This is an optimization exercise on Yosys and OpenROAD, whose aim is small area, not a production implementation. Where RTL was checked, it was by simulation tests only, not by an equivalence proof against the original. Not every run is shown, and edits may drop behaviour that the tests do not exercise. No functional check of the RTL was part of runs 3 and 5. Power figures rest on the tool's default switching activity, not on a simulated workload.

File: flow/design.v
module Digital_Clock(clock, rst, button1, button2, switches, timeZone, LEDArray, audioOut, dOnesHours, dTensHours, dOnesMins, dTensMins, dMeridiem, dTimeZone);
    input clock;
    input rst;
    input button1, button2;
    input [6:0] switches;
    input [2:0] timeZone;
    output [9:0] LEDArray;
    output audioOut;
    output [6:0] dTensHours;
    output [6:0] dOnesHours;
    output [6:0] dTensMins;
    output [6:0] dOnesMins;
    output [6:0] dMeridiem;
    output [6:0] dTimeZone;
    reg [4:0] divCnt;
    reg       divHalf;
    wire      divEnd = (divCnt == 5'd29);
    wire      tick = divEnd & ~divHalf;
    always @(posedge clock) begin
        if (rst) begin
            divCnt <= 5'd0; divHalf <= 1'b0;
        end else if (divEnd) begin
            divCnt <= 5'd0; divHalf <= ~divHalf;
        end else
            divCnt <= divCnt + 5'd1;
    end
    function [6:0] up59;             
        input [6:0] v;
        if (v[6:4] >= 3'd6 || v == 7'h59) up59 = 7'h00;
        else if (v[3:0] == 4'd9) up59 = {v[6:4] + 3'd1, 4'd0};
        else up59 = {v[6:4], v[3:0] + 4'd1};
    endfunction
    function [6:0] dn59;             
        input [6:0] v;
        if (v == 7'h00) dn59 = 7'h59;
        else if (v[3:0] == 4'd0) dn59 = {v[6:4] - 3'd1, 4'd9};
        else dn59 = {v[6:4], v[3:0] - 4'd1};
    endfunction
    function [6:0] inc59;            
        input [6:0] v;
        if (v[3:0] == 4'd9) inc59 = (v[6:4] == 3'd5) ? 7'h00 : {v[6:4] + 3'd1, 4'd0};
        else inc59 = {v[6:4], v[3:0] + 4'd1};
    endfunction
    function [6:0] add30;            
        input [6:0] v;
        if (v[6:4] < 3'd3 || (v[6:4] == 3'd3 && v[3:0] < 4'd4)) add30 = {v[6:4] + 3'd3, v[3:0]};
        else if (v[3:0] >= 4'd4) add30 = {v[6:4] - 3'd3, v[3:0] - 4'd4};
        else add30 = {v[6:4] - 3'd4, v[3:0] + 4'd6};
    endfunction
    reg [6:0] clkS, clkM; reg [4:0] clkH;
    reg [6:0] tmrS, tmrM; reg [4:0] tmrH;
    reg [6:0] almS, almM; reg [4:0] almH;
    reg [6:0] dS, dM;     reg [4:0] dH;      
    reg [2:0] tmrSet, almSet;
    reg       tmrDone, tmrStop;               
    reg [3:0] blink;
    reg       led, play, merValid;
    reg [2:0] prevTZ;
    wire b1 = ~button1;
    wire b2 = ~button2;
    wire stepAny = b1 | b2;
    wire both = b1 & b2;
    wire sw0 = switches[0], sw2 = switches[2], sw3 = switches[3];
    wire gC = ~sw2 & ~sw3, gT = sw2 & ~sw3, gA = ~sw2 & sw3;
    wire anyG = ~(sw2 & sw3);
    wire tSetAll = (tmrSet == 3'b111);
    wire selA = sw0 & gA;
    wire selT = sw0 ? gT : sw2;
    wire up = sw0 & b1;
    wire [6:0] uinS = selA ? almS : selT ? tmrS : clkS;
    wire [6:0] uinM = selA ? almM : selT ? tmrM : clkM;
    wire [4:0] uinH = selA ? almH : selT ? tmrH : clkH;
    wire [6:0] uoutS = up ? up59(uinS) : dn59(uinS);
    wire [6:0] uoutM = up ? up59(uinM) : dn59(uinM);
    wire [4:0] uoutH = up ? ((uinH >= 5'd23) ? 5'd0 : uinH + 5'd1) : ((uinH == 5'd0) ? 5'd23 : uinH - 5'd1);
    wire tRun = ~sw0 & sw2 & tSetAll;
    wire tCount = tRun & ~tmrDone & ~tmrStop;
    wire tsZ = (tmrS == 7'd0), tmZ = (tmrM == 7'd0), thZ = (tmrH == 5'd0);
    wire tBorrowM = tsZ & ~(tmZ & thZ);
    wire tBorrowH = tsZ & tmZ & ~thZ;
    wire tFinish  = tsZ & tmZ & thZ;
    wire aMatch = (almSet == 3'b111) & (almS == clkS) & (almM == clkM) & (almH == clkH);
    wire aRun = ~sw0 & sw3 & (aMatch | (blink != 4'd0));
    wire sCarry = (clkS == 7'h59);
    wire mCarry = sCarry & (clkM == 7'h59);
    wire [6:0] incS = inc59(clkS);
    wire [6:0] incM = inc59(clkM);
    wire [4:0] incH = (clkH == 5'd24) ? 5'd0 : clkH + 5'd1;
    wire [3:0] tzOff = (timeZone == 3'd0) ? 4'd0 : {1'b0, timeZone} + 4'd2;
    wire chTZ = (timeZone != prevTZ);
    wire nst = (timeZone == 3'd1);
    wire dShow = ~sw2 | tSetAll;              
    wire [6:0] dMpre = dShow ? uinM : dM;
    wire mGe30 = (clkM[6:4] >= 3'd3);
    wire inc = nst & ((clkM == 7'h30) | (~mGe30 & (dMpre == 7'h59)));
    wire [6:0] dMrun = (~chTZ & nst) ? (mGe30 ? {clkM[6:4] - 3'd3, clkM[3:0]} : add30(dMpre)) : dMpre;
    wire [3:0] off = nst ? (inc ? 4'd3 : 4'd4) : tzOff;
    wire [4:0] h24 = (clkH == 5'd24) ? 5'd0 : clkH;
    wire [5:0] hdiff = {1'b0, h24} - {2'b0, off};
    wire [4:0] hmod = hdiff[5] ? hdiff[4:0] + 5'd24 : hdiff[4:0];
    wire [4:0] dHrun = chTZ ? 5'd0 : (nst & (clkH == 5'd3) & ~inc) ? 5'd26 : hmod;
    always @(posedge clock) begin
        if (rst) begin
            clkS <= 0; clkM <= 0; clkH <= 0;
            tmrS <= 0; tmrM <= 0; tmrH <= 0;
            almS <= 0; almM <= 0; almH <= 0;
            dS <= 0; dM <= 0; dH <= 0;
            tmrSet <= 0; almSet <= 0; tmrDone <= 0; tmrStop <= 0;
            blink <= 0; led <= 0; play <= 0; merValid <= 0; prevTZ <= 0;
        end else if (tick) begin
            prevTZ <= timeZone;
            merValid <= 1'b1;
            if (sw0) begin
                if (switches[4] & anyG) begin
                    dS <= uinS;
                    if (stepAny) begin
                        if (gC) clkS <= uoutS;
                        if (gT) tmrS <= uoutS;
                        if (gA) almS <= uoutS;
                    end
                    if (gT) tmrSet[0] <= 1'b1;
                    if (gA) almSet[0] <= 1'b1;
                end
                if (switches[5] & anyG) begin
                    dM <= uinM;
                    if (stepAny) begin
                        if (gC) clkM <= uoutM;
                        if (gT) tmrM <= uoutM;
                        if (gA) almM <= uoutM;
                    end
                    if (gT) tmrSet[1] <= 1'b1;
                    if (gA) almSet[1] <= 1'b1;
                end
                if (switches[6] & anyG) begin
                    dH <= uinH;
                    if (stepAny) begin
                        if (gC) clkH <= uoutH;
                        if (gT) tmrH <= uoutH;
                        if (gA) almH <= uoutH;
                    end
                    if (gT) tmrSet[2] <= 1'b1;
                    if (gA) almSet[2] <= 1'b1;
                end
            end else begin
                if (both) begin
                    clkS <= 0; clkM <= 0; clkH <= 0;
                end else begin
                    clkS <= incS;
                    if (sCarry) clkM <= incM;
                    if (mCarry) clkH <= incH;
                end
                if (dShow) dS <= uinS;
                dM <= dMrun;
                dH <= dHrun;
                if (aRun) begin
                    play <= 1'b1;
                    if (blink == 4'd13 || blink == 4'd15) blink <= 4'd0;
                    else if (stepAny) blink <= 4'd15;
                    else blink <= blink + 4'd1;
                    if (blink == 4'd15) play <= 1'b0;
                    else if (blink != 4'd13) led <= ~blink[0];
                end
                if (tCount) begin
                    tmrS <= (tsZ & ~tBorrowM) ? 7'h63 : uoutS;
                    if (tBorrowM) tmrM <= uoutM;
                    if (tBorrowH) tmrH <= uoutH;
                    if (tFinish) tmrDone <= 1'b1;
                end
                if (tRun & (tmrDone | tmrStop)) begin
                    play <= ~tmrStop;
                    if (tmrStop) begin
                        tmrStop <= 1'b0;
                        tmrSet <= 3'b000;
                    end else begin
                        led <= 1'b0;
                        if (stepAny) begin tmrStop <= 1'b1; tmrDone <= 1'b0; end
                    end
                end
            end
        end
    end
    reg [7:0] tone;
    reg [3:0] tcnt;
    reg       spk;
    always @(posedge clock) begin
        if (rst) begin
            tone <= 0; tcnt <= 0; spk <= 0;
        end else if (play) begin
            tone <= tone + 8'd1;
            if (tcnt == 4'd0) begin
                tcnt <= tone[7] ? 4'd9 : 4'd4;
                spk <= ~spk;
            end else
                tcnt <= tcnt - 4'd1;
        end
    end
    assign audioOut = spk;
    assign LEDArray = {10{led}};
    wire sw1 = switches[1];
    wire [6:0] segSo, segSt, segMo, segMt;
    assign segSo[0] = (~dS[3] & ~dS[2] & ~dS[1] & dS[0]) | (dS[2] & ~dS[1] & ~dS[0]);
    assign segSo[1] = (dS[2] & ~dS[1] & dS[0]) | (dS[2] & dS[1] & ~dS[0]);
    assign segSo[2] = (~dS[2] & dS[1] & ~dS[0]);
    assign segSo[3] = (~dS[2] & ~dS[1] & dS[0]) | (dS[2] & ~dS[1] & ~dS[0]) | (dS[2] & dS[1] & dS[0]);
    assign segSo[4] = (dS[0]) | (dS[2] & ~dS[1]);
    assign segSo[5] = (~dS[3] & ~dS[2] & dS[0]) | (~dS[2] & dS[1]) | (dS[1] & dS[0]);
    assign segSo[6] = (~dS[3] & ~dS[2] & ~dS[1]) | (dS[2] & dS[1] & dS[0]);
    assign segSt[0] = (~dS[6] & ~dS[5] & dS[4]) | (dS[6] & ~dS[5] & ~dS[4]);
    assign segSt[1] = (dS[6] & dS[4]) | (dS[6] & dS[5]);
    assign segSt[2] = (~dS[6] & dS[5] & ~dS[4]);
    assign segSt[3] = (~dS[6] & ~dS[5] & dS[4]) | (dS[6] & ~dS[5] & ~dS[4]);
    assign segSt[4] = (dS[4]) | (dS[6] & ~dS[5]);
    assign segSt[5] = (~dS[6] & dS[4]) | (~dS[6] & dS[5]);
    assign segSt[6] = (~dS[6] & ~dS[5]);
    assign segMo[0] = (~dM[3] & ~dM[2] & ~dM[1] & dM[0]) | (dM[2] & ~dM[1] & ~dM[0]);
    assign segMo[1] = (dM[2] & ~dM[1] & dM[0]) | (dM[2] & dM[1] & ~dM[0]);
    assign segMo[2] = (~dM[2] & dM[1] & ~dM[0]);
    assign segMo[3] = (~dM[2] & ~dM[1] & dM[0]) | (dM[2] & ~dM[1] & ~dM[0]) | (dM[2] & dM[1] & dM[0]);
    assign segMo[4] = (dM[0]) | (dM[2] & ~dM[1]);
    assign segMo[5] = (~dM[3] & ~dM[2] & dM[0]) | (~dM[2] & dM[1]) | (dM[1] & dM[0]);
    assign segMo[6] = (~dM[3] & ~dM[2] & ~dM[1]) | (dM[2] & dM[1] & dM[0]);
    assign segMt[0] = (~dM[6] & ~dM[5] & dM[4]) | (dM[6] & ~dM[5] & ~dM[4]);
    assign segMt[1] = (dM[6] & dM[4]) | (dM[6] & dM[5]);
    assign segMt[2] = (~dM[6] & dM[5] & ~dM[4]);
    assign segMt[3] = (~dM[6] & ~dM[5] & dM[4]) | (dM[6] & ~dM[5] & ~dM[4]);
    assign segMt[4] = (dM[4]) | (dM[6] & ~dM[5]);
    assign segMt[5] = (~dM[6] & dM[4]) | (~dM[6] & dM[5]);
    assign segMt[6] = (~dM[6] & ~dM[5]);
    assign dTensMins = segMt;
    assign dOnesMins = segMo;
    wire [13:0] hSeg;
    assign hSeg[0] = (~dH[4] & ~dH[3] & ~dH[2] & ~dH[1] & dH[0]) | (~dH[4] & ~dH[3] & dH[2] & ~dH[1] & ~dH[0]) | (sw1 & dH[4] & dH[3]) | (dH[3] & ~dH[2] & dH[1] & dH[0]) | (sw1 & dH[3] & dH[2] & ~dH[1] & dH[0]) | (~sw1 & dH[3] & dH[2] & dH[1] & ~dH[0]) | (sw1 & dH[4] & ~dH[2] & ~dH[1] & ~dH[0]) | (~sw1 & dH[4] & dH[2] & ~dH[1] & dH[0]) | (sw1 & dH[4] & dH[2] & dH[1] & dH[0]) | (dH[4] & dH[3] & ~dH[1]);
    assign hSeg[1] = (~dH[4] & ~dH[3] & dH[2] & ~dH[1] & dH[0]) | (~dH[4] & ~dH[3] & dH[2] & dH[1] & ~dH[0]) | (~sw1 & dH[3] & dH[2] & dH[1] & dH[0]) | (~sw1 & dH[4] & ~dH[3] & ~dH[2] & ~dH[1] & ~dH[0]) | (sw1 & dH[4] & ~dH[2] & ~dH[1] & dH[0]) | (sw1 & dH[4] & ~dH[2] & dH[1] & ~dH[0]) | (sw1 & dH[4] & dH[3]);
    assign hSeg[2] = (sw1 & ~dH[4] & ~dH[3] & ~dH[2] & ~dH[0]) | (~dH[4] & ~dH[3] & ~dH[2] & dH[1] & ~dH[0]) | (dH[3] & dH[2] & ~dH[1] & ~dH[0]) | (sw1 & dH[3] & dH[2] & ~dH[0]) | (~sw1 & dH[4] & dH[2] & dH[1] & ~dH[0]) | (sw1 & dH[4] & dH[3]);
    assign hSeg[3] = (~dH[4] & ~dH[3] & dH[2] & ~dH[1] & ~dH[0]) | (~dH[4] & ~dH[3] & dH[2] & dH[1] & dH[0]) | (dH[3] & ~dH[2] & dH[0]) | (~sw1 & dH[3] & dH[2] & dH[1] & ~dH[0]) | (dH[4] & dH[3]) | (~dH[4] & ~dH[2] & ~dH[1] & dH[0]) | (sw1 & dH[3] & ~dH[1] & dH[0]) | (sw1 & dH[4] & ~dH[2] & ~dH[1] & ~dH[0]) | (sw1 & dH[4] & dH[1] & dH[0]) | (~sw1 & dH[4] & ~dH[2] & dH[0]) | (dH[4] & dH[2] & ~dH[1] & dH[0]);
    assign hSeg[4] = (dH[0]) | (~dH[4] & ~dH[3] & dH[2] & ~dH[1]) | (~sw1 & dH[3] & dH[2] & dH[1]) | (dH[4] & dH[3]) | (sw1 & dH[4] & ~dH[2] & ~dH[1]);
    assign hSeg[5] = (~dH[4] & ~dH[3] & ~dH[2] & dH[1]) | (dH[3] & dH[2] & ~dH[1]) | (~sw1 & dH[4] & dH[2] & dH[1]) | (sw1 & ~dH[4] & ~dH[3] & ~dH[2]) | (sw1 & dH[3] & dH[2]) | (sw1 & dH[1] & dH[0]) | (sw1 & dH[4] & dH[3]) | (~sw1 & dH[4] & ~dH[1] & dH[0]) | (~dH[4] & ~dH[2] & dH[1] & dH[0]) | (~dH[4] & ~dH[3] & ~dH[2] & dH[0]) | (~dH[4] & ~dH[3] & dH[1] & dH[0]);
    assign hSeg[6] = (~sw1 & ~dH[4] & ~dH[3] & ~dH[2] & ~dH[1]) | (~dH[4] & ~dH[3] & dH[2] & dH[1] & dH[0]) | (~dH[4] & dH[3] & ~dH[2] & dH[1]) | (~sw1 & dH[4] & dH[2] & ~dH[1]) | (~dH[4] & ~dH[3] & ~dH[2] & ~dH[1] & dH[0]) | (sw1 & dH[3] & dH[2] & ~dH[1] & dH[0]) | (sw1 & dH[4] & dH[1] & dH[0]) | (sw1 & dH[4] & dH[2] & dH[1]) | (sw1 & dH[4] & dH[3]) | (~sw1 & dH[4] & ~dH[1] & dH[0]);
    assign hSeg[7] = (~dH[4] & dH[3] & dH[1]) | (dH[3] & dH[2]) | (dH[4] & ~dH[3] & ~dH[2]) | (sw1);
    assign hSeg[8] = (sw1 & dH[3] & ~dH[2] & ~dH[1]) | (sw1 & dH[4] & ~dH[2]) | (sw1 & ~dH[1] & dH[0]) | (sw1 & ~dH[4] & dH[2] & dH[1]) | (sw1 & ~dH[3] & ~dH[2] & dH[1]) | (sw1 & ~dH[3] & dH[2] & ~dH[1]);
    assign hSeg[9] = (~sw1 & dH[4] & dH[2]) | (dH[4] & dH[3] & ~dH[1]) | (sw1 & dH[3] & ~dH[2] & ~dH[1]) | (sw1 & ~dH[1] & dH[0]) | (sw1 & dH[4] & ~dH[2]) | (sw1 & ~dH[4] & dH[2] & dH[1]) | (sw1 & ~dH[4] & ~dH[3] & dH[1]) | (sw1 & ~dH[3] & dH[2] & ~dH[1]);
    assign hSeg[10] = (~dH[4] & dH[3] & dH[1]) | (dH[3] & dH[2]) | (dH[4] & ~dH[3] & ~dH[2]) | (sw1);
    assign hSeg[11] = (dH[3] & dH[1]) | (dH[3] & dH[2]) | (dH[4] & ~dH[3] & ~dH[2]) | (sw1);
    assign hSeg[12] = (dH[3] & dH[1]) | (dH[3] & dH[2]) | (dH[4]) | (sw1);
    assign hSeg[13] = (~dH[4]) | (~dH[3] & ~dH[2]) | (sw1);
    assign dTensHours = hSeg[13:7];
    assign dOnesHours = hSeg[6:0];
    wire pm = (dH >= 5'd12);
    assign dMeridiem = sw1 ? (~merValid ? 7'b1111111 : pm ? 7'b0001100 : 7'b0001000) : segSt;
    function [6:0] tzLetter;
        input [2:0] z;
        case (z)
            3'd0: tzLetter = 7'b1000001;
            3'd1: tzLetter = 7'b1001000;
            3'd2: tzLetter = 7'b0001000;
            3'd3: tzLetter = 7'b0000110;
            3'd4: tzLetter = 7'b1000110;
            3'd5: tzLetter = 7'b0010010;
            3'd6: tzLetter = 7'b0001100;
            default: tzLetter = 7'b0010001;
        endcase
    endfunction
    assign dTimeZone = sw1 ? tzLetter(timeZone) : segSo;
endmodule
File: flow/flow/run.sh
#!/bin/bash
# Own layout flow: the standard ORFS flow (standard.sh), with
#  - synthesis through flow/my_synth.tcl: ORFS synthesis with an area-oriented
#    ABC script (flow/abc_area.scr) and no half/full-adder extraction;
#  - port buffers of the smallest buffer cell;
#  - clock tree of clkbuf_4 cells without dummy loads.
# Each tool's output goes to the ORFS logs under orfs/logs; make's own output
# goes to flow_make.log in this folder.
set -euo pipefail
WORK=$(pwd)
FLOWDIR=$WORK/flow
export MY_ABC_SCRIPT=$FLOWDIR/abc_area.scr
sed -E "s#SYNTH_SCRIPT=[^ ]+#SYNTH_SCRIPT=$FLOWDIR/my_synth.tcl#" standard.sh > my_standard.sh
grep -q "SYNTH_SCRIPT=$FLOWDIR/my_synth.tcl" my_standard.sh
bash my_standard.sh \
  "BUFFER_PORTS_ARGS=-buffer_cell sky130_fd_sc_hd__buf_1" \
  "CTS_ARGS=-sink_clustering_enable -repair_clock_nets -buf_list sky130_fd_sc_hd__clkbuf_4 -dont_use_dummy_load" \
  finish > "$WORK/flow_make.log" 2>&1
File: flow/flow/abc_area.scr
strash
&get -n
&deepsyn -T 30
&put
dch -f
amap
File: flow/flow/my_synth.tcl
# ORFS synthesis as synth_recipe.tcl runs it, with an area-oriented ABC script
# and without the half/full-adder extraction (ABC maps that logic instead).
proc synth {args} { yosys synth -nofsm -noshare {*}$args }
proc extract_fa {args} { puts "extract_fa skipped" }
proc abc {args} {
  set i [lsearch $args -script]
  if {$i >= 0} {
    set args [lreplace $args [expr {$i+1}] [expr {$i+1}] $::env(MY_ABC_SCRIPT)]
  }
  yosys abc {*}$args
}
source $::env(SCRIPTS_DIR)/synth.tcl
# left out here: clear keep_hierarchy, flatten, clean up, hide names made inside functions, write 1_2_yosys.v
File: flow/standard.sh
#!/bin/bash
# synth_recipe.tcl (not shown) runs the flow's synth.tcl, then flattens the netlist and writes it again
# the make line also repeats each setting of config.mk as NAME=value (left out here)
make -C /OpenROAD-flow-scripts/flow DESIGN_CONFIG=/design/flow/config.mk WORK_HOME=/design/flow/orfs CLKGATE_MAP_FILE= SYNTH_SCRIPT=/design/flow/synth_recipe.tcl "${@:-finish}"
File: flow/config.mk
export PLATFORM = sky130hd
export DESIGN_NAME = Digital_Clock
export DESIGN_NICKNAME = Digital_Clock
export VERILOG_FILES = /design/flow/design.v
export SDC_FILE = /design/flow/constraint.sdc
export NUM_CORES = 4
export LEC_CHECK = 0
export CAP_MARGIN = 20
export CORE_MARGIN = 2
export CORE_UTILIZATION = 40
export SLEW_MARGIN = 20
File: flow/constraint.sdc
create_clock -name core_clock -period 20.0 [get_ports {clock}]
set_input_delay 4.0000 -clock core_clock [delete_from_list [all_inputs] [get_ports {clock}]]
set_output_delay 4.0000 -clock core_clock [all_outputs]
set_load 0.01 [all_outputs]
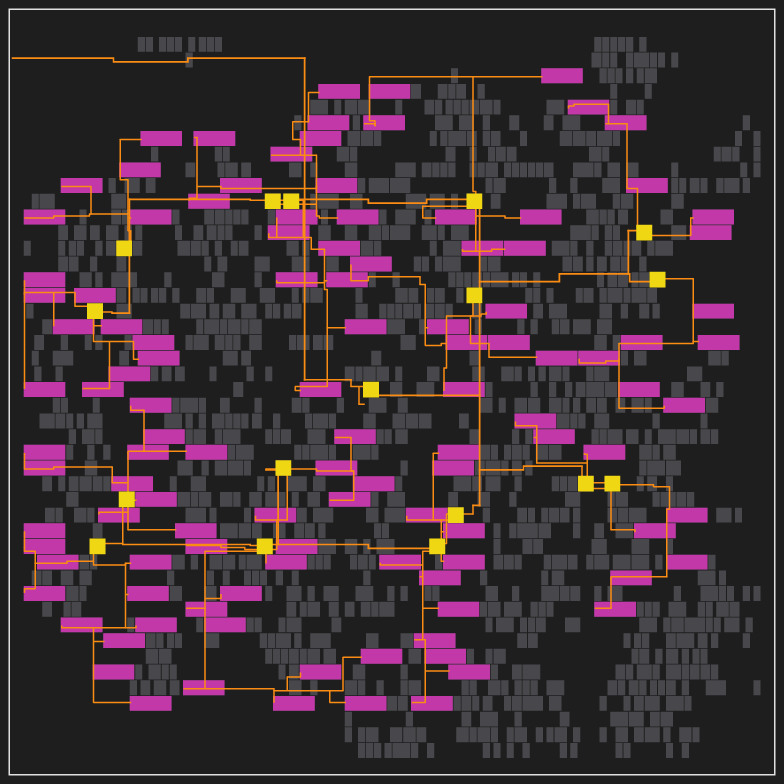
Fig. 1. Clock network drawn from the DEF (run 1).
[clock wires] orange | length: 1480 microns
[flip-flops] magenta | count: 113
[clock drivers] yellow | count: 17
flops lie: all over the die
routed clock nets: 18

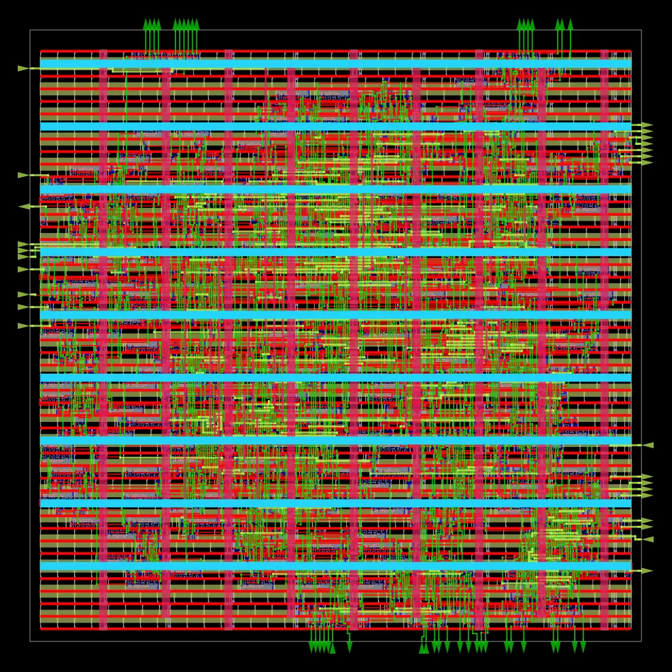
Fig. 2. The whole layout, all layers (run 1).
post-detailed-routing wire length: 21.10 mm
number of cell rows: 46
die extent in x: 132.4 microns
Post-Layout Inst Area: 7216 sq um
Non-Filler Instances: 1250

==> reports/qor.tcl, run 1 <==
set qor(power.leakage_nw) 2.401
set qor(postSynth.asyncResetShare) 0
set qor(synth.top_cells.by_count) {175 x nor2_1, 165 x clkinv_1, 113 x dfxtp_1}
set qor(period_share) 0.5193
set qor(post_synth_and_or_nand_nor_area_fraction) 0.2325
set qor(crit_fanout) 16
set qor(pin_count) 67
set qor(required_time_of_the_worst_setup_path_ns) 16.00
set qor(synth_most_common_cell) {nor2_1}
set qor(period_needed_ns) 10.39
set qor(first_global_vias) 6556
set qor(startpoint_kind_of_the_worst_setup_timing_path) {input port}
set qor(met3_usage) 0.06475
set qor(numPortBuffers) 66
set qor(status) {timing/DRC/antenna clean}
set qor(synth.area.top_cells) {dfxtp_1 34%, nor2_1 10%, clkinv_1 9.4%}
set qor(initial_util) 0.4123
set qor(vias) 7404
set qor(synth.mux.area_fraction) 0
set qor(post_cts_hold_buffer_count) 0
set qor(compound_cell_area_share_of_the_yosys_netlist) 0.3171
set qor(worst_slew_margin_rel) 0.3350
set qor(cp.depth) 11
set qor(signed_area_change_from_the_synthesized_netlist_to_the_final_layout_pct) 9.368
set qor(postSynthCellCount) 954
set qor(layout-drive-gt1-share) 0.02420
set qor(synth.top_cell.area_share) 0.3429
set qor(cts_sinks) 113
set qor(viasPerCell) 5.923
set qor(global_route_wire_length_before_repair_mm) 33.64
set qor(synthXorXnorAreaFrac) 0
set qor(globalplace.congestion) 0.9688
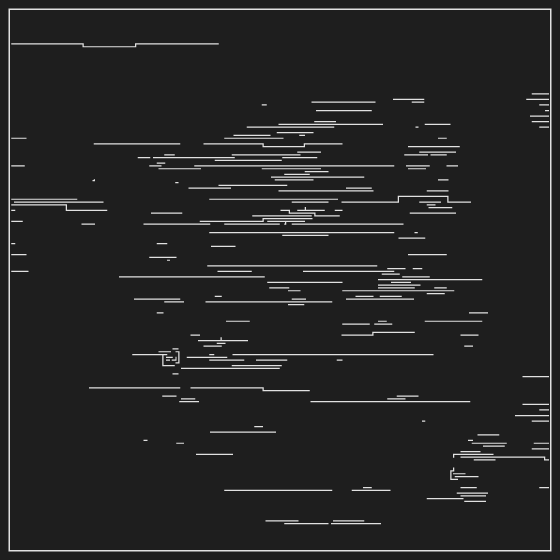
Fig. 3. The metal 3 layer (run 1).
wire length on this layer: 1860 microns
longest straight run: 49.0 microns
share of all routed wire: 8.8%

==> run 1: area by class of cell <==
class,count,area (sq um)
timing repair buffer,74,307.8
fill,1718,8785
multi-input combinational,664,3626
inverter,165,619.3
antenna,1,2.502
sequential,113,2262
tap,216,270.3
clock buffer,17,127.6
==> run 1: report_power, final <==
part / leakage (nW) / switching, W / internal [W] / total [W]
Sequential: 0.912 / 0.00000216 / 0.000227 / 0.000229
Combinational: 1.41 / 0.0000420 / 0.0000175 / 0.0000594
Clock: 0.0782 / 0.0000733 / 0.0000386 / 0.000112
Total: 2.40 / 0.000117 / 0.000283 / 0.000400
==> run 1: registers in the layout, summed over array words and instances (netlist names), 7 cells and up <==
register and count:
dS 7, clkM 7, clkS 7, tone 8
almS 7, almM 7, tmrS 7, tmrM 7
dM 7
==> run 1: metrics by stage <==
step / setup WS (ns) / hold WS [ns] / instances
2_1_floorplan: 10.64 / 0.4257 / 954
3_3_place_gp: 9.748 / 0.4439 / 1232
3_5_place_dp: 9.673 / 0.4475 / 1232
4_1_cts: 9.665 / 0.4624 / 1249
5_1_grt: 9.308 / 0.4904 / 1250
6_report: 9.613 / 0.4617 / 1250
## Run 2: what changed since run 1
--- a/flow/design.v
+++ b/flow/design.v
@@ -12,17 +12,16 @@
     output [6:0] dOnesMins;
     output [6:0] dMeridiem;
     output [6:0] dTimeZone;
-    reg [4:0] divCnt;
-    reg       divHalf;
-    wire      divEnd = (divCnt == 5'd29);
-    wire      tick = divEnd & ~divHalf;
+    reg [1:0] divQ;
+    reg [3:0] divL;
+    wire      tick = (divQ == 2'd1) & (divL == 4'b1000);
     always @(posedge clock) begin
         if (rst) begin
-            divCnt <= 5'd0; divHalf <= 1'b0;
-        end else if (divEnd) begin
-            divCnt <= 5'd0; divHalf <= ~divHalf;
-        end else
-            divCnt <= divCnt + 5'd1;
+            divQ <= 2'd0; divL <= 4'd0;
+        end else begin
+            divQ <= divQ + 2'd1;
+            divL <= {divL[2:0], ~(divL[3] ^ divL[2])};
+        end
     end
     function [6:0] up59;             
         input [6:0] v;
@@ -35,11 +34,6 @@
         if (v == 7'h00) dn59 = 7'h59;
         else if (v[3:0] == 4'd0) dn59 = {v[6:4] - 3'd1, 4'd9};
         else dn59 = {v[6:4], v[3:0] - 4'd1};
-    endfunction
-    function [6:0] inc59;            
-        input [6:0] v;
-        if (v[3:0] == 4'd9) inc59 = (v[6:4] == 3'd5) ? 7'h00 : {v[6:4] + 3'd1, 4'd0};
-        else inc59 = {v[6:4], v[3:0] + 4'd1};
     endfunction
     function [6:0] add30;            
         input [6:0] v;
@@ -64,15 +58,17 @@
     wire gC = ~sw2 & ~sw3, gT = sw2 & ~sw3, gA = ~sw2 & sw3;
     wire anyG = ~(sw2 & sw3);
     wire tSetAll = (tmrSet == 3'b111);
-    wire selA = sw0 & gA;
-    wire selT = sw0 ? gT : sw2;
-    wire up = sw0 & b1;
+    reg  clkPend;
+    wire selA = ~clkPend & sw0 & gA;
+    wire selT = ~clkPend & (sw0 ? gT : sw2);
+    wire up = clkPend | (sw0 & b1);
     wire [6:0] uinS = selA ? almS : selT ? tmrS : clkS;
     wire [6:0] uinM = selA ? almM : selT ? tmrM : clkM;
     wire [4:0] uinH = selA ? almH : selT ? tmrH : clkH;
     wire [6:0] uoutS = up ? up59(uinS) : dn59(uinS);
     wire [6:0] uoutM = up ? up59(uinM) : dn59(uinM);
-    wire [4:0] uoutH = up ? ((uinH >= 5'd23) ? 5'd0 : uinH + 5'd1) : ((uinH == 5'd0) ? 5'd23 : uinH - 5'd1);
+    wire hWrap = clkPend ? (uinH == 5'd24) : (uinH >= 5'd23);
+    wire [4:0] uoutH = up ? (hWrap ? 5'd0 : uinH + 5'd1) : ((uinH == 5'd0) ? 5'd23 : uinH - 5'd1);
     wire tRun = ~sw0 & sw2 & tSetAll;
     wire tCount = tRun & ~tmrDone & ~tmrStop;
     wire tsZ = (tmrS == 7'd0), tmZ = (tmrM == 7'd0), thZ = (tmrH == 5'd0);
@@ -83,9 +79,6 @@
     wire aRun = ~sw0 & sw3 & (aMatch | (blink != 4'd0));
     wire sCarry = (clkS == 7'h59);
     wire mCarry = sCarry & (clkM == 7'h59);
-    wire [6:0] incS = inc59(clkS);
-    wire [6:0] incM = inc59(clkM);
-    wire [4:0] incH = (clkH == 5'd24) ? 5'd0 : clkH + 5'd1;
     wire [3:0] tzOff = (timeZone == 3'd0) ? 4'd0 : {1'b0, timeZone} + 4'd2;
     wire chTZ = (timeZone != prevTZ);
     wire nst = (timeZone == 3'd1);
@@ -107,6 +100,12 @@
             dS <= 0; dM <= 0; dH <= 0;
             tmrSet <= 0; almSet <= 0; tmrDone <= 0; tmrStop <= 0;
             blink <= 0; led <= 0; play <= 0; merValid <= 0; prevTZ <= 0;
+            clkPend <= 0;
+        end else if (clkPend) begin
+            clkPend <= 1'b0;
+            clkS <= uoutS;
+            if (sCarry) clkM <= uoutM;
+            if (mCarry) clkH <= uoutH;
         end else if (tick) begin
             prevTZ <= timeZone;
             merValid <= 1'b1;
@@ -144,11 +143,8 @@
             end else begin
                 if (both) begin
                     clkS <= 0; clkM <= 0; clkH <= 0;
-                end else begin
-                    clkS <= incS;
-                    if (sCarry) clkM <= incM;
-                    if (mCarry) clkH <= incH;
-                end
+                end else
+                    clkPend <= 1'b1;
                 if (dShow) dS <= uinS;
                 dM <= dMrun;
                 dH <= dHrun;
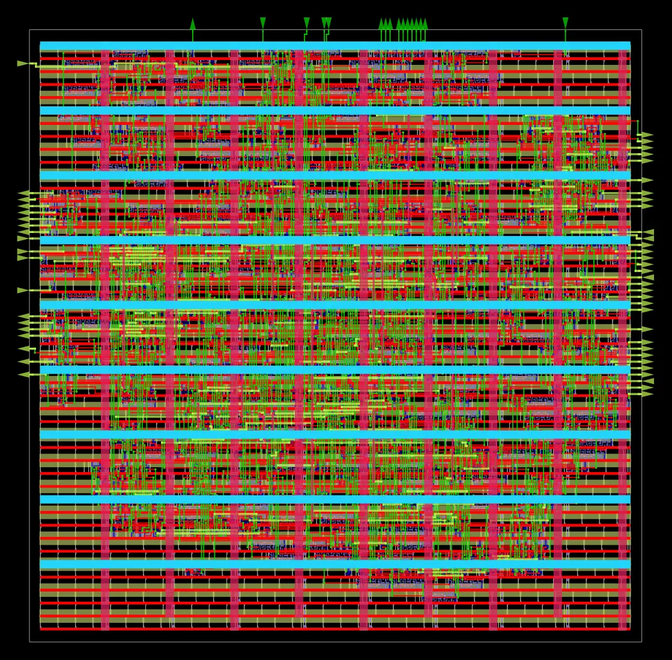
Fig. 4. The whole layout, all layers (run 2).
number of cell rows: 45
core utilization of the finished layout: 0.4477
post-detailed-routing wire length: 19.21 mm

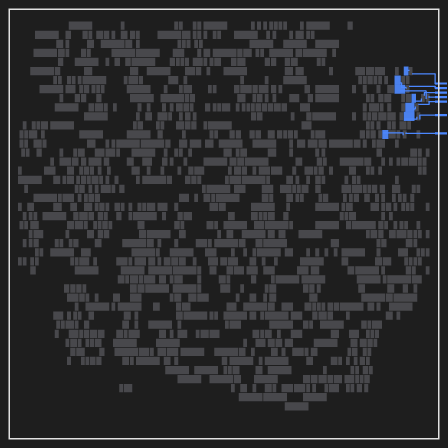
Fig. 5. Port wiring (run 2).
[dOnesHours] blue | bits: 7 | direction: output | end cells: 7 | wire: 77.1 microns

==> run 2 against run 1 <==
Compared with the run above: register-to-register slack got worse by 0.33 ns; global-route usage decreased by 0.39 points; still clean; cell count decreased by 9.4%; largest cell class unchanged; largest power group unchanged; fmax increased by 4.8%; combinational power decreased by 32%; via count decreased by 8.9%; die area decreased by 5.9%; critical path type unchanged; cell area decreased by 6.0%.
==> reports/qor.tcl, run 2 <==
set qor(status) {timing/DRC/antenna clean}
set qor(sequential_cell_total) 114
set qor(non_filler_instances) 1132
set qor(synth_most_common_cell) {nor2_1}
set qor(place_worst_setup_slack_ns) 10.11
set qor(layout-drive-gt1-share) 0.02757
set qor(holdWs_ns) 0.4320
set qor(crit_fanout) 15
set qor(globalplace.congestion) 0.9157
set qor(startpoint_kind_of_the_worst_setup_timing_path) {input port}
set qor(inverters) 139
set qor(power.leakage_nw) 2.263
set qor(tapCellCount) 188
set qor(initial_util) 0.4093
set qor(clock_power_share) 0.294
set qor(area_occupied_by_multi_input_gates_sq_um) 3309
set qor(vias) 6743
set qor(power-top-group) {registers}
set qor(num-multi-input-gates) 600
set qor(numPortBuffers) 66
set qor(largest_register_ffs) 8
set qor(synth.area.top_cells) {dfxtp_1 37%, nor2_1 8.8%, clkinv_1 8.4%}
set qor(layout.area.top_class) {multi-input combinational cells}
set qor(synth.top_cells.by_count) {146 x nor2_1, 139 x clkinv_1, 114 x dfxtp_1}
set qor(postLayoutSetupSlackWorst_ns) 10.09
set qor(die_x_microns) 128.5
set qor(postSynth.asyncResetShare) 0
set qor(period_needed_ns) 9.911
set qor(design_area_sq_um) 6780
set qor(signed_area_change_from_the_synthesized_netlist_to_the_final_layout_pct) 9.386
set qor(non_clock_buffer_area_share) 0.04447
set qor(area_share_clock_buf_inv) 0.01882
set qor(count_of_inserted_antenna_diode_cells) 1
set qor(multi_input_area_share) 0.4881
set qor(p_comb_w) 0.0000401
set qor(cts_sinks) 114
set qor(synth.top_cell.area_share) 0.3682
set qor(worst_slew_margin_rel) 0.2920
set qor(clock_buffers) 17
set qor(p_seq_frac) 0.601
set qor(viasPerCell) 5.957
set qor(pwr-share-comb) 0.105
set qor(pin_count) 67
set qor(layout.non_clock_buffers) 73
set qor(power.sequential.total_w) 0.000229
set qor(postSynthCellCount) 865
run 2: cell types whose count changed in the layout (fill, tap and decap cells not counted), moves of 8 or more:
cell / previous run / this run
a22oi_1: 13 / 5
nand2_1: 64 / 80
nor2_1: 175 / 146
a222oi_1: 12 / 25
o21ai_0: 68 / 41
clkinv_1: 165 / 139
run 2: metal layers:
layer | global-route usage | up-vias | share of wire | routed length, microns
met3 | 0.05114 | 39 | 0.075 | 1442
met5 | 0 | - | 0 | 0
met1 | 0.3141 | 3041 | 0.46 | 8753
met2 | 0.3786 | 298 | 0.45 | 8611
met4 | 0.07886 | 0 | 0.021 | 405
li1 | - | 3365 | - | -
run 2: cell families after synthesis:
kind of cell    after synthesis  share of synthesized area
simple gates                333                     0.2338
buf+inv                     151                    0.09871
flops                       114                     0.3682
compound gates              267                     0.2994
run 2: worst max path at each step:
stage          cells after the start        start             to
2_1_floorplan                      6  switches[1]  dOnesHours[0]
3_3_place_gp                       6  switches[1]  dOnesHours[0]
3_5_place_dp                       6  switches[1]  dOnesHours[0]
4_1_cts                            6  switches[1]  dOnesHours[0]
5_1_grt                           10  switches[1]   dTimeZone[2]
6_report                           6  switches[1]  dOnesHours[0]
## Run 3: what changed since run 2
--- a/flow/design.v
+++ b/flow/design.v
@@ -12,35 +12,17 @@
     output [6:0] dOnesMins;
     output [6:0] dMeridiem;
     output [6:0] dTimeZone;
-    reg [1:0] divQ;
-    reg [3:0] divL;
-    wire      tick = (divQ == 2'd1) & (divL == 4'b1000);
+    reg [4:0] divCnt;
+    reg       divHalf;
+    wire      tick = (divCnt == 5'd29) & ~divHalf;
     always @(posedge clock) begin
         if (rst) begin
-            divQ <= 2'd0; divL <= 4'd0;
-        end else begin
-            divQ <= divQ + 2'd1;
-            divL <= {divL[2:0], ~(divL[3] ^ divL[2])};
-        end
+            divCnt <= 5'd0; divHalf <= 1'b0;
+        end else if (divCnt == 5'd29) begin
+            divCnt <= 5'd0; divHalf <= ~divHalf;
+        end else
+            divCnt <= divCnt + 5'd1;
     end
-    function [6:0] up59;             
-        input [6:0] v;
-        if (v[6:4] >= 3'd6 || v == 7'h59) up59 = 7'h00;
-        else if (v[3:0] == 4'd9) up59 = {v[6:4] + 3'd1, 4'd0};
-        else up59 = {v[6:4], v[3:0] + 4'd1};
-    endfunction
-    function [6:0] dn59;             
-        input [6:0] v;
-        if (v == 7'h00) dn59 = 7'h59;
-        else if (v[3:0] == 4'd0) dn59 = {v[6:4] - 3'd1, 4'd9};
-        else dn59 = {v[6:4], v[3:0] - 4'd1};
-    endfunction
-    function [6:0] add30;            
-        input [6:0] v;
-        if (v[6:4] < 3'd3 || (v[6:4] == 3'd3 && v[3:0] < 4'd4)) add30 = {v[6:4] + 3'd3, v[3:0]};
-        else if (v[3:0] >= 4'd4) add30 = {v[6:4] - 3'd3, v[3:0] - 4'd4};
-        else add30 = {v[6:4] - 3'd4, v[3:0] + 4'd6};
-    endfunction
     reg [6:0] clkS, clkM; reg [4:0] clkH;
     reg [6:0] tmrS, tmrM; reg [4:0] tmrH;
     reg [6:0] almS, almM; reg [4:0] almH;
@@ -52,38 +34,53 @@
     reg [2:0] prevTZ;
     wire b1 = ~button1;
     wire b2 = ~button2;
-    wire stepAny = b1 | b2;
-    wire both = b1 & b2;
     wire sw0 = switches[0], sw2 = switches[2], sw3 = switches[3];
     wire gC = ~sw2 & ~sw3, gT = sw2 & ~sw3, gA = ~sw2 & sw3;
     wire anyG = ~(sw2 & sw3);
-    wire tSetAll = (tmrSet == 3'b111);
-    reg  clkPend;
-    wire selA = ~clkPend & sw0 & gA;
-    wire selT = ~clkPend & (sw0 ? gT : sw2);
-    wire up = clkPend | (sw0 & b1);
-    wire [6:0] uinS = selA ? almS : selT ? tmrS : clkS;
-    wire [6:0] uinM = selA ? almM : selT ? tmrM : clkM;
-    wire [4:0] uinH = selA ? almH : selT ? tmrH : clkH;
+    function [6:0] up59;
+        input [6:0] v;
+        if (v[6:4] >= 3'd6 || v == 7'h59) up59 = 7'h00;
+        else if (v[3:0] == 4'd9) up59 = {v[6:4] + 3'd1, 4'd0};
+        else up59 = {v[6:4], v[3:0] + 4'd1};
+    endfunction
+    function [6:0] dn59;
+        input [6:0] v;
+        if (v == 7'h00) dn59 = 7'h59;
+        else if (v[3:0] == 4'd0) dn59 = {v[6:4] - 3'd1, 4'd9};
+        else dn59 = {v[6:4], v[3:0] - 4'd1};
+    endfunction
+    function [6:0] add30;
+        input [6:0] v;
+        if (v[6:4] < 3'd3 || (v[6:4] == 3'd3 && v[3:0] < 4'd4)) add30 = {v[6:4] + 3'd3, v[3:0]};
+        else if (v[3:0] >= 4'd4) add30 = {v[6:4] - 3'd3, v[3:0] - 4'd4};
+        else add30 = {v[6:4] - 3'd4, v[3:0] + 4'd6};
+    endfunction
+    wire selT = sw0 & gT, selA = sw0 & gA;
+    wire up = ~sw0 | b1;
+    wire [6:0] uinS = selT ? tmrS : selA ? almS : clkS;
+    wire [6:0] uinM = selT ? tmrM : selA ? almM : clkM;
+    wire [4:0] uinH = selT ? tmrH : selA ? almH : clkH;
     wire [6:0] uoutS = up ? up59(uinS) : dn59(uinS);
     wire [6:0] uoutM = up ? up59(uinM) : dn59(uinM);
-    wire hWrap = clkPend ? (uinH == 5'd24) : (uinH >= 5'd23);
+    wire hWrap = sw0 ? (uinH >= 5'd23) : (uinH >= 5'd24);
     wire [4:0] uoutH = up ? (hWrap ? 5'd0 : uinH + 5'd1) : ((uinH == 5'd0) ? 5'd23 : uinH - 5'd1);
+    wire stepAny = b1 | b2;
+    wire tSetAll = (tmrSet == 3'b111);
     wire tRun = ~sw0 & sw2 & tSetAll;
-    wire tCount = tRun & ~tmrDone & ~tmrStop;
     wire tsZ = (tmrS == 7'd0), tmZ = (tmrM == 7'd0), thZ = (tmrH == 5'd0);
     wire tBorrowM = tsZ & ~(tmZ & thZ);
     wire tBorrowH = tsZ & tmZ & ~thZ;
     wire tFinish  = tsZ & tmZ & thZ;
     wire aMatch = (almSet == 3'b111) & (almS == clkS) & (almM == clkM) & (almH == clkH);
     wire aRun = ~sw0 & sw3 & (aMatch | (blink != 4'd0));
+    wire both = b1 & b2;
     wire sCarry = (clkS == 7'h59);
     wire mCarry = sCarry & (clkM == 7'h59);
     wire [3:0] tzOff = (timeZone == 3'd0) ? 4'd0 : {1'b0, timeZone} + 4'd2;
     wire chTZ = (timeZone != prevTZ);
     wire nst = (timeZone == 3'd1);
-    wire dShow = ~sw2 | tSetAll;              
-    wire [6:0] dMpre = dShow ? uinM : dM;
+    wire [6:0] dMpre = ~sw2 ? clkM : (tSetAll ? tmrM : dM);
+    wire [6:0] dSrun = ~sw2 ? clkS : (tSetAll ? tmrS : dS);
     wire mGe30 = (clkM[6:4] >= 3'd3);
     wire inc = nst & ((clkM == 7'h30) | (~mGe30 & (dMpre == 7'h59)));
     wire [6:0] dMrun = (~chTZ & nst) ? (mGe30 ? {clkM[6:4] - 3'd3, clkM[3:0]} : add30(dMpre)) : dMpre;
@@ -100,12 +97,6 @@
             dS <= 0; dM <= 0; dH <= 0;
             tmrSet <= 0; almSet <= 0; tmrDone <= 0; tmrStop <= 0;
             blink <= 0; led <= 0; play <= 0; merValid <= 0; prevTZ <= 0;
-            clkPend <= 0;
-        end else if (clkPend) begin
-            clkPend <= 1'b0;
-            clkS <= uoutS;
-            if (sCarry) clkM <= uoutM;
-            if (mCarry) clkH <= uoutH;
         end else if (tick) begin
             prevTZ <= timeZone;
             merValid <= 1'b1;
@@ -143,9 +134,12 @@
             end else begin
                 if (both) begin
                     clkS <= 0; clkM <= 0; clkH <= 0;
-                end else
-                    clkPend <= 1'b1;
-                if (dShow) dS <= uinS;
+                end else begin
+                    clkS <= uoutS;
+                    if (sCarry) clkM <= uoutM;
+                    if (mCarry) clkH <= uoutH;
+                end
+                dS <= dSrun;
                 dM <= dMrun;
                 dH <= dHrun;
                 if (aRun) begin
@@ -156,20 +150,22 @@
                     if (blink == 4'd15) play <= 1'b0;
                     else if (blink != 4'd13) led <= ~blink[0];
                 end
-                if (tCount) begin
-                    tmrS <= (tsZ & ~tBorrowM) ? 7'h63 : uoutS;
-                    if (tBorrowM) tmrM <= uoutM;
-                    if (tBorrowH) tmrH <= uoutH;
-                    if (tFinish) tmrDone <= 1'b1;
-                end
-                if (tRun & (tmrDone | tmrStop)) begin
-                    play <= ~tmrStop;
-                    if (tmrStop) begin
-                        tmrStop <= 1'b0;
-                        tmrSet <= 3'b000;
+                if (tRun) begin
+                    if (~tmrDone & ~tmrStop) begin
+                        tmrS <= (tsZ & ~tBorrowM) ? 7'h63 : dn59(tmrS);
+                        if (tBorrowM) tmrM <= dn59(tmrM);
+                        if (tBorrowH) tmrH <= tmrH - 5'd1;
+                        if (tFinish) tmrDone <= 1'b1;
                     end else begin
-                        led <= 1'b0;
-                        if (stepAny) begin tmrStop <= 1'b1; tmrDone <= 1'b0; end
+                        play <= 1'b1;
+                        if (tmrStop) begin
+                            tmrStop <= 1'b0; tmrDone <= 1'b0;
+                            play <= 1'b0;
+                            tmrSet <= 3'b000;
+                        end else begin
+                            led <= 1'b0;
+                            if (stepAny) begin tmrStop <= 1'b1; tmrDone <= 1'b0; end
+                        end
                     end
                 end
             end
@@ -256,5 +252,6 @@
             default: tzLetter = 7'b0010001;
         endcase
     endfunction
-    assign dTimeZone = sw1 ? tzLetter(timeZone) : segSo;
+    wire [6:0] tzSeg = tzLetter(timeZone);
+    assign dTimeZone = sw1 ? tzSeg : segSo;
 endmodule
==> flow/flow/run.sh (replaced) <==
#!/bin/bash
# Own layout flow: the standard ORFS flow, with synthesis using an
# area-oriented ABC script (flow/my_synth.tcl, flow/abc_area.scr).
set -euo pipefail
WORK=$(pwd)
FLOWDIR=$WORK/flow
export MY_ABC_SCRIPT=$FLOWDIR/abc_area.scr
# same make command as standard.sh, with our synthesis script
sed -E "s#SYNTH_SCRIPT=[^ ]+#SYNTH_SCRIPT=$FLOWDIR/my_synth.tcl#" standard.sh > my_standard.sh
grep -q "SYNTH_SCRIPT=$FLOWDIR/my_synth.tcl" my_standard.sh
bash my_standard.sh "BUFFER_PORTS_ARGS=-buffer_cell sky130_fd_sc_hd__buf_1" finish > "$WORK/flow_make.log" 2>&1
==> run 3 against run 2 <==
Compared with the run above: non-clock buffer count rose by 3; combinational power fell by 12%; sequential share of layout area fell by 4.7 points; largest power group is now the clock network; critical path type unchanged; register-to-register slack improved by 1.3 ns; worst setup slack got worse by 0.50 ns.
==> reports/qor.tcl, run 3 <==
set qor(vias) 7621
set qor(combinational_family_with_the_most_area_after_synthesis) {compound AO/OA/AOI/OAI gates}
set qor(period_needed_ns) 10.41
set qor(status) {timing/DRC/antenna clean}
set qor(globalplace.congestion) 0.9509
set qor(die_x_microns) 133.3
set qor(internal_power_summed_over_all_cells_w) 0.0004350
set qor(crit_fanout) 18
set qor(initial_util) 0.4064
set qor(adder_cell_fraction_of_synth_area) 0
set qor(period_share) 0.5206
set qor(pin_count) 67
set qor(p_comb_w) 0.0000354
set qor(cts_sinks) 113
set qor(clock_power_w) 0.000324
set qor(crit_path_end) {dOnesHours[0]}
set qor(compound_cell_area_share_of_the_yosys_netlist) 0.3033
set qor(startpoint_kind_of_the_worst_setup_timing_path) {input port}
set qor(required_time_of_the_worst_setup_path_ns) 16.00
set qor(viasPerCell) 5.968
set qor(place_worst_setup_slack_ns) 9.650
set qor(sw_share) 0.2576
set qor(power.sequential.total_w) 0.000226
set qor(power.leakage_nw) 2.652
set qor(synth.top_cells.by_count) {178 x nor2_1, 151 x clkinv_1, 113 x dfxtp_1}
set qor(synth.mux.area_fraction) 0
set qor(postSynth.asyncResetShare) 0
[run 3: changes by cell type in the layout (fill, tap and decap cells not counted), sizes merged, moves of 9 or more]
cell    before  now
inv          0    9
nor2       146  178
a222oi      25   16
clkinv     139  154
o221ai      10   27
o21ai       41   52
[run 3: worst max-delay path: cells and delay by family]
| kind | cells | cell delay, ns |
|---|---|---|
| AO/OA/AOI/OAI | 6 | 1.16 |
| AND/OR/NAND/NOR | 1 | 0.44 |
| buffers and inverters | 4 | 0.81 |
[run 3: final cells by class]
class                   instances  area [sq um]  share of cell area
repair buffers                 76         321.6             0.04113
clock inverters                15         193.9             0.02481
inverters                     151         566.8             0.07250
flip-flops and latches        113          2262              0.2894
well taps                     220         275.3             0.03521
multi-input cells             685          3772              0.4826
clock buffers                  17         425.4             0.05442
[run 3: layer usage]
metal  vias to the layer above  wire, microns  global-route usage
met5                         -              0                   0
met4                         0            526             0.08924
met3                        39           1769             0.05365
met2                       340          10150              0.4009
met1                      3535          10170              0.3475
li1                       3707              -                   -
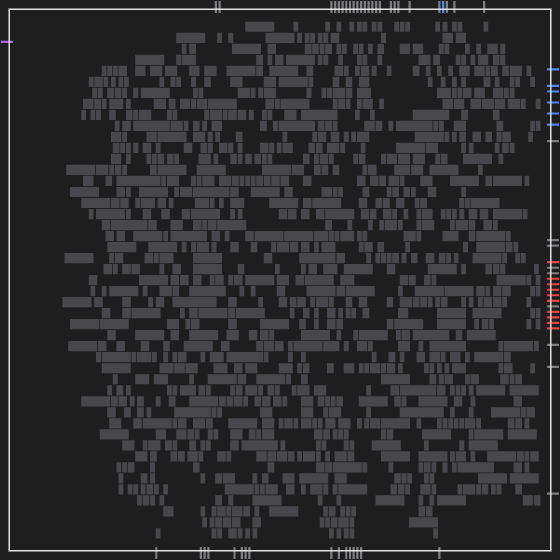
Fig. 6. I/O pins on the die edge (run 3).
Pins as bars across the die edge, other pins in gray.
[clock] purple | pins: 1 | direction: input | edge: left
[LEDArray] red | pins: 10 | direction: output | edge: right
[dOnesHours] blue | pins: 7 | direction: output | edge: 6 right, 1 top

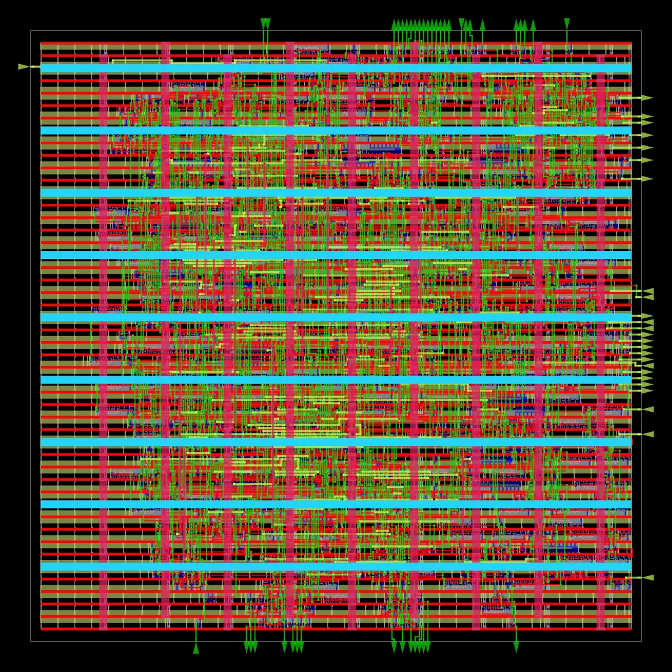
Fig. 7. The whole layout, all layers (run 3).
Non-Filler Instances: 1277
Post-Layout Inst Area: 7818 sq um
core utilization of the finished layout: 0.4748
post-detailed-routing wire length: 22.62 mm
number of cell rows: 47

## Run 4: files that changed since run 3, shown whole
==> flow/design.v <==
module Digital_Clock(clock, rst, button1, button2, switches, timeZone, LEDArray, audioOut, dOnesHours, dTensHours, dOnesMins, dTensMins, dMeridiem, dTimeZone);
    input clock;
    input rst;
    input button1, button2;
    input [6:0] switches;
    input [2:0] timeZone;
    output [9:0] LEDArray;
    output audioOut;
    output [6:0] dTensHours;
    output [6:0] dOnesHours;
    output [6:0] dTensMins;
    output [6:0] dOnesMins;
    output [6:0] dMeridiem;
    output [6:0] dTimeZone;
    reg [1:0] divQ;
    reg [3:0] divL;
    wire      tick = (divQ == 2'd1) & (divL == 4'b1000);
    always @(posedge clock) begin
        if (rst) begin
            divQ <= 2'd0; divL <= 4'd0;
        end else begin
            divQ <= divQ + 2'd1;
            divL <= {divL[2:0], ~(divL[3] ^ divL[2])};
        end
    end
    reg [5:0] clkS, clkM; reg [4:0] clkH;
    reg [5:0] tmrS, tmrM; reg [4:0] tmrH;
    reg [5:0] almS, almM; reg [4:0] almH;
    reg [5:0] dS, dM;     reg [4:0] dH;      
    reg [2:0] tmrSet, almSet;
    reg       tmrDone, tmrStop;               
    reg [3:0] blink;
    reg       led, play, merValid;
    reg [2:0] prevTZ;
    wire b1 = ~button1;
    wire b2 = ~button2;
    wire stepAny = b1 | b2;
    wire both = b1 & b2;
    wire sw0 = switches[0], sw2 = switches[2], sw3 = switches[3];
    wire gC = ~sw2 & ~sw3, gT = sw2 & ~sw3, gA = ~sw2 & sw3;
    wire anyG = ~(sw2 & sw3);
    wire tSetAll = (tmrSet == 3'b111);
    reg  clkPend;
    wire selA = ~clkPend & sw0 & gA;
    wire selT = ~clkPend & (sw0 ? gT : sw2);
    wire up = clkPend | (sw0 & b1);
    wire [5:0] uinS = selA ? almS : selT ? tmrS : clkS;
    wire [5:0] uinM = selA ? almM : selT ? tmrM : clkM;
    wire [4:0] uinH = selA ? almH : selT ? tmrH : clkH;
    wire [5:0] uoutS = up ? ((uinS >= 6'd59) ? 6'd0 : uinS + 6'd1) : ((uinS == 6'd0) ? 6'd59 : uinS - 6'd1);
    wire [5:0] uoutM = up ? ((uinM >= 6'd59) ? 6'd0 : uinM + 6'd1) : ((uinM == 6'd0) ? 6'd59 : uinM - 6'd1);
    wire hWrap = clkPend ? (uinH == 5'd24) : (uinH >= 5'd23);
    wire [4:0] uoutH = up ? (hWrap ? 5'd0 : uinH + 5'd1) : ((uinH == 5'd0) ? 5'd23 : uinH - 5'd1);
    wire tRun = ~sw0 & sw2 & tSetAll;
    wire tCount = tRun & ~tmrDone & ~tmrStop;
    wire tsZ = (tmrS == 6'd0), tmZ = (tmrM == 6'd0), thZ = (tmrH == 5'd0);
    wire tBorrowM = tsZ & ~(tmZ & thZ);
    wire tBorrowH = tsZ & tmZ & ~thZ;
    wire tFinish  = tsZ & tmZ & thZ;
    wire aMatch = (almSet == 3'b111) & (almS == clkS) & (almM == clkM) & (almH == clkH);
    wire aRun = ~sw0 & sw3 & (aMatch | (blink != 4'd0));
    wire sCarry = (clkS == 6'd59);
    wire mCarry = sCarry & (clkM == 6'd59);
    wire [3:0] tzOff = (timeZone == 3'd0) ? 4'd0 : {1'b0, timeZone} + 4'd2;
    wire chTZ = (timeZone != prevTZ);
    wire nst = (timeZone == 3'd1);
    wire dShow = ~sw2 | tSetAll;              
    wire [5:0] dMpre = dShow ? uinM : dM;
    wire mGe30 = (clkM >= 6'd30);
    wire inc = nst & ((clkM == 6'd30) | (~mGe30 & (dMpre == 6'd59)));
    wire [5:0] dMrun = (~chTZ & nst) ? (mGe30 ? clkM - 6'd30 : dMpre + 6'd30) : dMpre;
    wire [3:0] off = nst ? (inc ? 4'd3 : 4'd4) : tzOff;
    wire [4:0] h24 = (clkH == 5'd24) ? 5'd0 : clkH;
    wire [5:0] hdiff = {1'b0, h24} - {2'b0, off};
    wire [4:0] hmod = hdiff[5] ? hdiff[4:0] + 5'd24 : hdiff[4:0];
    wire [4:0] dHrun = chTZ ? 5'd0 : (nst & (clkH == 5'd3) & ~inc) ? 5'd26 : hmod;
    always @(posedge clock) begin
        if (rst) begin
            clkS <= 0; clkM <= 0; clkH <= 0;
            tmrS <= 0; tmrM <= 0; tmrH <= 0;
            almS <= 0; almM <= 0; almH <= 0;
            dS <= 0; dM <= 0; dH <= 0;
            tmrSet <= 0; almSet <= 0; tmrDone <= 0; tmrStop <= 0;
            blink <= 0; led <= 0; play <= 0; merValid <= 0; prevTZ <= 0;
            clkPend <= 0;
        end else if (clkPend) begin
            clkPend <= 1'b0;
            clkS <= uoutS;
            if (sCarry) clkM <= uoutM;
            if (mCarry) clkH <= uoutH;
        end else if (tick) begin
            prevTZ <= timeZone;
            merValid <= 1'b1;
            if (sw0) begin
                if (switches[4] & anyG) begin
                    dS <= uinS;
                    if (stepAny) begin
                        if (gC) clkS <= uoutS;
                        if (gT) tmrS <= uoutS;
                        if (gA) almS <= uoutS;
                    end
                    if (gT) tmrSet[0] <= 1'b1;
                    if (gA) almSet[0] <= 1'b1;
                end
                if (switches[5] & anyG) begin
                    dM <= uinM;
                    if (stepAny) begin
                        if (gC) clkM <= uoutM;
                        if (gT) tmrM <= uoutM;
                        if (gA) almM <= uoutM;
                    end
                    if (gT) tmrSet[1] <= 1'b1;
                    if (gA) almSet[1] <= 1'b1;
                end
                if (switches[6] & anyG) begin
                    dH <= uinH;
                    if (stepAny) begin
                        if (gC) clkH <= uoutH;
                        if (gT) tmrH <= uoutH;
                        if (gA) almH <= uoutH;
                    end
                    if (gT) tmrSet[2] <= 1'b1;
                    if (gA) almSet[2] <= 1'b1;
                end
            end else begin
                if (both) begin
                    clkS <= 0; clkM <= 0; clkH <= 0;
                end else
                    clkPend <= 1'b1;
                if (dShow) dS <= uinS;
                dM <= dMrun;
                dH <= dHrun;
                if (aRun) begin
                    play <= 1'b1;
                    if (blink == 4'd13 || blink == 4'd15) blink <= 4'd0;
                    else if (stepAny) blink <= 4'd15;
                    else blink <= blink + 4'd1;
                    if (blink == 4'd15) play <= 1'b0;
                    else if (blink != 4'd13) led <= ~blink[0];
                end
                if (tCount) begin
                    tmrS <= (tsZ & ~tBorrowM) ? 6'd63 : uoutS;
                    if (tBorrowM) tmrM <= uoutM;
                    if (tBorrowH) tmrH <= uoutH;
                    if (tFinish) tmrDone <= 1'b1;
                end
                if (tRun & (tmrDone | tmrStop)) begin
                    play <= ~tmrStop;
                    if (tmrStop) begin
                        tmrStop <= 1'b0;
                        tmrSet <= 3'b000;
                    end else begin
                        led <= 1'b0;
                        if (stepAny) begin tmrStop <= 1'b1; tmrDone <= 1'b0; end
                    end
                end
            end
        end
    end
    reg [7:0] tone;
    reg [3:0] tcnt;
    reg       spk;
    always @(posedge clock) begin
        if (rst) begin
            tone <= 0; tcnt <= 0; spk <= 0;
        end else if (play) begin
            tone <= tone + 8'd1;
            if (tcnt == 4'd0) begin
                tcnt <= tone[7] ? 4'd9 : 4'd4;
                spk <= ~spk;
            end else
                tcnt <= tcnt - 4'd1;
        end
    end
    assign audioOut = spk;
    assign LEDArray = {10{led}};
    wire sw1 = switches[1];
    wire [6:0] segSo, segSt, segMo, segMt;
    assign segSo[0] = (~dS[5] & ~dS[4] & ~dS[3] & ~dS[2] & ~dS[1] & dS[0]) | (dS[5] & ~dS[4] & ~dS[3] & ~dS[2] & dS[1] & ~dS[0]) | (~dS[5] & ~dS[4] & ~dS[3] & dS[2] & ~dS[1] & ~dS[0]) | (dS[5] & ~dS[4] & dS[3] & ~dS[2] & ~dS[1] & dS[0]) | (~dS[5] & ~dS[4] & dS[3] & ~dS[2] & dS[1] & dS[0]) | (dS[5] & ~dS[4] & dS[3] & dS[2] & ~dS[1] & ~dS[0]) | (~dS[5] & ~dS[4] & dS[3] & dS[2] & dS[1] & ~dS[0]) | (dS[5] & dS[4] & ~dS[3] & ~dS[2] & dS[1] & dS[0]) | (~dS[5] & dS[4] & ~dS[3] & dS[2] & ~dS[1] & dS[0]) | (dS[5] & dS[4] & ~dS[3] & dS[2] & dS[1] & ~dS[0]) | (~dS[5] & dS[4] & dS[3] & ~dS[2] & ~dS[1] & ~dS[0]) | (dS[5] & dS[4] & dS[3] & dS[2] & ~dS[1] & dS[0]) | (~dS[5] & dS[4] & dS[3] & dS[2] & dS[1] & dS[0]);
    assign segSo[1] = (dS[5] & ~dS[4] & ~dS[3] & ~dS[2] & dS[1] & dS[0]) | (dS[5] & ~dS[4] & ~dS[3] & dS[2] & ~dS[1] & ~dS[0]) | (~dS[5] & ~dS[4] & ~dS[3] & dS[2] & ~dS[1] & dS[0]) | (~dS[5] & ~dS[4] & ~dS[3] & dS[2] & dS[1] & ~dS[0]) | (dS[5] & ~dS[4] & dS[3] & dS[2] & ~dS[1] & dS[0]) | (dS[5] & ~dS[4] & dS[3] & dS[2] & dS[1] & ~dS[0]) | (~dS[5] & ~dS[4] & dS[3] & dS[2] & dS[1] & dS[0]) | (~dS[5] & dS[4] & ~dS[3] & ~dS[2] & ~dS[1] & ~dS[0]) | (dS[5] & dS[4] & ~dS[3] & dS[2] & dS[1] & dS[0]) | (dS[5] & dS[4] & dS[3] & ~dS[2] & ~dS[1] & ~dS[0]) | (~dS[5] & dS[4] & dS[3] & ~dS[2] & ~dS[1] & dS[0]) | (~dS[5] & dS[4] & dS[3] & ~dS[2] & dS[1] & ~dS[0]);
    assign segSo[2] = (dS[5] & ~dS[4] & ~dS[3] & ~dS[2] & ~dS[1] & ~dS[0]) | (~dS[5] & ~dS[4] & ~dS[3] & ~dS[2] & dS[1] & ~dS[0]) | (dS[5] & dS[4] & ~dS[3] & dS[2] & ~dS[1] & ~dS[0]) | (~dS[5] & dS[4] & ~dS[3] & dS[2] & dS[1] & ~dS[0]) | (dS[5] & ~dS[4] & dS[3] & ~dS[2] & dS[1] & ~dS[0]) | (~dS[5] & ~dS[4] & dS[3] & dS[2] & ~dS[1] & ~dS[0]) | (dS[5] & dS[4] & dS[3] & dS[2] & dS[1] & ~dS[0]);
    assign segSo[3] = (~dS[5] & ~dS[4] & ~dS[3] & dS[2] & ~dS[1] & ~dS[0]) | (~dS[4] & ~dS[3] & dS[2] & dS[1] & dS[0]) | (~dS[5] & ~dS[4] & dS[3] & dS[2] & dS[1] & ~dS[0]) | (~dS[5] & dS[4] & dS[3] & ~dS[2] & ~dS[1] & ~dS[0]) | (dS[5] & ~dS[4] & ~dS[3] & ~dS[2] & dS[1] & ~dS[0]) | (dS[5] & ~dS[4] & ~dS[3] & dS[2] & dS[0]) | (dS[5] & ~dS[4] & dS[3] & dS[2] & ~dS[1] & ~dS[0]) | (dS[5] & ~dS[4] & dS[2] & dS[1] & dS[0]) | (dS[5] & dS[4] & ~dS[3] & dS[2] & dS[1] & ~dS[0]) | (dS[5] & dS[4] & ~dS[2] & dS[0]) | (dS[4] & ~dS[3] & ~dS[2] & dS[0]) | (~dS[5] & dS[3] & ~dS[2] & dS[1] & dS[0]) | (~dS[5] & ~dS[4] & ~dS[2] & ~dS[1] & dS[0]) | (dS[4] & dS[3] & dS[2] & ~dS[1] & dS[0]) | (~dS[5] & dS[4] & dS[3] & dS[1] & dS[0]) | (~dS[5] & dS[4] & dS[2] & ~dS[1] & dS[0]) | (~dS[4] & dS[3] & ~dS[2] & ~dS[1] & dS[0]);
    assign segSo[4] = (dS[0]) | (dS[5] & ~dS[4] & ~dS[3] & ~dS[2] & dS[1]) | (~dS[5] & ~dS[4] & ~dS[3] & dS[2] & ~dS[1]) | (dS[5] & ~dS[4] & dS[3] & dS[2] & ~dS[1]) | (~dS[5] & ~dS[4] & dS[3] & dS[2] & dS[1]) | (dS[5] & dS[4] & ~dS[3] & dS[2] & dS[1]) | (~dS[5] & dS[4] & dS[3] & ~dS[2] & ~dS[1]);
    assign segSo[5] = (~dS[5] & ~dS[4] & ~dS[3] & ~dS[2] & dS[1]) | (~dS[5] & ~dS[4] & dS[3] & dS[2] & ~dS[1]) | (~dS[5] & dS[4] & ~dS[3] & dS[2] & dS[1]) | (dS[5] & ~dS[4] & ~dS[3] & ~dS[2] & ~dS[1]) | (dS[5] & ~dS[4] & dS[3] & ~dS[2] & dS[1]) | (dS[5] & dS[4] & ~dS[3] & ~dS[2] & dS[1] & dS[0]) | (dS[5] & dS[4] & ~dS[3] & dS[2] & ~dS[1]) | (dS[5] & dS[4] & dS[3] & dS[2] & dS[1]) | (~dS[5] & dS[4] & dS[3] & dS[1] & dS[0]) | (dS[5] & dS[4] & dS[3] & ~dS[1] & dS[0]) | (~dS[5] & dS[4] & ~dS[3] & ~dS[1] & dS[0]) | (~dS[5] & ~dS[4] & ~dS[3] & dS[1] & dS[0]) | (dS[5] & dS[3] & dS[2] & dS[1] & dS[0]) | (dS[5] & ~dS[4] & ~dS[2] & ~dS[1] & dS[0]) | (~dS[4] & dS[3] & ~dS[2] & dS[1] & dS[0]) | (dS[5] & ~dS[4] & ~dS[3] & ~dS[1] & dS[0]) | (~dS[5] & ~dS[4] & ~dS[3] & ~dS[2] & dS[0]);
    assign segSo[6] = (~dS[5] & ~dS[4] & ~dS[3] & ~dS[2] & ~dS[1]) | (~dS[5] & ~dS[4] & ~dS[3] & dS[2] & dS[1] & dS[0]) | (~dS[5] & ~dS[4] & dS[3] & ~dS[2] & dS[1]) | (~dS[5] & dS[4] & ~dS[3] & dS[2] & ~dS[1]) | (~dS[5] & dS[4] & dS[3] & dS[2] & dS[1]) | (dS[5] & ~dS[4] & ~dS[3] & dS[2] & ~dS[1] & dS[0]) | (dS[5] & ~dS[4] & dS[3] & ~dS[2] & ~dS[1]) | (dS[5] & ~dS[4] & dS[3] & dS[2] & dS[1] & dS[0]) | (dS[5] & dS[4] & ~dS[3] & ~dS[2] & dS[1]) | (dS[5] & dS[4] & dS[3] & dS[2] & ~dS[1]) | (dS[5] & dS[4] & dS[3] & ~dS[1] & dS[0]) | (~dS[5] & dS[3] & ~dS[2] & dS[1] & dS[0]) | (~dS[5] & dS[4] & ~dS[3] & ~dS[1] & dS[0]);
    assign segSt[0] = (~dS[4] & dS[3] & dS[1]) | (~dS[4] & dS[3] & dS[2]) | (~dS[5] & dS[4] & ~dS[3] & ~dS[2]) | (dS[5] & ~dS[4] & dS[3]) | (dS[4] & ~dS[3] & ~dS[2] & ~dS[1]);
    assign segSt[1] = (dS[5] & dS[4] & dS[1]) | (dS[5] & dS[4] & dS[2]) | (dS[5] & dS[4] & dS[3]);
    assign segSt[2] = (~dS[5] & dS[4] & ~dS[3] & dS[2]) | (~dS[5] & dS[4] & dS[3] & ~dS[2]) | (~dS[5] & dS[4] & dS[3] & ~dS[1]);
    assign segSt[3] = (~dS[4] & dS[3] & dS[1]) | (~dS[4] & dS[3] & dS[2]) | (~dS[5] & dS[4] & ~dS[3] & ~dS[2]) | (dS[5] & ~dS[4] & dS[3]) | (dS[4] & ~dS[3] & ~dS[2] & ~dS[1]);
    assign segSt[4] = (~dS[4] & dS[3] & dS[1]) | (~dS[4] & dS[3] & dS[2]) | (dS[4] & ~dS[3] & ~dS[2]) | (~dS[5] & dS[3] & dS[2] & dS[1]) | (dS[5] & ~dS[3]) | (dS[5] & ~dS[2]);
    assign segSt[5] = (~dS[5] & dS[3] & dS[1]) | (~dS[5] & dS[3] & dS[2]) | (~dS[5] & dS[4]) | (dS[5] & ~dS[4] & ~dS[3]);
    assign segSt[6] = (~dS[5] & ~dS[4]) | (~dS[5] & ~dS[3] & ~dS[2]);
    assign segMo[0] = (~dM[5] & ~dM[4] & ~dM[3] & ~dM[2] & ~dM[1] & dM[0]) | (dM[5] & ~dM[4] & ~dM[3] & ~dM[2] & dM[1] & ~dM[0]) | (~dM[5] & ~dM[4] & ~dM[3] & dM[2] & ~dM[1] & ~dM[0]) | (dM[5] & ~dM[4] & dM[3] & ~dM[2] & ~dM[1] & dM[0]) | (~dM[5] & ~dM[4] & dM[3] & ~dM[2] & dM[1] & dM[0]) | (dM[5] & ~dM[4] & dM[3] & dM[2] & ~dM[1] & ~dM[0]) | (~dM[5] & ~dM[4] & dM[3] & dM[2] & dM[1] & ~dM[0]) | (dM[5] & dM[4] & ~dM[3] & ~dM[2] & dM[1] & dM[0]) | (~dM[5] & dM[4] & ~dM[3] & dM[2] & ~dM[1] & dM[0]) | (dM[5] & dM[4] & ~dM[3] & dM[2] & dM[1] & ~dM[0]) | (~dM[5] & dM[4] & dM[3] & ~dM[2] & ~dM[1] & ~dM[0]) | (dM[5] & dM[4] & dM[3] & dM[2] & ~dM[1] & dM[0]) | (~dM[5] & dM[4] & dM[3] & dM[2] & dM[1] & dM[0]);
    assign segMo[1] = (dM[5] & ~dM[4] & ~dM[3] & ~dM[2] & dM[1] & dM[0]) | (dM[5] & ~dM[4] & ~dM[3] & dM[2] & ~dM[1] & ~dM[0]) | (~dM[5] & ~dM[4] & ~dM[3] & dM[2] & ~dM[1] & dM[0]) | (~dM[5] & ~dM[4] & ~dM[3] & dM[2] & dM[1] & ~dM[0]) | (dM[5] & ~dM[4] & dM[3] & dM[2] & ~dM[1] & dM[0]) | (dM[5] & ~dM[4] & dM[3] & dM[2] & dM[1] & ~dM[0]) | (~dM[5] & ~dM[4] & dM[3] & dM[2] & dM[1] & dM[0]) | (~dM[5] & dM[4] & ~dM[3] & ~dM[2] & ~dM[1] & ~dM[0]) | (dM[5] & dM[4] & ~dM[3] & dM[2] & dM[1] & dM[0]) | (dM[5] & dM[4] & dM[3] & ~dM[2] & ~dM[1] & ~dM[0]) | (~dM[5] & dM[4] & dM[3] & ~dM[2] & ~dM[1] & dM[0]) | (~dM[5] & dM[4] & dM[3] & ~dM[2] & dM[1] & ~dM[0]);
    assign segMo[2] = (dM[5] & ~dM[4] & ~dM[3] & ~dM[2] & ~dM[1] & ~dM[0]) | (~dM[5] & ~dM[4] & ~dM[3] & ~dM[2] & dM[1] & ~dM[0]) | (dM[5] & dM[4] & ~dM[3] & dM[2] & ~dM[1] & ~dM[0]) | (~dM[5] & dM[4] & ~dM[3] & dM[2] & dM[1] & ~dM[0]) | (dM[5] & ~dM[4] & dM[3] & ~dM[2] & dM[1] & ~dM[0]) | (~dM[5] & ~dM[4] & dM[3] & dM[2] & ~dM[1] & ~dM[0]) | (dM[5] & dM[4] & dM[3] & dM[2] & dM[1] & ~dM[0]);
    assign segMo[3] = (~dM[5] & ~dM[4] & ~dM[3] & dM[2] & ~dM[1] & ~dM[0]) | (~dM[4] & ~dM[3] & dM[2] & dM[1] & dM[0]) | (~dM[5] & ~dM[4] & dM[3] & dM[2] & dM[1] & ~dM[0]) | (~dM[5] & dM[4] & dM[3] & ~dM[2] & ~dM[1] & ~dM[0]) | (dM[5] & ~dM[4] & ~dM[3] & ~dM[2] & dM[1] & ~dM[0]) | (dM[5] & ~dM[4] & ~dM[3] & dM[2] & dM[0]) | (dM[5] & ~dM[4] & dM[3] & dM[2] & ~dM[1] & ~dM[0]) | (dM[5] & ~dM[4] & dM[2] & dM[1] & dM[0]) | (dM[5] & dM[4] & ~dM[3] & dM[2] & dM[1] & ~dM[0]) | (dM[5] & dM[4] & ~dM[2] & dM[0]) | (dM[4] & ~dM[3] & ~dM[2] & dM[0]) | (~dM[5] & dM[3] & ~dM[2] & dM[1] & dM[0]) | (~dM[5] & ~dM[4] & ~dM[2] & ~dM[1] & dM[0]) | (dM[4] & dM[3] & dM[2] & ~dM[1] & dM[0]) | (~dM[5] & dM[4] & dM[3] & dM[1] & dM[0]) | (~dM[5] & dM[4] & dM[2] & ~dM[1] & dM[0]) | (~dM[4] & dM[3] & ~dM[2] & ~dM[1] & dM[0]);
    assign segMo[4] = (dM[0]) | (dM[5] & ~dM[4] & ~dM[3] & ~dM[2] & dM[1]) | (~dM[5] & ~dM[4] & ~dM[3] & dM[2] & ~dM[1]) | (dM[5] & ~dM[4] & dM[3] & dM[2] & ~dM[1]) | (~dM[5] & ~dM[4] & dM[3] & dM[2] & dM[1]) | (dM[5] & dM[4] & ~dM[3] & dM[2] & dM[1]) | (~dM[5] & dM[4] & dM[3] & ~dM[2] & ~dM[1]);
    assign segMo[5] = (~dM[5] & ~dM[4] & ~dM[3] & ~dM[2] & dM[1]) | (~dM[5] & ~dM[4] & dM[3] & dM[2] & ~dM[1]) | (~dM[5] & dM[4] & ~dM[3] & dM[2] & dM[1]) | (dM[5] & ~dM[4] & ~dM[3] & ~dM[2] & ~dM[1]) | (dM[5] & ~dM[4] & dM[3] & ~dM[2] & dM[1]) | (dM[5] & dM[4] & ~dM[3] & ~dM[2] & dM[1] & dM[0]) | (dM[5] & dM[4] & ~dM[3] & dM[2] & ~dM[1]) | (dM[5] & dM[4] & dM[3] & dM[2] & dM[1]) | (~dM[5] & dM[4] & dM[3] & dM[1] & dM[0]) | (dM[5] & dM[4] & dM[3] & ~dM[1] & dM[0]) | (~dM[5] & dM[4] & ~dM[3] & ~dM[1] & dM[0]) | (~dM[5] & ~dM[4] & ~dM[3] & dM[1] & dM[0]) | (dM[5] & dM[3] & dM[2] & dM[1] & dM[0]) | (dM[5] & ~dM[4] & ~dM[2] & ~dM[1] & dM[0]) | (~dM[4] & dM[3] & ~dM[2] & dM[1] & dM[0]) | (dM[5] & ~dM[4] & ~dM[3] & ~dM[1] & dM[0]) | (~dM[5] & ~dM[4] & ~dM[3] & ~dM[2] & dM[0]);
    assign segMo[6] = (~dM[5] & ~dM[4] & ~dM[3] & ~dM[2] & ~dM[1]) | (~dM[5] & ~dM[4] & ~dM[3] & dM[2] & dM[1] & dM[0]) | (~dM[5] & ~dM[4] & dM[3] & ~dM[2] & dM[1]) | (~dM[5] & dM[4] & ~dM[3] & dM[2] & ~dM[1]) | (~dM[5] & dM[4] & dM[3] & dM[2] & dM[1]) | (dM[5] & ~dM[4] & ~dM[3] & dM[2] & ~dM[1] & dM[0]) | (dM[5] & ~dM[4] & dM[3] & ~dM[2] & ~dM[1]) | (dM[5] & ~dM[4] & dM[3] & dM[2] & dM[1] & dM[0]) | (dM[5] & dM[4] & ~dM[3] & ~dM[2] & dM[1]) | (dM[5] & dM[4] & dM[3] & dM[2] & ~dM[1]) | (dM[5] & dM[4] & dM[3] & ~dM[1] & dM[0]) | (~dM[5] & dM[3] & ~dM[2] & dM[1] & dM[0]) | (~dM[5] & dM[4] & ~dM[3] & ~dM[1] & dM[0]);
    assign segMt[0] = (~dM[4] & dM[3] & dM[1]) | (~dM[4] & dM[3] & dM[2]) | (~dM[5] & dM[4] & ~dM[3] & ~dM[2]) | (dM[5] & ~dM[4] & dM[3]) | (dM[4] & ~dM[3] & ~dM[2] & ~dM[1]);
    assign segMt[1] = (dM[5] & dM[4] & dM[1]) | (dM[5] & dM[4] & dM[2]) | (dM[5] & dM[4] & dM[3]);
    assign segMt[2] = (~dM[5] & dM[4] & ~dM[3] & dM[2]) | (~dM[5] & dM[4] & dM[3] & ~dM[2]) | (~dM[5] & dM[4] & dM[3] & ~dM[1]);
    assign segMt[3] = (~dM[4] & dM[3] & dM[1]) | (~dM[4] & dM[3] & dM[2]) | (~dM[5] & dM[4] & ~dM[3] & ~dM[2]) | (dM[5] & ~dM[4] & dM[3]) | (dM[4] & ~dM[3] & ~dM[2] & ~dM[1]);
    assign segMt[4] = (~dM[4] & dM[3] & dM[1]) | (~dM[4] & dM[3] & dM[2]) | (dM[4] & ~dM[3] & ~dM[2]) | (~dM[5] & dM[3] & dM[2] & dM[1]) | (dM[5] & ~dM[3]) | (dM[5] & ~dM[2]);
    assign segMt[5] = (~dM[5] & dM[3] & dM[1]) | (~dM[5] & dM[3] & dM[2]) | (~dM[5] & dM[4]) | (dM[5] & ~dM[4] & ~dM[3]);
    assign segMt[6] = (~dM[5] & ~dM[4]) | (~dM[5] & ~dM[3] & ~dM[2]);
    assign dTensMins = segMt;
    assign dOnesMins = segMo;
    wire [13:0] hSeg;
    assign hSeg[0] = (~dH[4] & ~dH[3] & ~dH[2] & ~dH[1] & dH[0]) | (~dH[4] & ~dH[3] & dH[2] & ~dH[1] & ~dH[0]) | (sw1 & dH[4] & dH[3]) | (dH[3] & ~dH[2] & dH[1] & dH[0]) | (sw1 & dH[3] & dH[2] & ~dH[1] & dH[0]) | (~sw1 & dH[3] & dH[2] & dH[1] & ~dH[0]) | (sw1 & dH[4] & ~dH[2] & ~dH[1] & ~dH[0]) | (~sw1 & dH[4] & dH[2] & ~dH[1] & dH[0]) | (sw1 & dH[4] & dH[2] & dH[1] & dH[0]) | (dH[4] & dH[3] & ~dH[1]);
    assign hSeg[1] = (~dH[4] & ~dH[3] & dH[2] & ~dH[1] & dH[0]) | (~dH[4] & ~dH[3] & dH[2] & dH[1] & ~dH[0]) | (~sw1 & dH[3] & dH[2] & dH[1] & dH[0]) | (~sw1 & dH[4] & ~dH[3] & ~dH[2] & ~dH[1] & ~dH[0]) | (sw1 & dH[4] & ~dH[2] & ~dH[1] & dH[0]) | (sw1 & dH[4] & ~dH[2] & dH[1] & ~dH[0]) | (sw1 & dH[4] & dH[3]);
    assign hSeg[2] = (sw1 & ~dH[4] & ~dH[3] & ~dH[2] & ~dH[0]) | (~dH[4] & ~dH[3] & ~dH[2] & dH[1] & ~dH[0]) | (dH[3] & dH[2] & ~dH[1] & ~dH[0]) | (sw1 & dH[3] & dH[2] & ~dH[0]) | (~sw1 & dH[4] & dH[2] & dH[1] & ~dH[0]) | (sw1 & dH[4] & dH[3]);
    assign hSeg[3] = (~dH[4] & ~dH[3] & dH[2] & ~dH[1] & ~dH[0]) | (~dH[4] & ~dH[3] & dH[2] & dH[1] & dH[0]) | (dH[3] & ~dH[2] & dH[0]) | (~sw1 & dH[3] & dH[2] & dH[1] & ~dH[0]) | (dH[4] & dH[3]) | (~dH[4] & ~dH[2] & ~dH[1] & dH[0]) | (sw1 & dH[3] & ~dH[1] & dH[0]) | (sw1 & dH[4] & ~dH[2] & ~dH[1] & ~dH[0]) | (sw1 & dH[4] & dH[1] & dH[0]) | (~sw1 & dH[4] & ~dH[2] & dH[0]) | (dH[4] & dH[2] & ~dH[1] & dH[0]);
    assign hSeg[4] = (dH[0]) | (~dH[4] & ~dH[3] & dH[2] & ~dH[1]) | (~sw1 & dH[3] & dH[2] & dH[1]) | (dH[4] & dH[3]) | (sw1 & dH[4] & ~dH[2] & ~dH[1]);
    assign hSeg[5] = (~dH[4] & ~dH[3] & ~dH[2] & dH[1]) | (dH[3] & dH[2] & ~dH[1]) | (~sw1 & dH[4] & dH[2] & dH[1]) | (sw1 & ~dH[4] & ~dH[3] & ~dH[2]) | (sw1 & dH[3] & dH[2]) | (sw1 & dH[1] & dH[0]) | (sw1 & dH[4] & dH[3]) | (~sw1 & dH[4] & ~dH[1] & dH[0]) | (~dH[4] & ~dH[2] & dH[1] & dH[0]) | (~dH[4] & ~dH[3] & ~dH[2] & dH[0]) | (~dH[4] & ~dH[3] & dH[1] & dH[0]);
    assign hSeg[6] = (~sw1 & ~dH[4] & ~dH[3] & ~dH[2] & ~dH[1]) | (~dH[4] & ~dH[3] & dH[2] & dH[1] & dH[0]) | (~dH[4] & dH[3] & ~dH[2] & dH[1]) | (~sw1 & dH[4] & dH[2] & ~dH[1]) | (~dH[4] & ~dH[3] & ~dH[2] & ~dH[1] & dH[0]) | (sw1 & dH[3] & dH[2] & ~dH[1] & dH[0]) | (sw1 & dH[4] & dH[1] & dH[0]) | (sw1 & dH[4] & dH[2] & dH[1]) | (sw1 & dH[4] & dH[3]) | (~sw1 & dH[4] & ~dH[1] & dH[0]);
    assign hSeg[7] = (~dH[4] & dH[3] & dH[1]) | (dH[3] & dH[2]) | (dH[4] & ~dH[3] & ~dH[2]) | (sw1);
    assign hSeg[8] = (sw1 & dH[3] & ~dH[2] & ~dH[1]) | (sw1 & dH[4] & ~dH[2]) | (sw1 & ~dH[1] & dH[0]) | (sw1 & ~dH[4] & dH[2] & dH[1]) | (sw1 & ~dH[3] & ~dH[2] & dH[1]) | (sw1 & ~dH[3] & dH[2] & ~dH[1]);
    assign hSeg[9] = (~sw1 & dH[4] & dH[2]) | (dH[4] & dH[3] & ~dH[1]) | (sw1 & dH[3] & ~dH[2] & ~dH[1]) | (sw1 & ~dH[1] & dH[0]) | (sw1 & dH[4] & ~dH[2]) | (sw1 & ~dH[4] & dH[2] & dH[1]) | (sw1 & ~dH[4] & ~dH[3] & dH[1]) | (sw1 & ~dH[3] & dH[2] & ~dH[1]);
    assign hSeg[10] = (~dH[4] & dH[3] & dH[1]) | (dH[3] & dH[2]) | (dH[4] & ~dH[3] & ~dH[2]) | (sw1);
    assign hSeg[11] = (dH[3] & dH[1]) | (dH[3] & dH[2]) | (dH[4] & ~dH[3] & ~dH[2]) | (sw1);
    assign hSeg[12] = (dH[3] & dH[1]) | (dH[3] & dH[2]) | (dH[4]) | (sw1);
    assign hSeg[13] = (~dH[4]) | (~dH[3] & ~dH[2]) | (sw1);
    assign dTensHours = hSeg[13:7];
    assign dOnesHours = hSeg[6:0];
    wire pm = (dH >= 5'd12);
    assign dMeridiem = sw1 ? (~merValid ? 7'b1111111 : pm ? 7'b0001100 : 7'b0001000) : segSt;
    function [6:0] tzLetter;
        input [2:0] z;
        case (z)
            3'd0: tzLetter = 7'b1000001;
            3'd1: tzLetter = 7'b1001000;
            3'd2: tzLetter = 7'b0001000;
            3'd3: tzLetter = 7'b0000110;
            3'd4: tzLetter = 7'b1000110;
            3'd5: tzLetter = 7'b0010010;
            3'd6: tzLetter = 7'b0001100;
            default: tzLetter = 7'b0010001;
        endcase
    endfunction
    assign dTimeZone = sw1 ? tzLetter(timeZone) : segSo;
endmodule
==> flow/flow/run.sh <==
#!/bin/bash
# Own layout flow: the standard ORFS flow (standard.sh), with
#  - synthesis through flow/my_synth.tcl: ORFS synthesis with an area-oriented
#    ABC script (flow/abc_area.scr) and no half/full-adder extraction;
#  - port buffers of the smallest buffer cell;
#  - clock tree of clkbuf_4/clkbuf_8 cells without dummy loads.
# Each tool's output goes to the ORFS logs under orfs/logs; make's own output
# goes to flow_make.log in this folder.
set -euo pipefail
WORK=$(pwd)
FLOWDIR=$WORK/flow
export MY_ABC_SCRIPT=$FLOWDIR/abc_area.scr
sed -E "s#SYNTH_SCRIPT=[^ ]+#SYNTH_SCRIPT=$FLOWDIR/my_synth.tcl#" standard.sh > my_standard.sh
grep -q "SYNTH_SCRIPT=$FLOWDIR/my_synth.tcl" my_standard.sh
bash my_standard.sh \
  "BUFFER_PORTS_ARGS=-buffer_cell sky130_fd_sc_hd__buf_1" \
  "CTS_ARGS=-sink_clustering_enable -repair_clock_nets -buf_list {sky130_fd_sc_hd__clkbuf_4 sky130_fd_sc_hd__clkbuf_8} -dont_use_dummy_load" \
  finish > "$WORK/flow_make.log" 2>&1
==> flow/flow/abc_area.scr <==
strash
&get -n
&deepsyn -I 1 -J 200 -T 900
&put
dch -f
amap
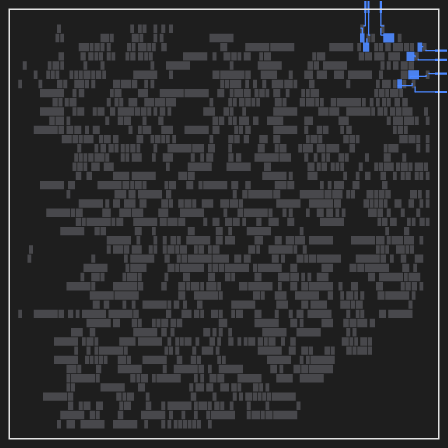
Fig. 8. Port wiring (run 4).
[dOnesHours] blue | bits: 7 | direction: output | end cells: 7 | wire: 55.8 microns

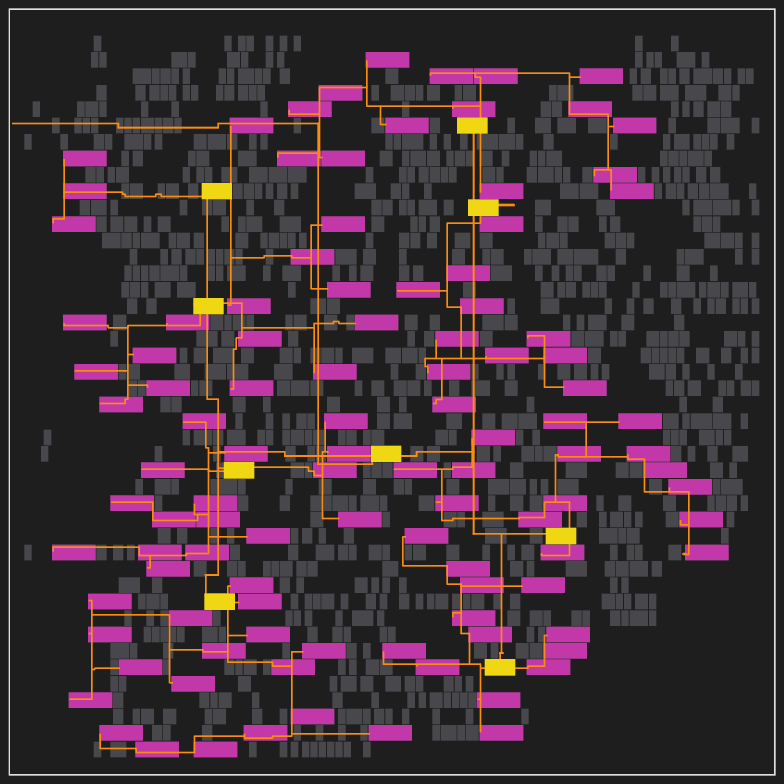
Fig. 9. Clock network drawn from the DEF (run 4).
[flip-flops] magenta | count: 106
[clock wires] orange | length: 1330 microns
[clock drivers] yellow | count: 9
routed clock nets: 10

==> run 4 against run 3 <==
Compared with the run above: still clean; cell count is 13% lower; utilization down 2.3 points; clock-buffer cell count shrank 8; die area down 9.9%; fmax grew 1.7%; register-to-register slack lost 1.5 ns; sequential power down 4%; routed wire length shrank 20%; critical path depth fell by 2; largest cell class unchanged.
==> reports/qor.tcl, run 4 <==
set qor(status) {timing/DRC/antenna clean}
set qor(cts_sinks) 106
set qor(vias) 6472
set qor(count_of_inserted_antenna_diode_cells) 0
set qor(row_count) 44
set qor(clk_root_buffer_cell) {clkbuf_8}
set qor(period_needed_ns) 10.24
set qor(global_route_wire_length_before_repair_mm) 29.28
set qor(number_of_search_and_repair_iterations_in_the_first_detailed_routing_pass) 9
set qor(signed_area_change_from_the_synthesized_netlist_to_the_final_layout_pct) 9.638
set qor(layout.core_utilization) 0.4517
set qor(area_occupied_by_multi_input_gates_sq_um) 3266
set qor(layout.non_clock_buffers) 75
set qor(regMostFlops) {tone}
set qor(area_share_clock_buf_inv) 0.01880
set qor(postSynth.asyncResetShare) 0
set qor(post_cts_resized) 0
set qor(startpoint_kind_of_the_worst_setup_timing_path) {input port}
set qor(required_time_of_the_worst_setup_path_ns) 16.00
set qor(postSynthCellCount) 857
set qor(seq_area_sq_um) 2122
set qor(multi_input_area_share) 0.4955
set qor(holdWs_ns) 0.4473
set qor(n_fill_cell) 1550
set qor(number_of_different_library_cells_in_the_post_synthesis_netlist) 42
set qor(postRouteWirelength_mm) 18.01
set qor(worst_slew_margin_rel) 0.3473
set qor(non_clock_buffer_area_share) 0.04785
set qor(sequential_cell_total) 106
set qor(synth.area.top_cells) {dfxtp_1 35%, nor2_1 9.2%, clkinv_1 8.9%}
set qor(numPortBuffers) 66
set qor(crit_fanout) 17
set qor(startpoint) {switches[1]}
set qor(initial_util) 0.4120
set qor(first_global_vias) 5758
set qor(synth_most_common_cell) {nor2_1}
set qor(seq-cell-share) 0.3220
set qor(tapCellCount) 184
set qor(num-multi-input-gates) 597
set qor(critPathTopFamily) {buffers and inverters}
set qor(synth.top_cell.area_share) 0.3530
set qor(layout.area.top_class) {multi-input combinational cells}
set qor(viasPerCell) 5.815
set qor(inverters) 142
set qor(grt_remaining_overflow) 0
set qor(crit_path_end) {dTensHours[4]}
set qor(synth.top_cells.by_count) {148 x nor2_1, 142 x clkinv_1, 106 x dfxtp_1}
set qor(cp.depth) 9
set qor(globalplace.congestion) 0.9329
[run 4: per-stage QoR]
stage	cells	cell area [sq um]	power, W	setup slack (ns)
2_1_floorplan	857	6011	0.0002558	10.85
3_3_place_gp	1104	6466	0.0002740	9.836
3_5_place_dp	1104	6466	0.0002740	9.813
4_1_cts	1113	6590	0.0003810	9.809
5_1_grt	1113	6590	0.0003956	9.464
6_report	1113	6590	0.0003787	9.764
[run 4: logic make-up (layout without fill, tap and decap cells)]
logic type / count (synthesis) / count (layout) / synth area share
compound gates: 277 / 277 / 0.3085
simple gates: 320 / 320 / 0.2348
buf+inv: 154 / 226 / 0.1037
flops: 106 / 106 / 0.3530
[run 4: metal layers]
metal  global-route usage  share of wire  vias to the layer above  wire (microns)
met5                    0              0                        -               0
met4              0.08339          0.025                        0             444
met3              0.02488          0.057                       29            1028
met2               0.3687           0.46                      239            8236
met1               0.3056           0.46                     2932            8300
li1                     -              -                     3272               -
[run 4: power breakdown]
| part | switching, W | internal (W) |
|---|---|---|
| clock | 0.0000680 | 0.0000406 |
| sequential | 0.00000271 | 0.000214 |
| combinational | 0.0000369 | 0.0000165 |
| total | 0.000108 | 0.000271 |
==> run 5: too many edits to list; what changed since run 4 <==
flow/design.v: 242 -> 498 lines; modules unchanged: 0
  Digital_Clock: edited, 242 -> 404 lines
  onesSevenSeg: new, 12 lines
  tensSevenSeg: new, 12 lines
  meridiemSevenSeg: new, 13 lines
  timeZoneSevenSeg: new, 13 lines
  ClockDivider: new, 23 lines
  music: new, 21 lines
==> module timeZoneSevenSeg as of run 5 <==
module timeZoneSevenSeg (choice, x, xx, d);
input choice;
input [5:0] x; 
input [2:0] xx;
output [6:0] d;
assign d[0] = (((choice) & ((~xx[2] & ~xx[1] & ~xx[0]) | (xx[2] & xx[1] & xx[0]))) | ((~choice) & ((~x[5] & ~x[4] & ~x[3] & ~x[2] & ~x[1] & x[0]) | (~x[5] & ~x[4] & ~x[3] & x[2] & ~x[1] & ~x[0]) | (~x[5] & ~x[4] & x[3] & ~x[2] & x[1] & x[0]) | (~x[5] & ~x[4] & x[3] & x[2] & x[1] & ~x[0]) | (~x[5] & x[4] & ~x[3] & x[2] & ~x[1] & x[0]) | (~x[5] & x[4] & x[3] & ~x[2] & ~x[1] & ~x[0]) | (~x[5] & x[4] & x[3] & x[2] & x[1] & x[0]) | (x[5] & ~x[4] & ~x[3] & ~x[2] & x[1] & ~x[0]) | (x[5] & ~x[4] & x[3] & ~x[2] & ~x[1] & x[0]) | (x[5] & ~x[4] & x[3] & x[2] & ~x[1] & ~x[0]) | (x[5] & x[4] & ~x[3] & ~x[2] & x[1] & x[0]) | (x[5] & x[4] & ~x[3] & x[2] & x[1] & ~x[0]) | (x[5] & x[4] & x[3] & x[2] & ~x[1] & x[0])))  );
assign d[1] = (((choice) & ((~xx[2] & xx[1] & xx[0]) | (xx[2] & ~xx[1])))  | ( (~choice) & ((~x[5] & ~x[4] & ~x[3] & x[2] & ~x[1] & x[0]) | (~x[5] & ~x[4] & ~x[3] & x[2] & x[1] & ~x[0]) | (~x[5] & ~x[4] & x[3] & x[2] & x[1] & x[0]) | (~x[5] & x[4] & ~x[3] & ~x[2] & ~x[1] & ~x[0]) | (~x[5] & x[4] & x[3] & ~x[2] & ~x[1] & x[0]) | (~x[5] & x[4] & x[3] & ~x[2] & x[1] & ~x[0]) | (x[5] & ~x[4] & ~x[3] & ~x[2] & x[1] & x[0]) | (x[5] & ~x[4] & ~x[3] & x[2] & ~x[1] & ~x[0]) | (x[5] & ~x[4] & x[3] & x[2] & ~x[1] & x[0]) | (x[5] & ~x[4] & x[3] & x[2] & x[1] & ~x[0]) | (x[5] & x[4] & ~x[3] & x[2] & x[1] & x[0]) | (x[5] & x[4] & x[3] & ~x[2] & ~x[1] & ~x[0])) )  );
assign d[2] = (((choice) & ((~xx[2] & xx[1] & xx[0]) | (xx[2] & ~xx[0])))  | ( (~choice) & ((~x[5] & ~x[4] & ~x[3] & ~x[2] & x[1] & ~x[0]) | (~x[5] & ~x[4] & x[3] & x[2] & ~x[1] & ~x[0]) | (~x[5] & x[4] & ~x[3] & x[2] & x[1] & ~x[0]) | (x[5] & ~x[4] & ~x[3] & ~x[2] & ~x[1] & ~x[0]) | (x[5] & ~x[4] & x[3] & ~x[2] & x[1] & ~x[0]) | (x[5] & x[4] & ~x[3] & x[2] & ~x[1] & ~x[0]) | (x[5] & x[4] & x[3] & x[2] & x[1] & ~x[0])) )  );
assign d[3] = (((choice) & ((~xx[2] & ~xx[1] & xx[0]) | (xx[1] & ~xx[0]))) |  ( (~choice) & ((~x[5] & ~x[4] & ~x[3] & x[2] & ~x[1] & ~x[0]) | (~x[4] & ~x[3] & x[2] & x[1] & x[0]) | (~x[5] & ~x[4] & x[3] & x[2] & x[1] & ~x[0]) | (~x[5] & x[4] & x[3] & ~x[2] & ~x[1] & ~x[0]) | (x[5] & ~x[4] & ~x[3] & ~x[2] & x[1] & ~x[0]) | (x[5] & ~x[4] & ~x[3] & x[2] & x[0]) | (x[5] & ~x[4] & x[3] & x[2] & ~x[1] & ~x[0]) | (x[5] & ~x[4] & x[2] & x[1] & x[0]) | (x[5] & x[4] & ~x[3] & x[2] & x[1] & ~x[0]) | (~x[5] & ~x[4] & ~x[2] & ~x[1] & x[0]) | (~x[5] & ~x[4] & x[3] & ~x[2] & x[0]) | (~x[5] & x[4] & ~x[3] & ~x[1] & x[0]) | (x[4] & ~x[2] & x[1] & x[0]) | (~x[5] & x[4] & x[3] & x[2] & x[0]) | (~x[4] & x[3] & ~x[2] & ~x[1] & x[0]) | (x[4] & ~x[3] & ~x[2] & x[0]) | (x[5] & x[4] & x[3] & ~x[1] & x[0])) )  );
assign d[4] = (((choice) & (xx[2] & xx[0])) |  ( (~choice) & ((x[0]) | (~x[5] & ~x[4] & ~x[3] & x[2] & ~x[1]) | (~x[5] & ~x[4] & x[3] & x[2] & x[1]) | (~x[5] & x[4] & x[3] & ~x[2] & ~x[1]) | (x[5] & ~x[4] & ~x[3] & ~x[2] & x[1]) | (x[5] & ~x[4] & x[3] & x[2] & ~x[1]) | (x[5] & x[4] & ~x[3] & x[2] & x[1])) )  );
assign d[5] = (((choice) & 0))  | ( (~choice) & ((~x[5] & ~x[4] & ~x[3] & ~x[2] & x[1]) | (~x[5] & ~x[4] & x[3] & x[2] & ~x[1]) | (~x[5] & x[4] & ~x[3] & x[2] & x[1]) | (x[5] & ~x[4] & ~x[3] & ~x[2] & ~x[1]) | (x[5] & ~x[4] & x[3] & ~x[2] & x[1]) | (x[5] & x[4] & ~x[3] & ~x[2] & x[1] & x[0]) | (x[5] & x[4] & ~x[3] & x[2] & ~x[1]) | (x[5] & x[4] & x[3] & x[2] & x[1]) | (~x[5] & ~x[4] & ~x[3] & ~x[2] & x[0]) | (~x[5] & ~x[4] & ~x[3] & x[1] & x[0]) | (~x[5] & ~x[4] & ~x[2] & x[1] & x[0]) | (~x[5] & x[4] & ~x[3] & ~x[1] & x[0]) | (~x[5] & x[4] & x[3] & x[1] & x[0]) | (x[5] & ~x[4] & ~x[3] & ~x[1] & x[0]) | (x[5] & ~x[4] & ~x[2] & ~x[1] & x[0]) | (x[5] & ~x[4] & x[3] & x[1] & x[0]) | (x[5] & x[4] & x[3] & ~x[1] & x[0])) )  ;
assign d[6] = (((choice) & ((~xx[2] & ~xx[1]) | (~xx[1] & ~xx[0]))) |  ( (~choice) & ((~x[5] & ~x[4] & ~x[3] & ~x[2] & ~x[1]) | (~x[5] & ~x[4] & ~x[3] & x[2] & x[1] & x[0]) | (~x[5] & ~x[4] & x[3] & ~x[2] & x[1]) | (~x[5] & x[4] & ~x[3] & x[2] & ~x[1]) | (~x[5] & x[4] & x[3] & x[2] & x[1]) | (x[5] & ~x[4] & ~x[3] & x[2] & ~x[1] & x[0]) | (x[5] & ~x[4] & x[3] & ~x[2] & ~x[1]) | (x[5] & ~x[4] & x[3] & x[2] & x[1] & x[0]) | (x[5] & x[4] & ~x[3] & ~x[2] & x[1]) | (x[5] & x[4] & x[3] & x[2] & ~x[1]) | (~x[5] & ~x[3] & ~x[2] & ~x[1] & x[0]) | (~x[5] & x[3] & ~x[2] & x[1] & x[0]) | (x[5] & x[3] & ~x[2] & ~x[1] & x[0])) )  );
endmodule
==> module ClockDivider as of run 5 <==
module ClockDivider(cin,rst,cout,tick);
input cin;
input rst;
output reg cout;
output tick;
parameter D = 30;
reg[4:0] count; 
assign tick = (count >= (D-1)) & ~cout;
always @(posedge cin)
begin
   if (rst) begin
      count <= 5'd0;
      cout <= 1'b0;
   end
   else begin
      count <= count + 5'd1;
      if (count >= (D-1)) begin
         cout <= ~cout;
         count <= 5'd0;
      end
   end
end
endmodule
==> module music as of run 5 <==
module music(clk, rst, play, speaker);
input clk;
input rst;
input play;
output reg speaker;
parameter clkdivider = 10;
reg [7:0] tone;
reg [3:0] counter;
always @(posedge clk) begin
	if (rst) begin
		tone <= 8'd0;
		counter <= 4'd0;
		speaker <= 1'b0;
	end
	else if(play) begin
		tone <= tone+1;
		if(counter==0) counter <= (tone[7] ? clkdivider-1 : clkdivider/2-1); else counter <= counter-1;
		if(counter==0) speaker <= ~speaker;
	end
end
endmodule
==> module tensSevenSeg as of run 5 <==
module tensSevenSeg (choice, x, d);
input choice;
input [5:0] x;
output [6:0] d;
assign d[0] = (((~choice) & ((~x[4] & x[3] & x[1]) | (~x[4] & x[3] & x[2]) | (~x[5] & x[4] & ~x[3] & ~x[2]) | (x[5] & ~x[4] & x[3]) | (x[4] & ~x[3] & ~x[2] & ~x[1]))) | (choice));
assign d[1] = (((~choice) & ((x[5] & x[4] & x[1]) | (x[5] & x[4] & x[2]) | (x[5] & x[4] & x[3]))) | ((choice) & ((x[3] & ~x[2] & ~x[1]) | (x[5]) | (~x[1] & x[0]) | (~x[4] & ~x[3] & x[1]) | (~x[4] & ~x[3] & x[2]) | (x[3] & x[2] & x[1]) | (x[4] & ~x[2]) | (x[4] & ~x[1]))));
assign d[2] = (((~choice) & ((~x[5] & x[4] & ~x[3] & x[2]) | (~x[5] & x[4] & x[3] & ~x[2]) | (~x[5] & x[4] & x[2] & ~x[1]))) | ((choice) & ((x[3] & ~x[2] & ~x[1]) | (x[5]) | (~x[1] & x[0]) | (~x[4] & ~x[3] & x[1]) | (~x[4] & ~x[3] & x[2]) | (x[3] & x[2] & x[1]) | (x[4] & ~x[2]) | (x[4] & ~x[1]))));
assign d[3] = (((~choice) & ((~x[4] & x[3] & x[1]) | (~x[4] & x[3] & x[2]) | (~x[5] & x[4] & ~x[3] & ~x[2]) | (x[5] & ~x[4] & x[3]) | (x[4] & ~x[3] & ~x[2] & ~x[1]))) | (choice));
assign d[4] = (((~choice) & ((~x[4] & x[3] & x[1]) | (~x[4] & x[3] & x[2]) | (x[4] & ~x[3] & ~x[2]) | (~x[5] & x[3] & x[2] & x[1]) | (x[5] & ~x[3]) | (x[5] & ~x[2]))) | (choice));
assign d[5] = (((~choice) & ((~x[5] & x[3] & x[1]) | (~x[5] & x[3] & x[2]) | (~x[5] & x[4]) | (x[5] & ~x[4] & ~x[3]))) | (choice));
assign d[6] = (((~choice) & ((~x[5] & ~x[4]) | (~x[5] & ~x[3] & ~x[2]))) | (choice));
endmodule
==> flow/run.sh (new file) <==
#!/bin/bash
# synth_recipe.tcl (not shown) runs the flow's synth.tcl, then flattens the netlist and writes it again
# the make line also repeats each setting of config.mk as NAME=value (left out here)
make -C /OpenROAD-flow-scripts/flow DESIGN_CONFIG=/design/flow/config.mk WORK_HOME=/design/flow/orfs CLKGATE_MAP_FILE= SYNTH_SCRIPT=/design/flow/synth_recipe.tcl finish
removed: flow/flow/run.sh
removed: flow/flow/abc_area.scr
removed: flow/flow/my_synth.tcl
removed: flow/standard.sh
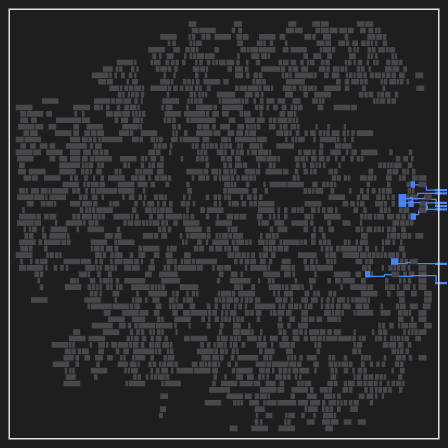
Fig. 10. Port wiring (run 5).
[dOnesHours] blue | bits: 7 | direction: output | end cells: 7 | wire: 108 microns

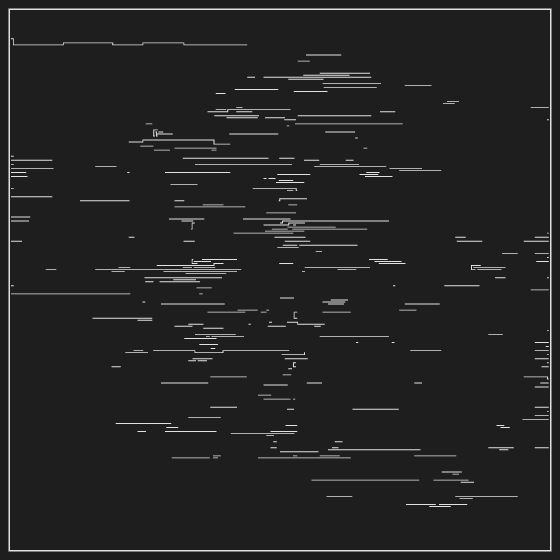
Fig. 11. The metal 3 layer (run 5).
main direction: horizontal
share of all routed wire: 6.0%

==> run 5 against run 4 <==
Compared with the run above: die area up 110%; global-route usage up 0.40 points; combinational power up 47%; clock power rose to 3.0 times the previous value; worst setup slack better by 0.048 ns; sequential power up 12%; largest cell class unchanged; largest power group is now the clock network.
==> reports/qor.tcl, run 5 <==
set qor(sw_share) 0.2907
set qor(design_area_sq_um) 13800
set qor(worst_slew_margin_rel) 0.2827
set qor(number_of_search_and_repair_iterations_in_the_first_detailed_routing_pass) 6
set qor(power.sequential.total_w) 0.000244
set qor(first_global_vias) 12170
set qor(clock_power_w) 0.000327
set qor(postLayoutSetupSlackWorst_ns) 9.811
set qor(globalplace.congestion) 0.9179
set qor(place_worst_setup_slack_ns) 9.829
set qor(row_count) 64
set qor(vias) 13580
set qor(synth.top_cell.area_share) 0.1941
set qor(placed_area_sq_um) 13190
set qor(initial_util) 0.4093
set qor(period_share) 0.5094
set qor(cts_sinks) 122
set qor(viasPerCell) 6.155
set qor(die_x_microns) 181.4
set qor(post_cts_resized) 0
set qor(route.met3.wl_mm) 2.296
set qor(use_met2) 0.3750
set qor(non_filler_instances) 2206
set qor(status) {timing/DRC/antenna clean}
set qor(layout.core_utilization) 0.4487
set qor(met1Wirelength_mm) 17.47
set qor(met3_usage) 0.03289
set qor(synth.top_cells.by_count) {216 x nor2_1, 198 x nand2_1, 176 x a21oi_1}
set qor(numPortBuffers) 66
set qor(layout-drive-gt1-share) 0.05691
set qor(power.leakage_nw) 4.979
set qor(highest-signal-layer) {met4}
set qor(area_occupied_by_multi_input_gates_sq_um) 9210
set qor(holdWs_ns) 0.4496
set qor(power-top-group) {the clock network}
set qor(postSynth.asyncResetShare) 0
set qor(postSynthCellCount) 1861
set qor(p_seq_frac) 0.376
set qor(signed_area_change_from_the_synthesized_netlist_to_the_final_layout_pct) 9.623
set qor(largest_register_ffs) 10
set qor(internal_power_summed_over_all_cells_w) 0.0004607
set qor(post_cts_hold_buffer_count) 0
run 5: worst max-delay path, delay by kind of cell:
kind | cells | cell delay (ns)
AO/OA/AOI/OAI | 4 | 0.59
AND/OR/NAND/NOR | 1 | 0.13
buffers and inverters | 4 | 1.46
run 5: worst min-delay path by stage:
stage | to | start | cells after the start
after detailed placement | alarmSet[2] | alarmSet[2] | 2
final | alarmSet[2] | alarmSet[2] | 2
after global placement | alarmSet[2] | alarmSet[2] | 2
after global routing | LEDArray[4] | LEDArray[4] | 1
after floorplan | alarmSet[2] | alarmSet[2] | 2
after CTS | alarmSet[2] | alarmSet[2] | 2
run 5: cells by family after synthesis:
| group | count (synthesis) | share of synthesized area |
|---|---|---|
| compound gates | 626 | 0.3162 |
| xor+xnor | 70 | 0.05100 |
| fa+ha+maj | 58 | 0.05885 |
| buf+inv | 237 | 0.07466 |
| flops | 122 | 0.1941 |
| mux | 37 | 0.04235 |
| simple gates | 711 | 0.2629 |
run 5: cell type report:
type	instances	area share
Timing Repair Buffer	84	0.05641
Clock buffer	17	0.03083
Tap cell	396	0.03591
Clock inverter	15	0.01324
Sequential cell	122	0.1770
Inverter	70	0.01904
Multi-Input combinational cell	1502	0.6675

-- re-timing with driven ports --
In the flow no input, the clock included, has a driving cell. The finished layouts below were timed again as built, in two steps.
Step 1 sets driving cells, clkbuf_16 on the clock port and buf_2 on the other inputs (assumed; they add their load-dependent delay and slew).
Step 2 times the ports against the registers' clock, not the clock port: input delays grow and output delays shrink by t, the midpoint of the rising clock arrivals with the driver on.
a / b / c = ideal / step 1 / step 2; a / b = the first two.
run	t, ns	slack for setup (ns)	cell pins on the clock port's net
run 1	0.561	9.613 / 9.584 / 9.584	1
run 2	0.565	10.089 / 10.062 / 10.062	1
run 3	0.470	9.588 / 9.567 / 9.567	1
run 4	0.419	9.764 / 9.738 / 9.738	1
run 5	0.486	9.811 / 9.784 / 9.784	1
After both steps every run listed still meets setup and hold. The setup slack of run 1, which loses most, moves by -0.029 ns with the drivers and by -0.029 ns with both steps.
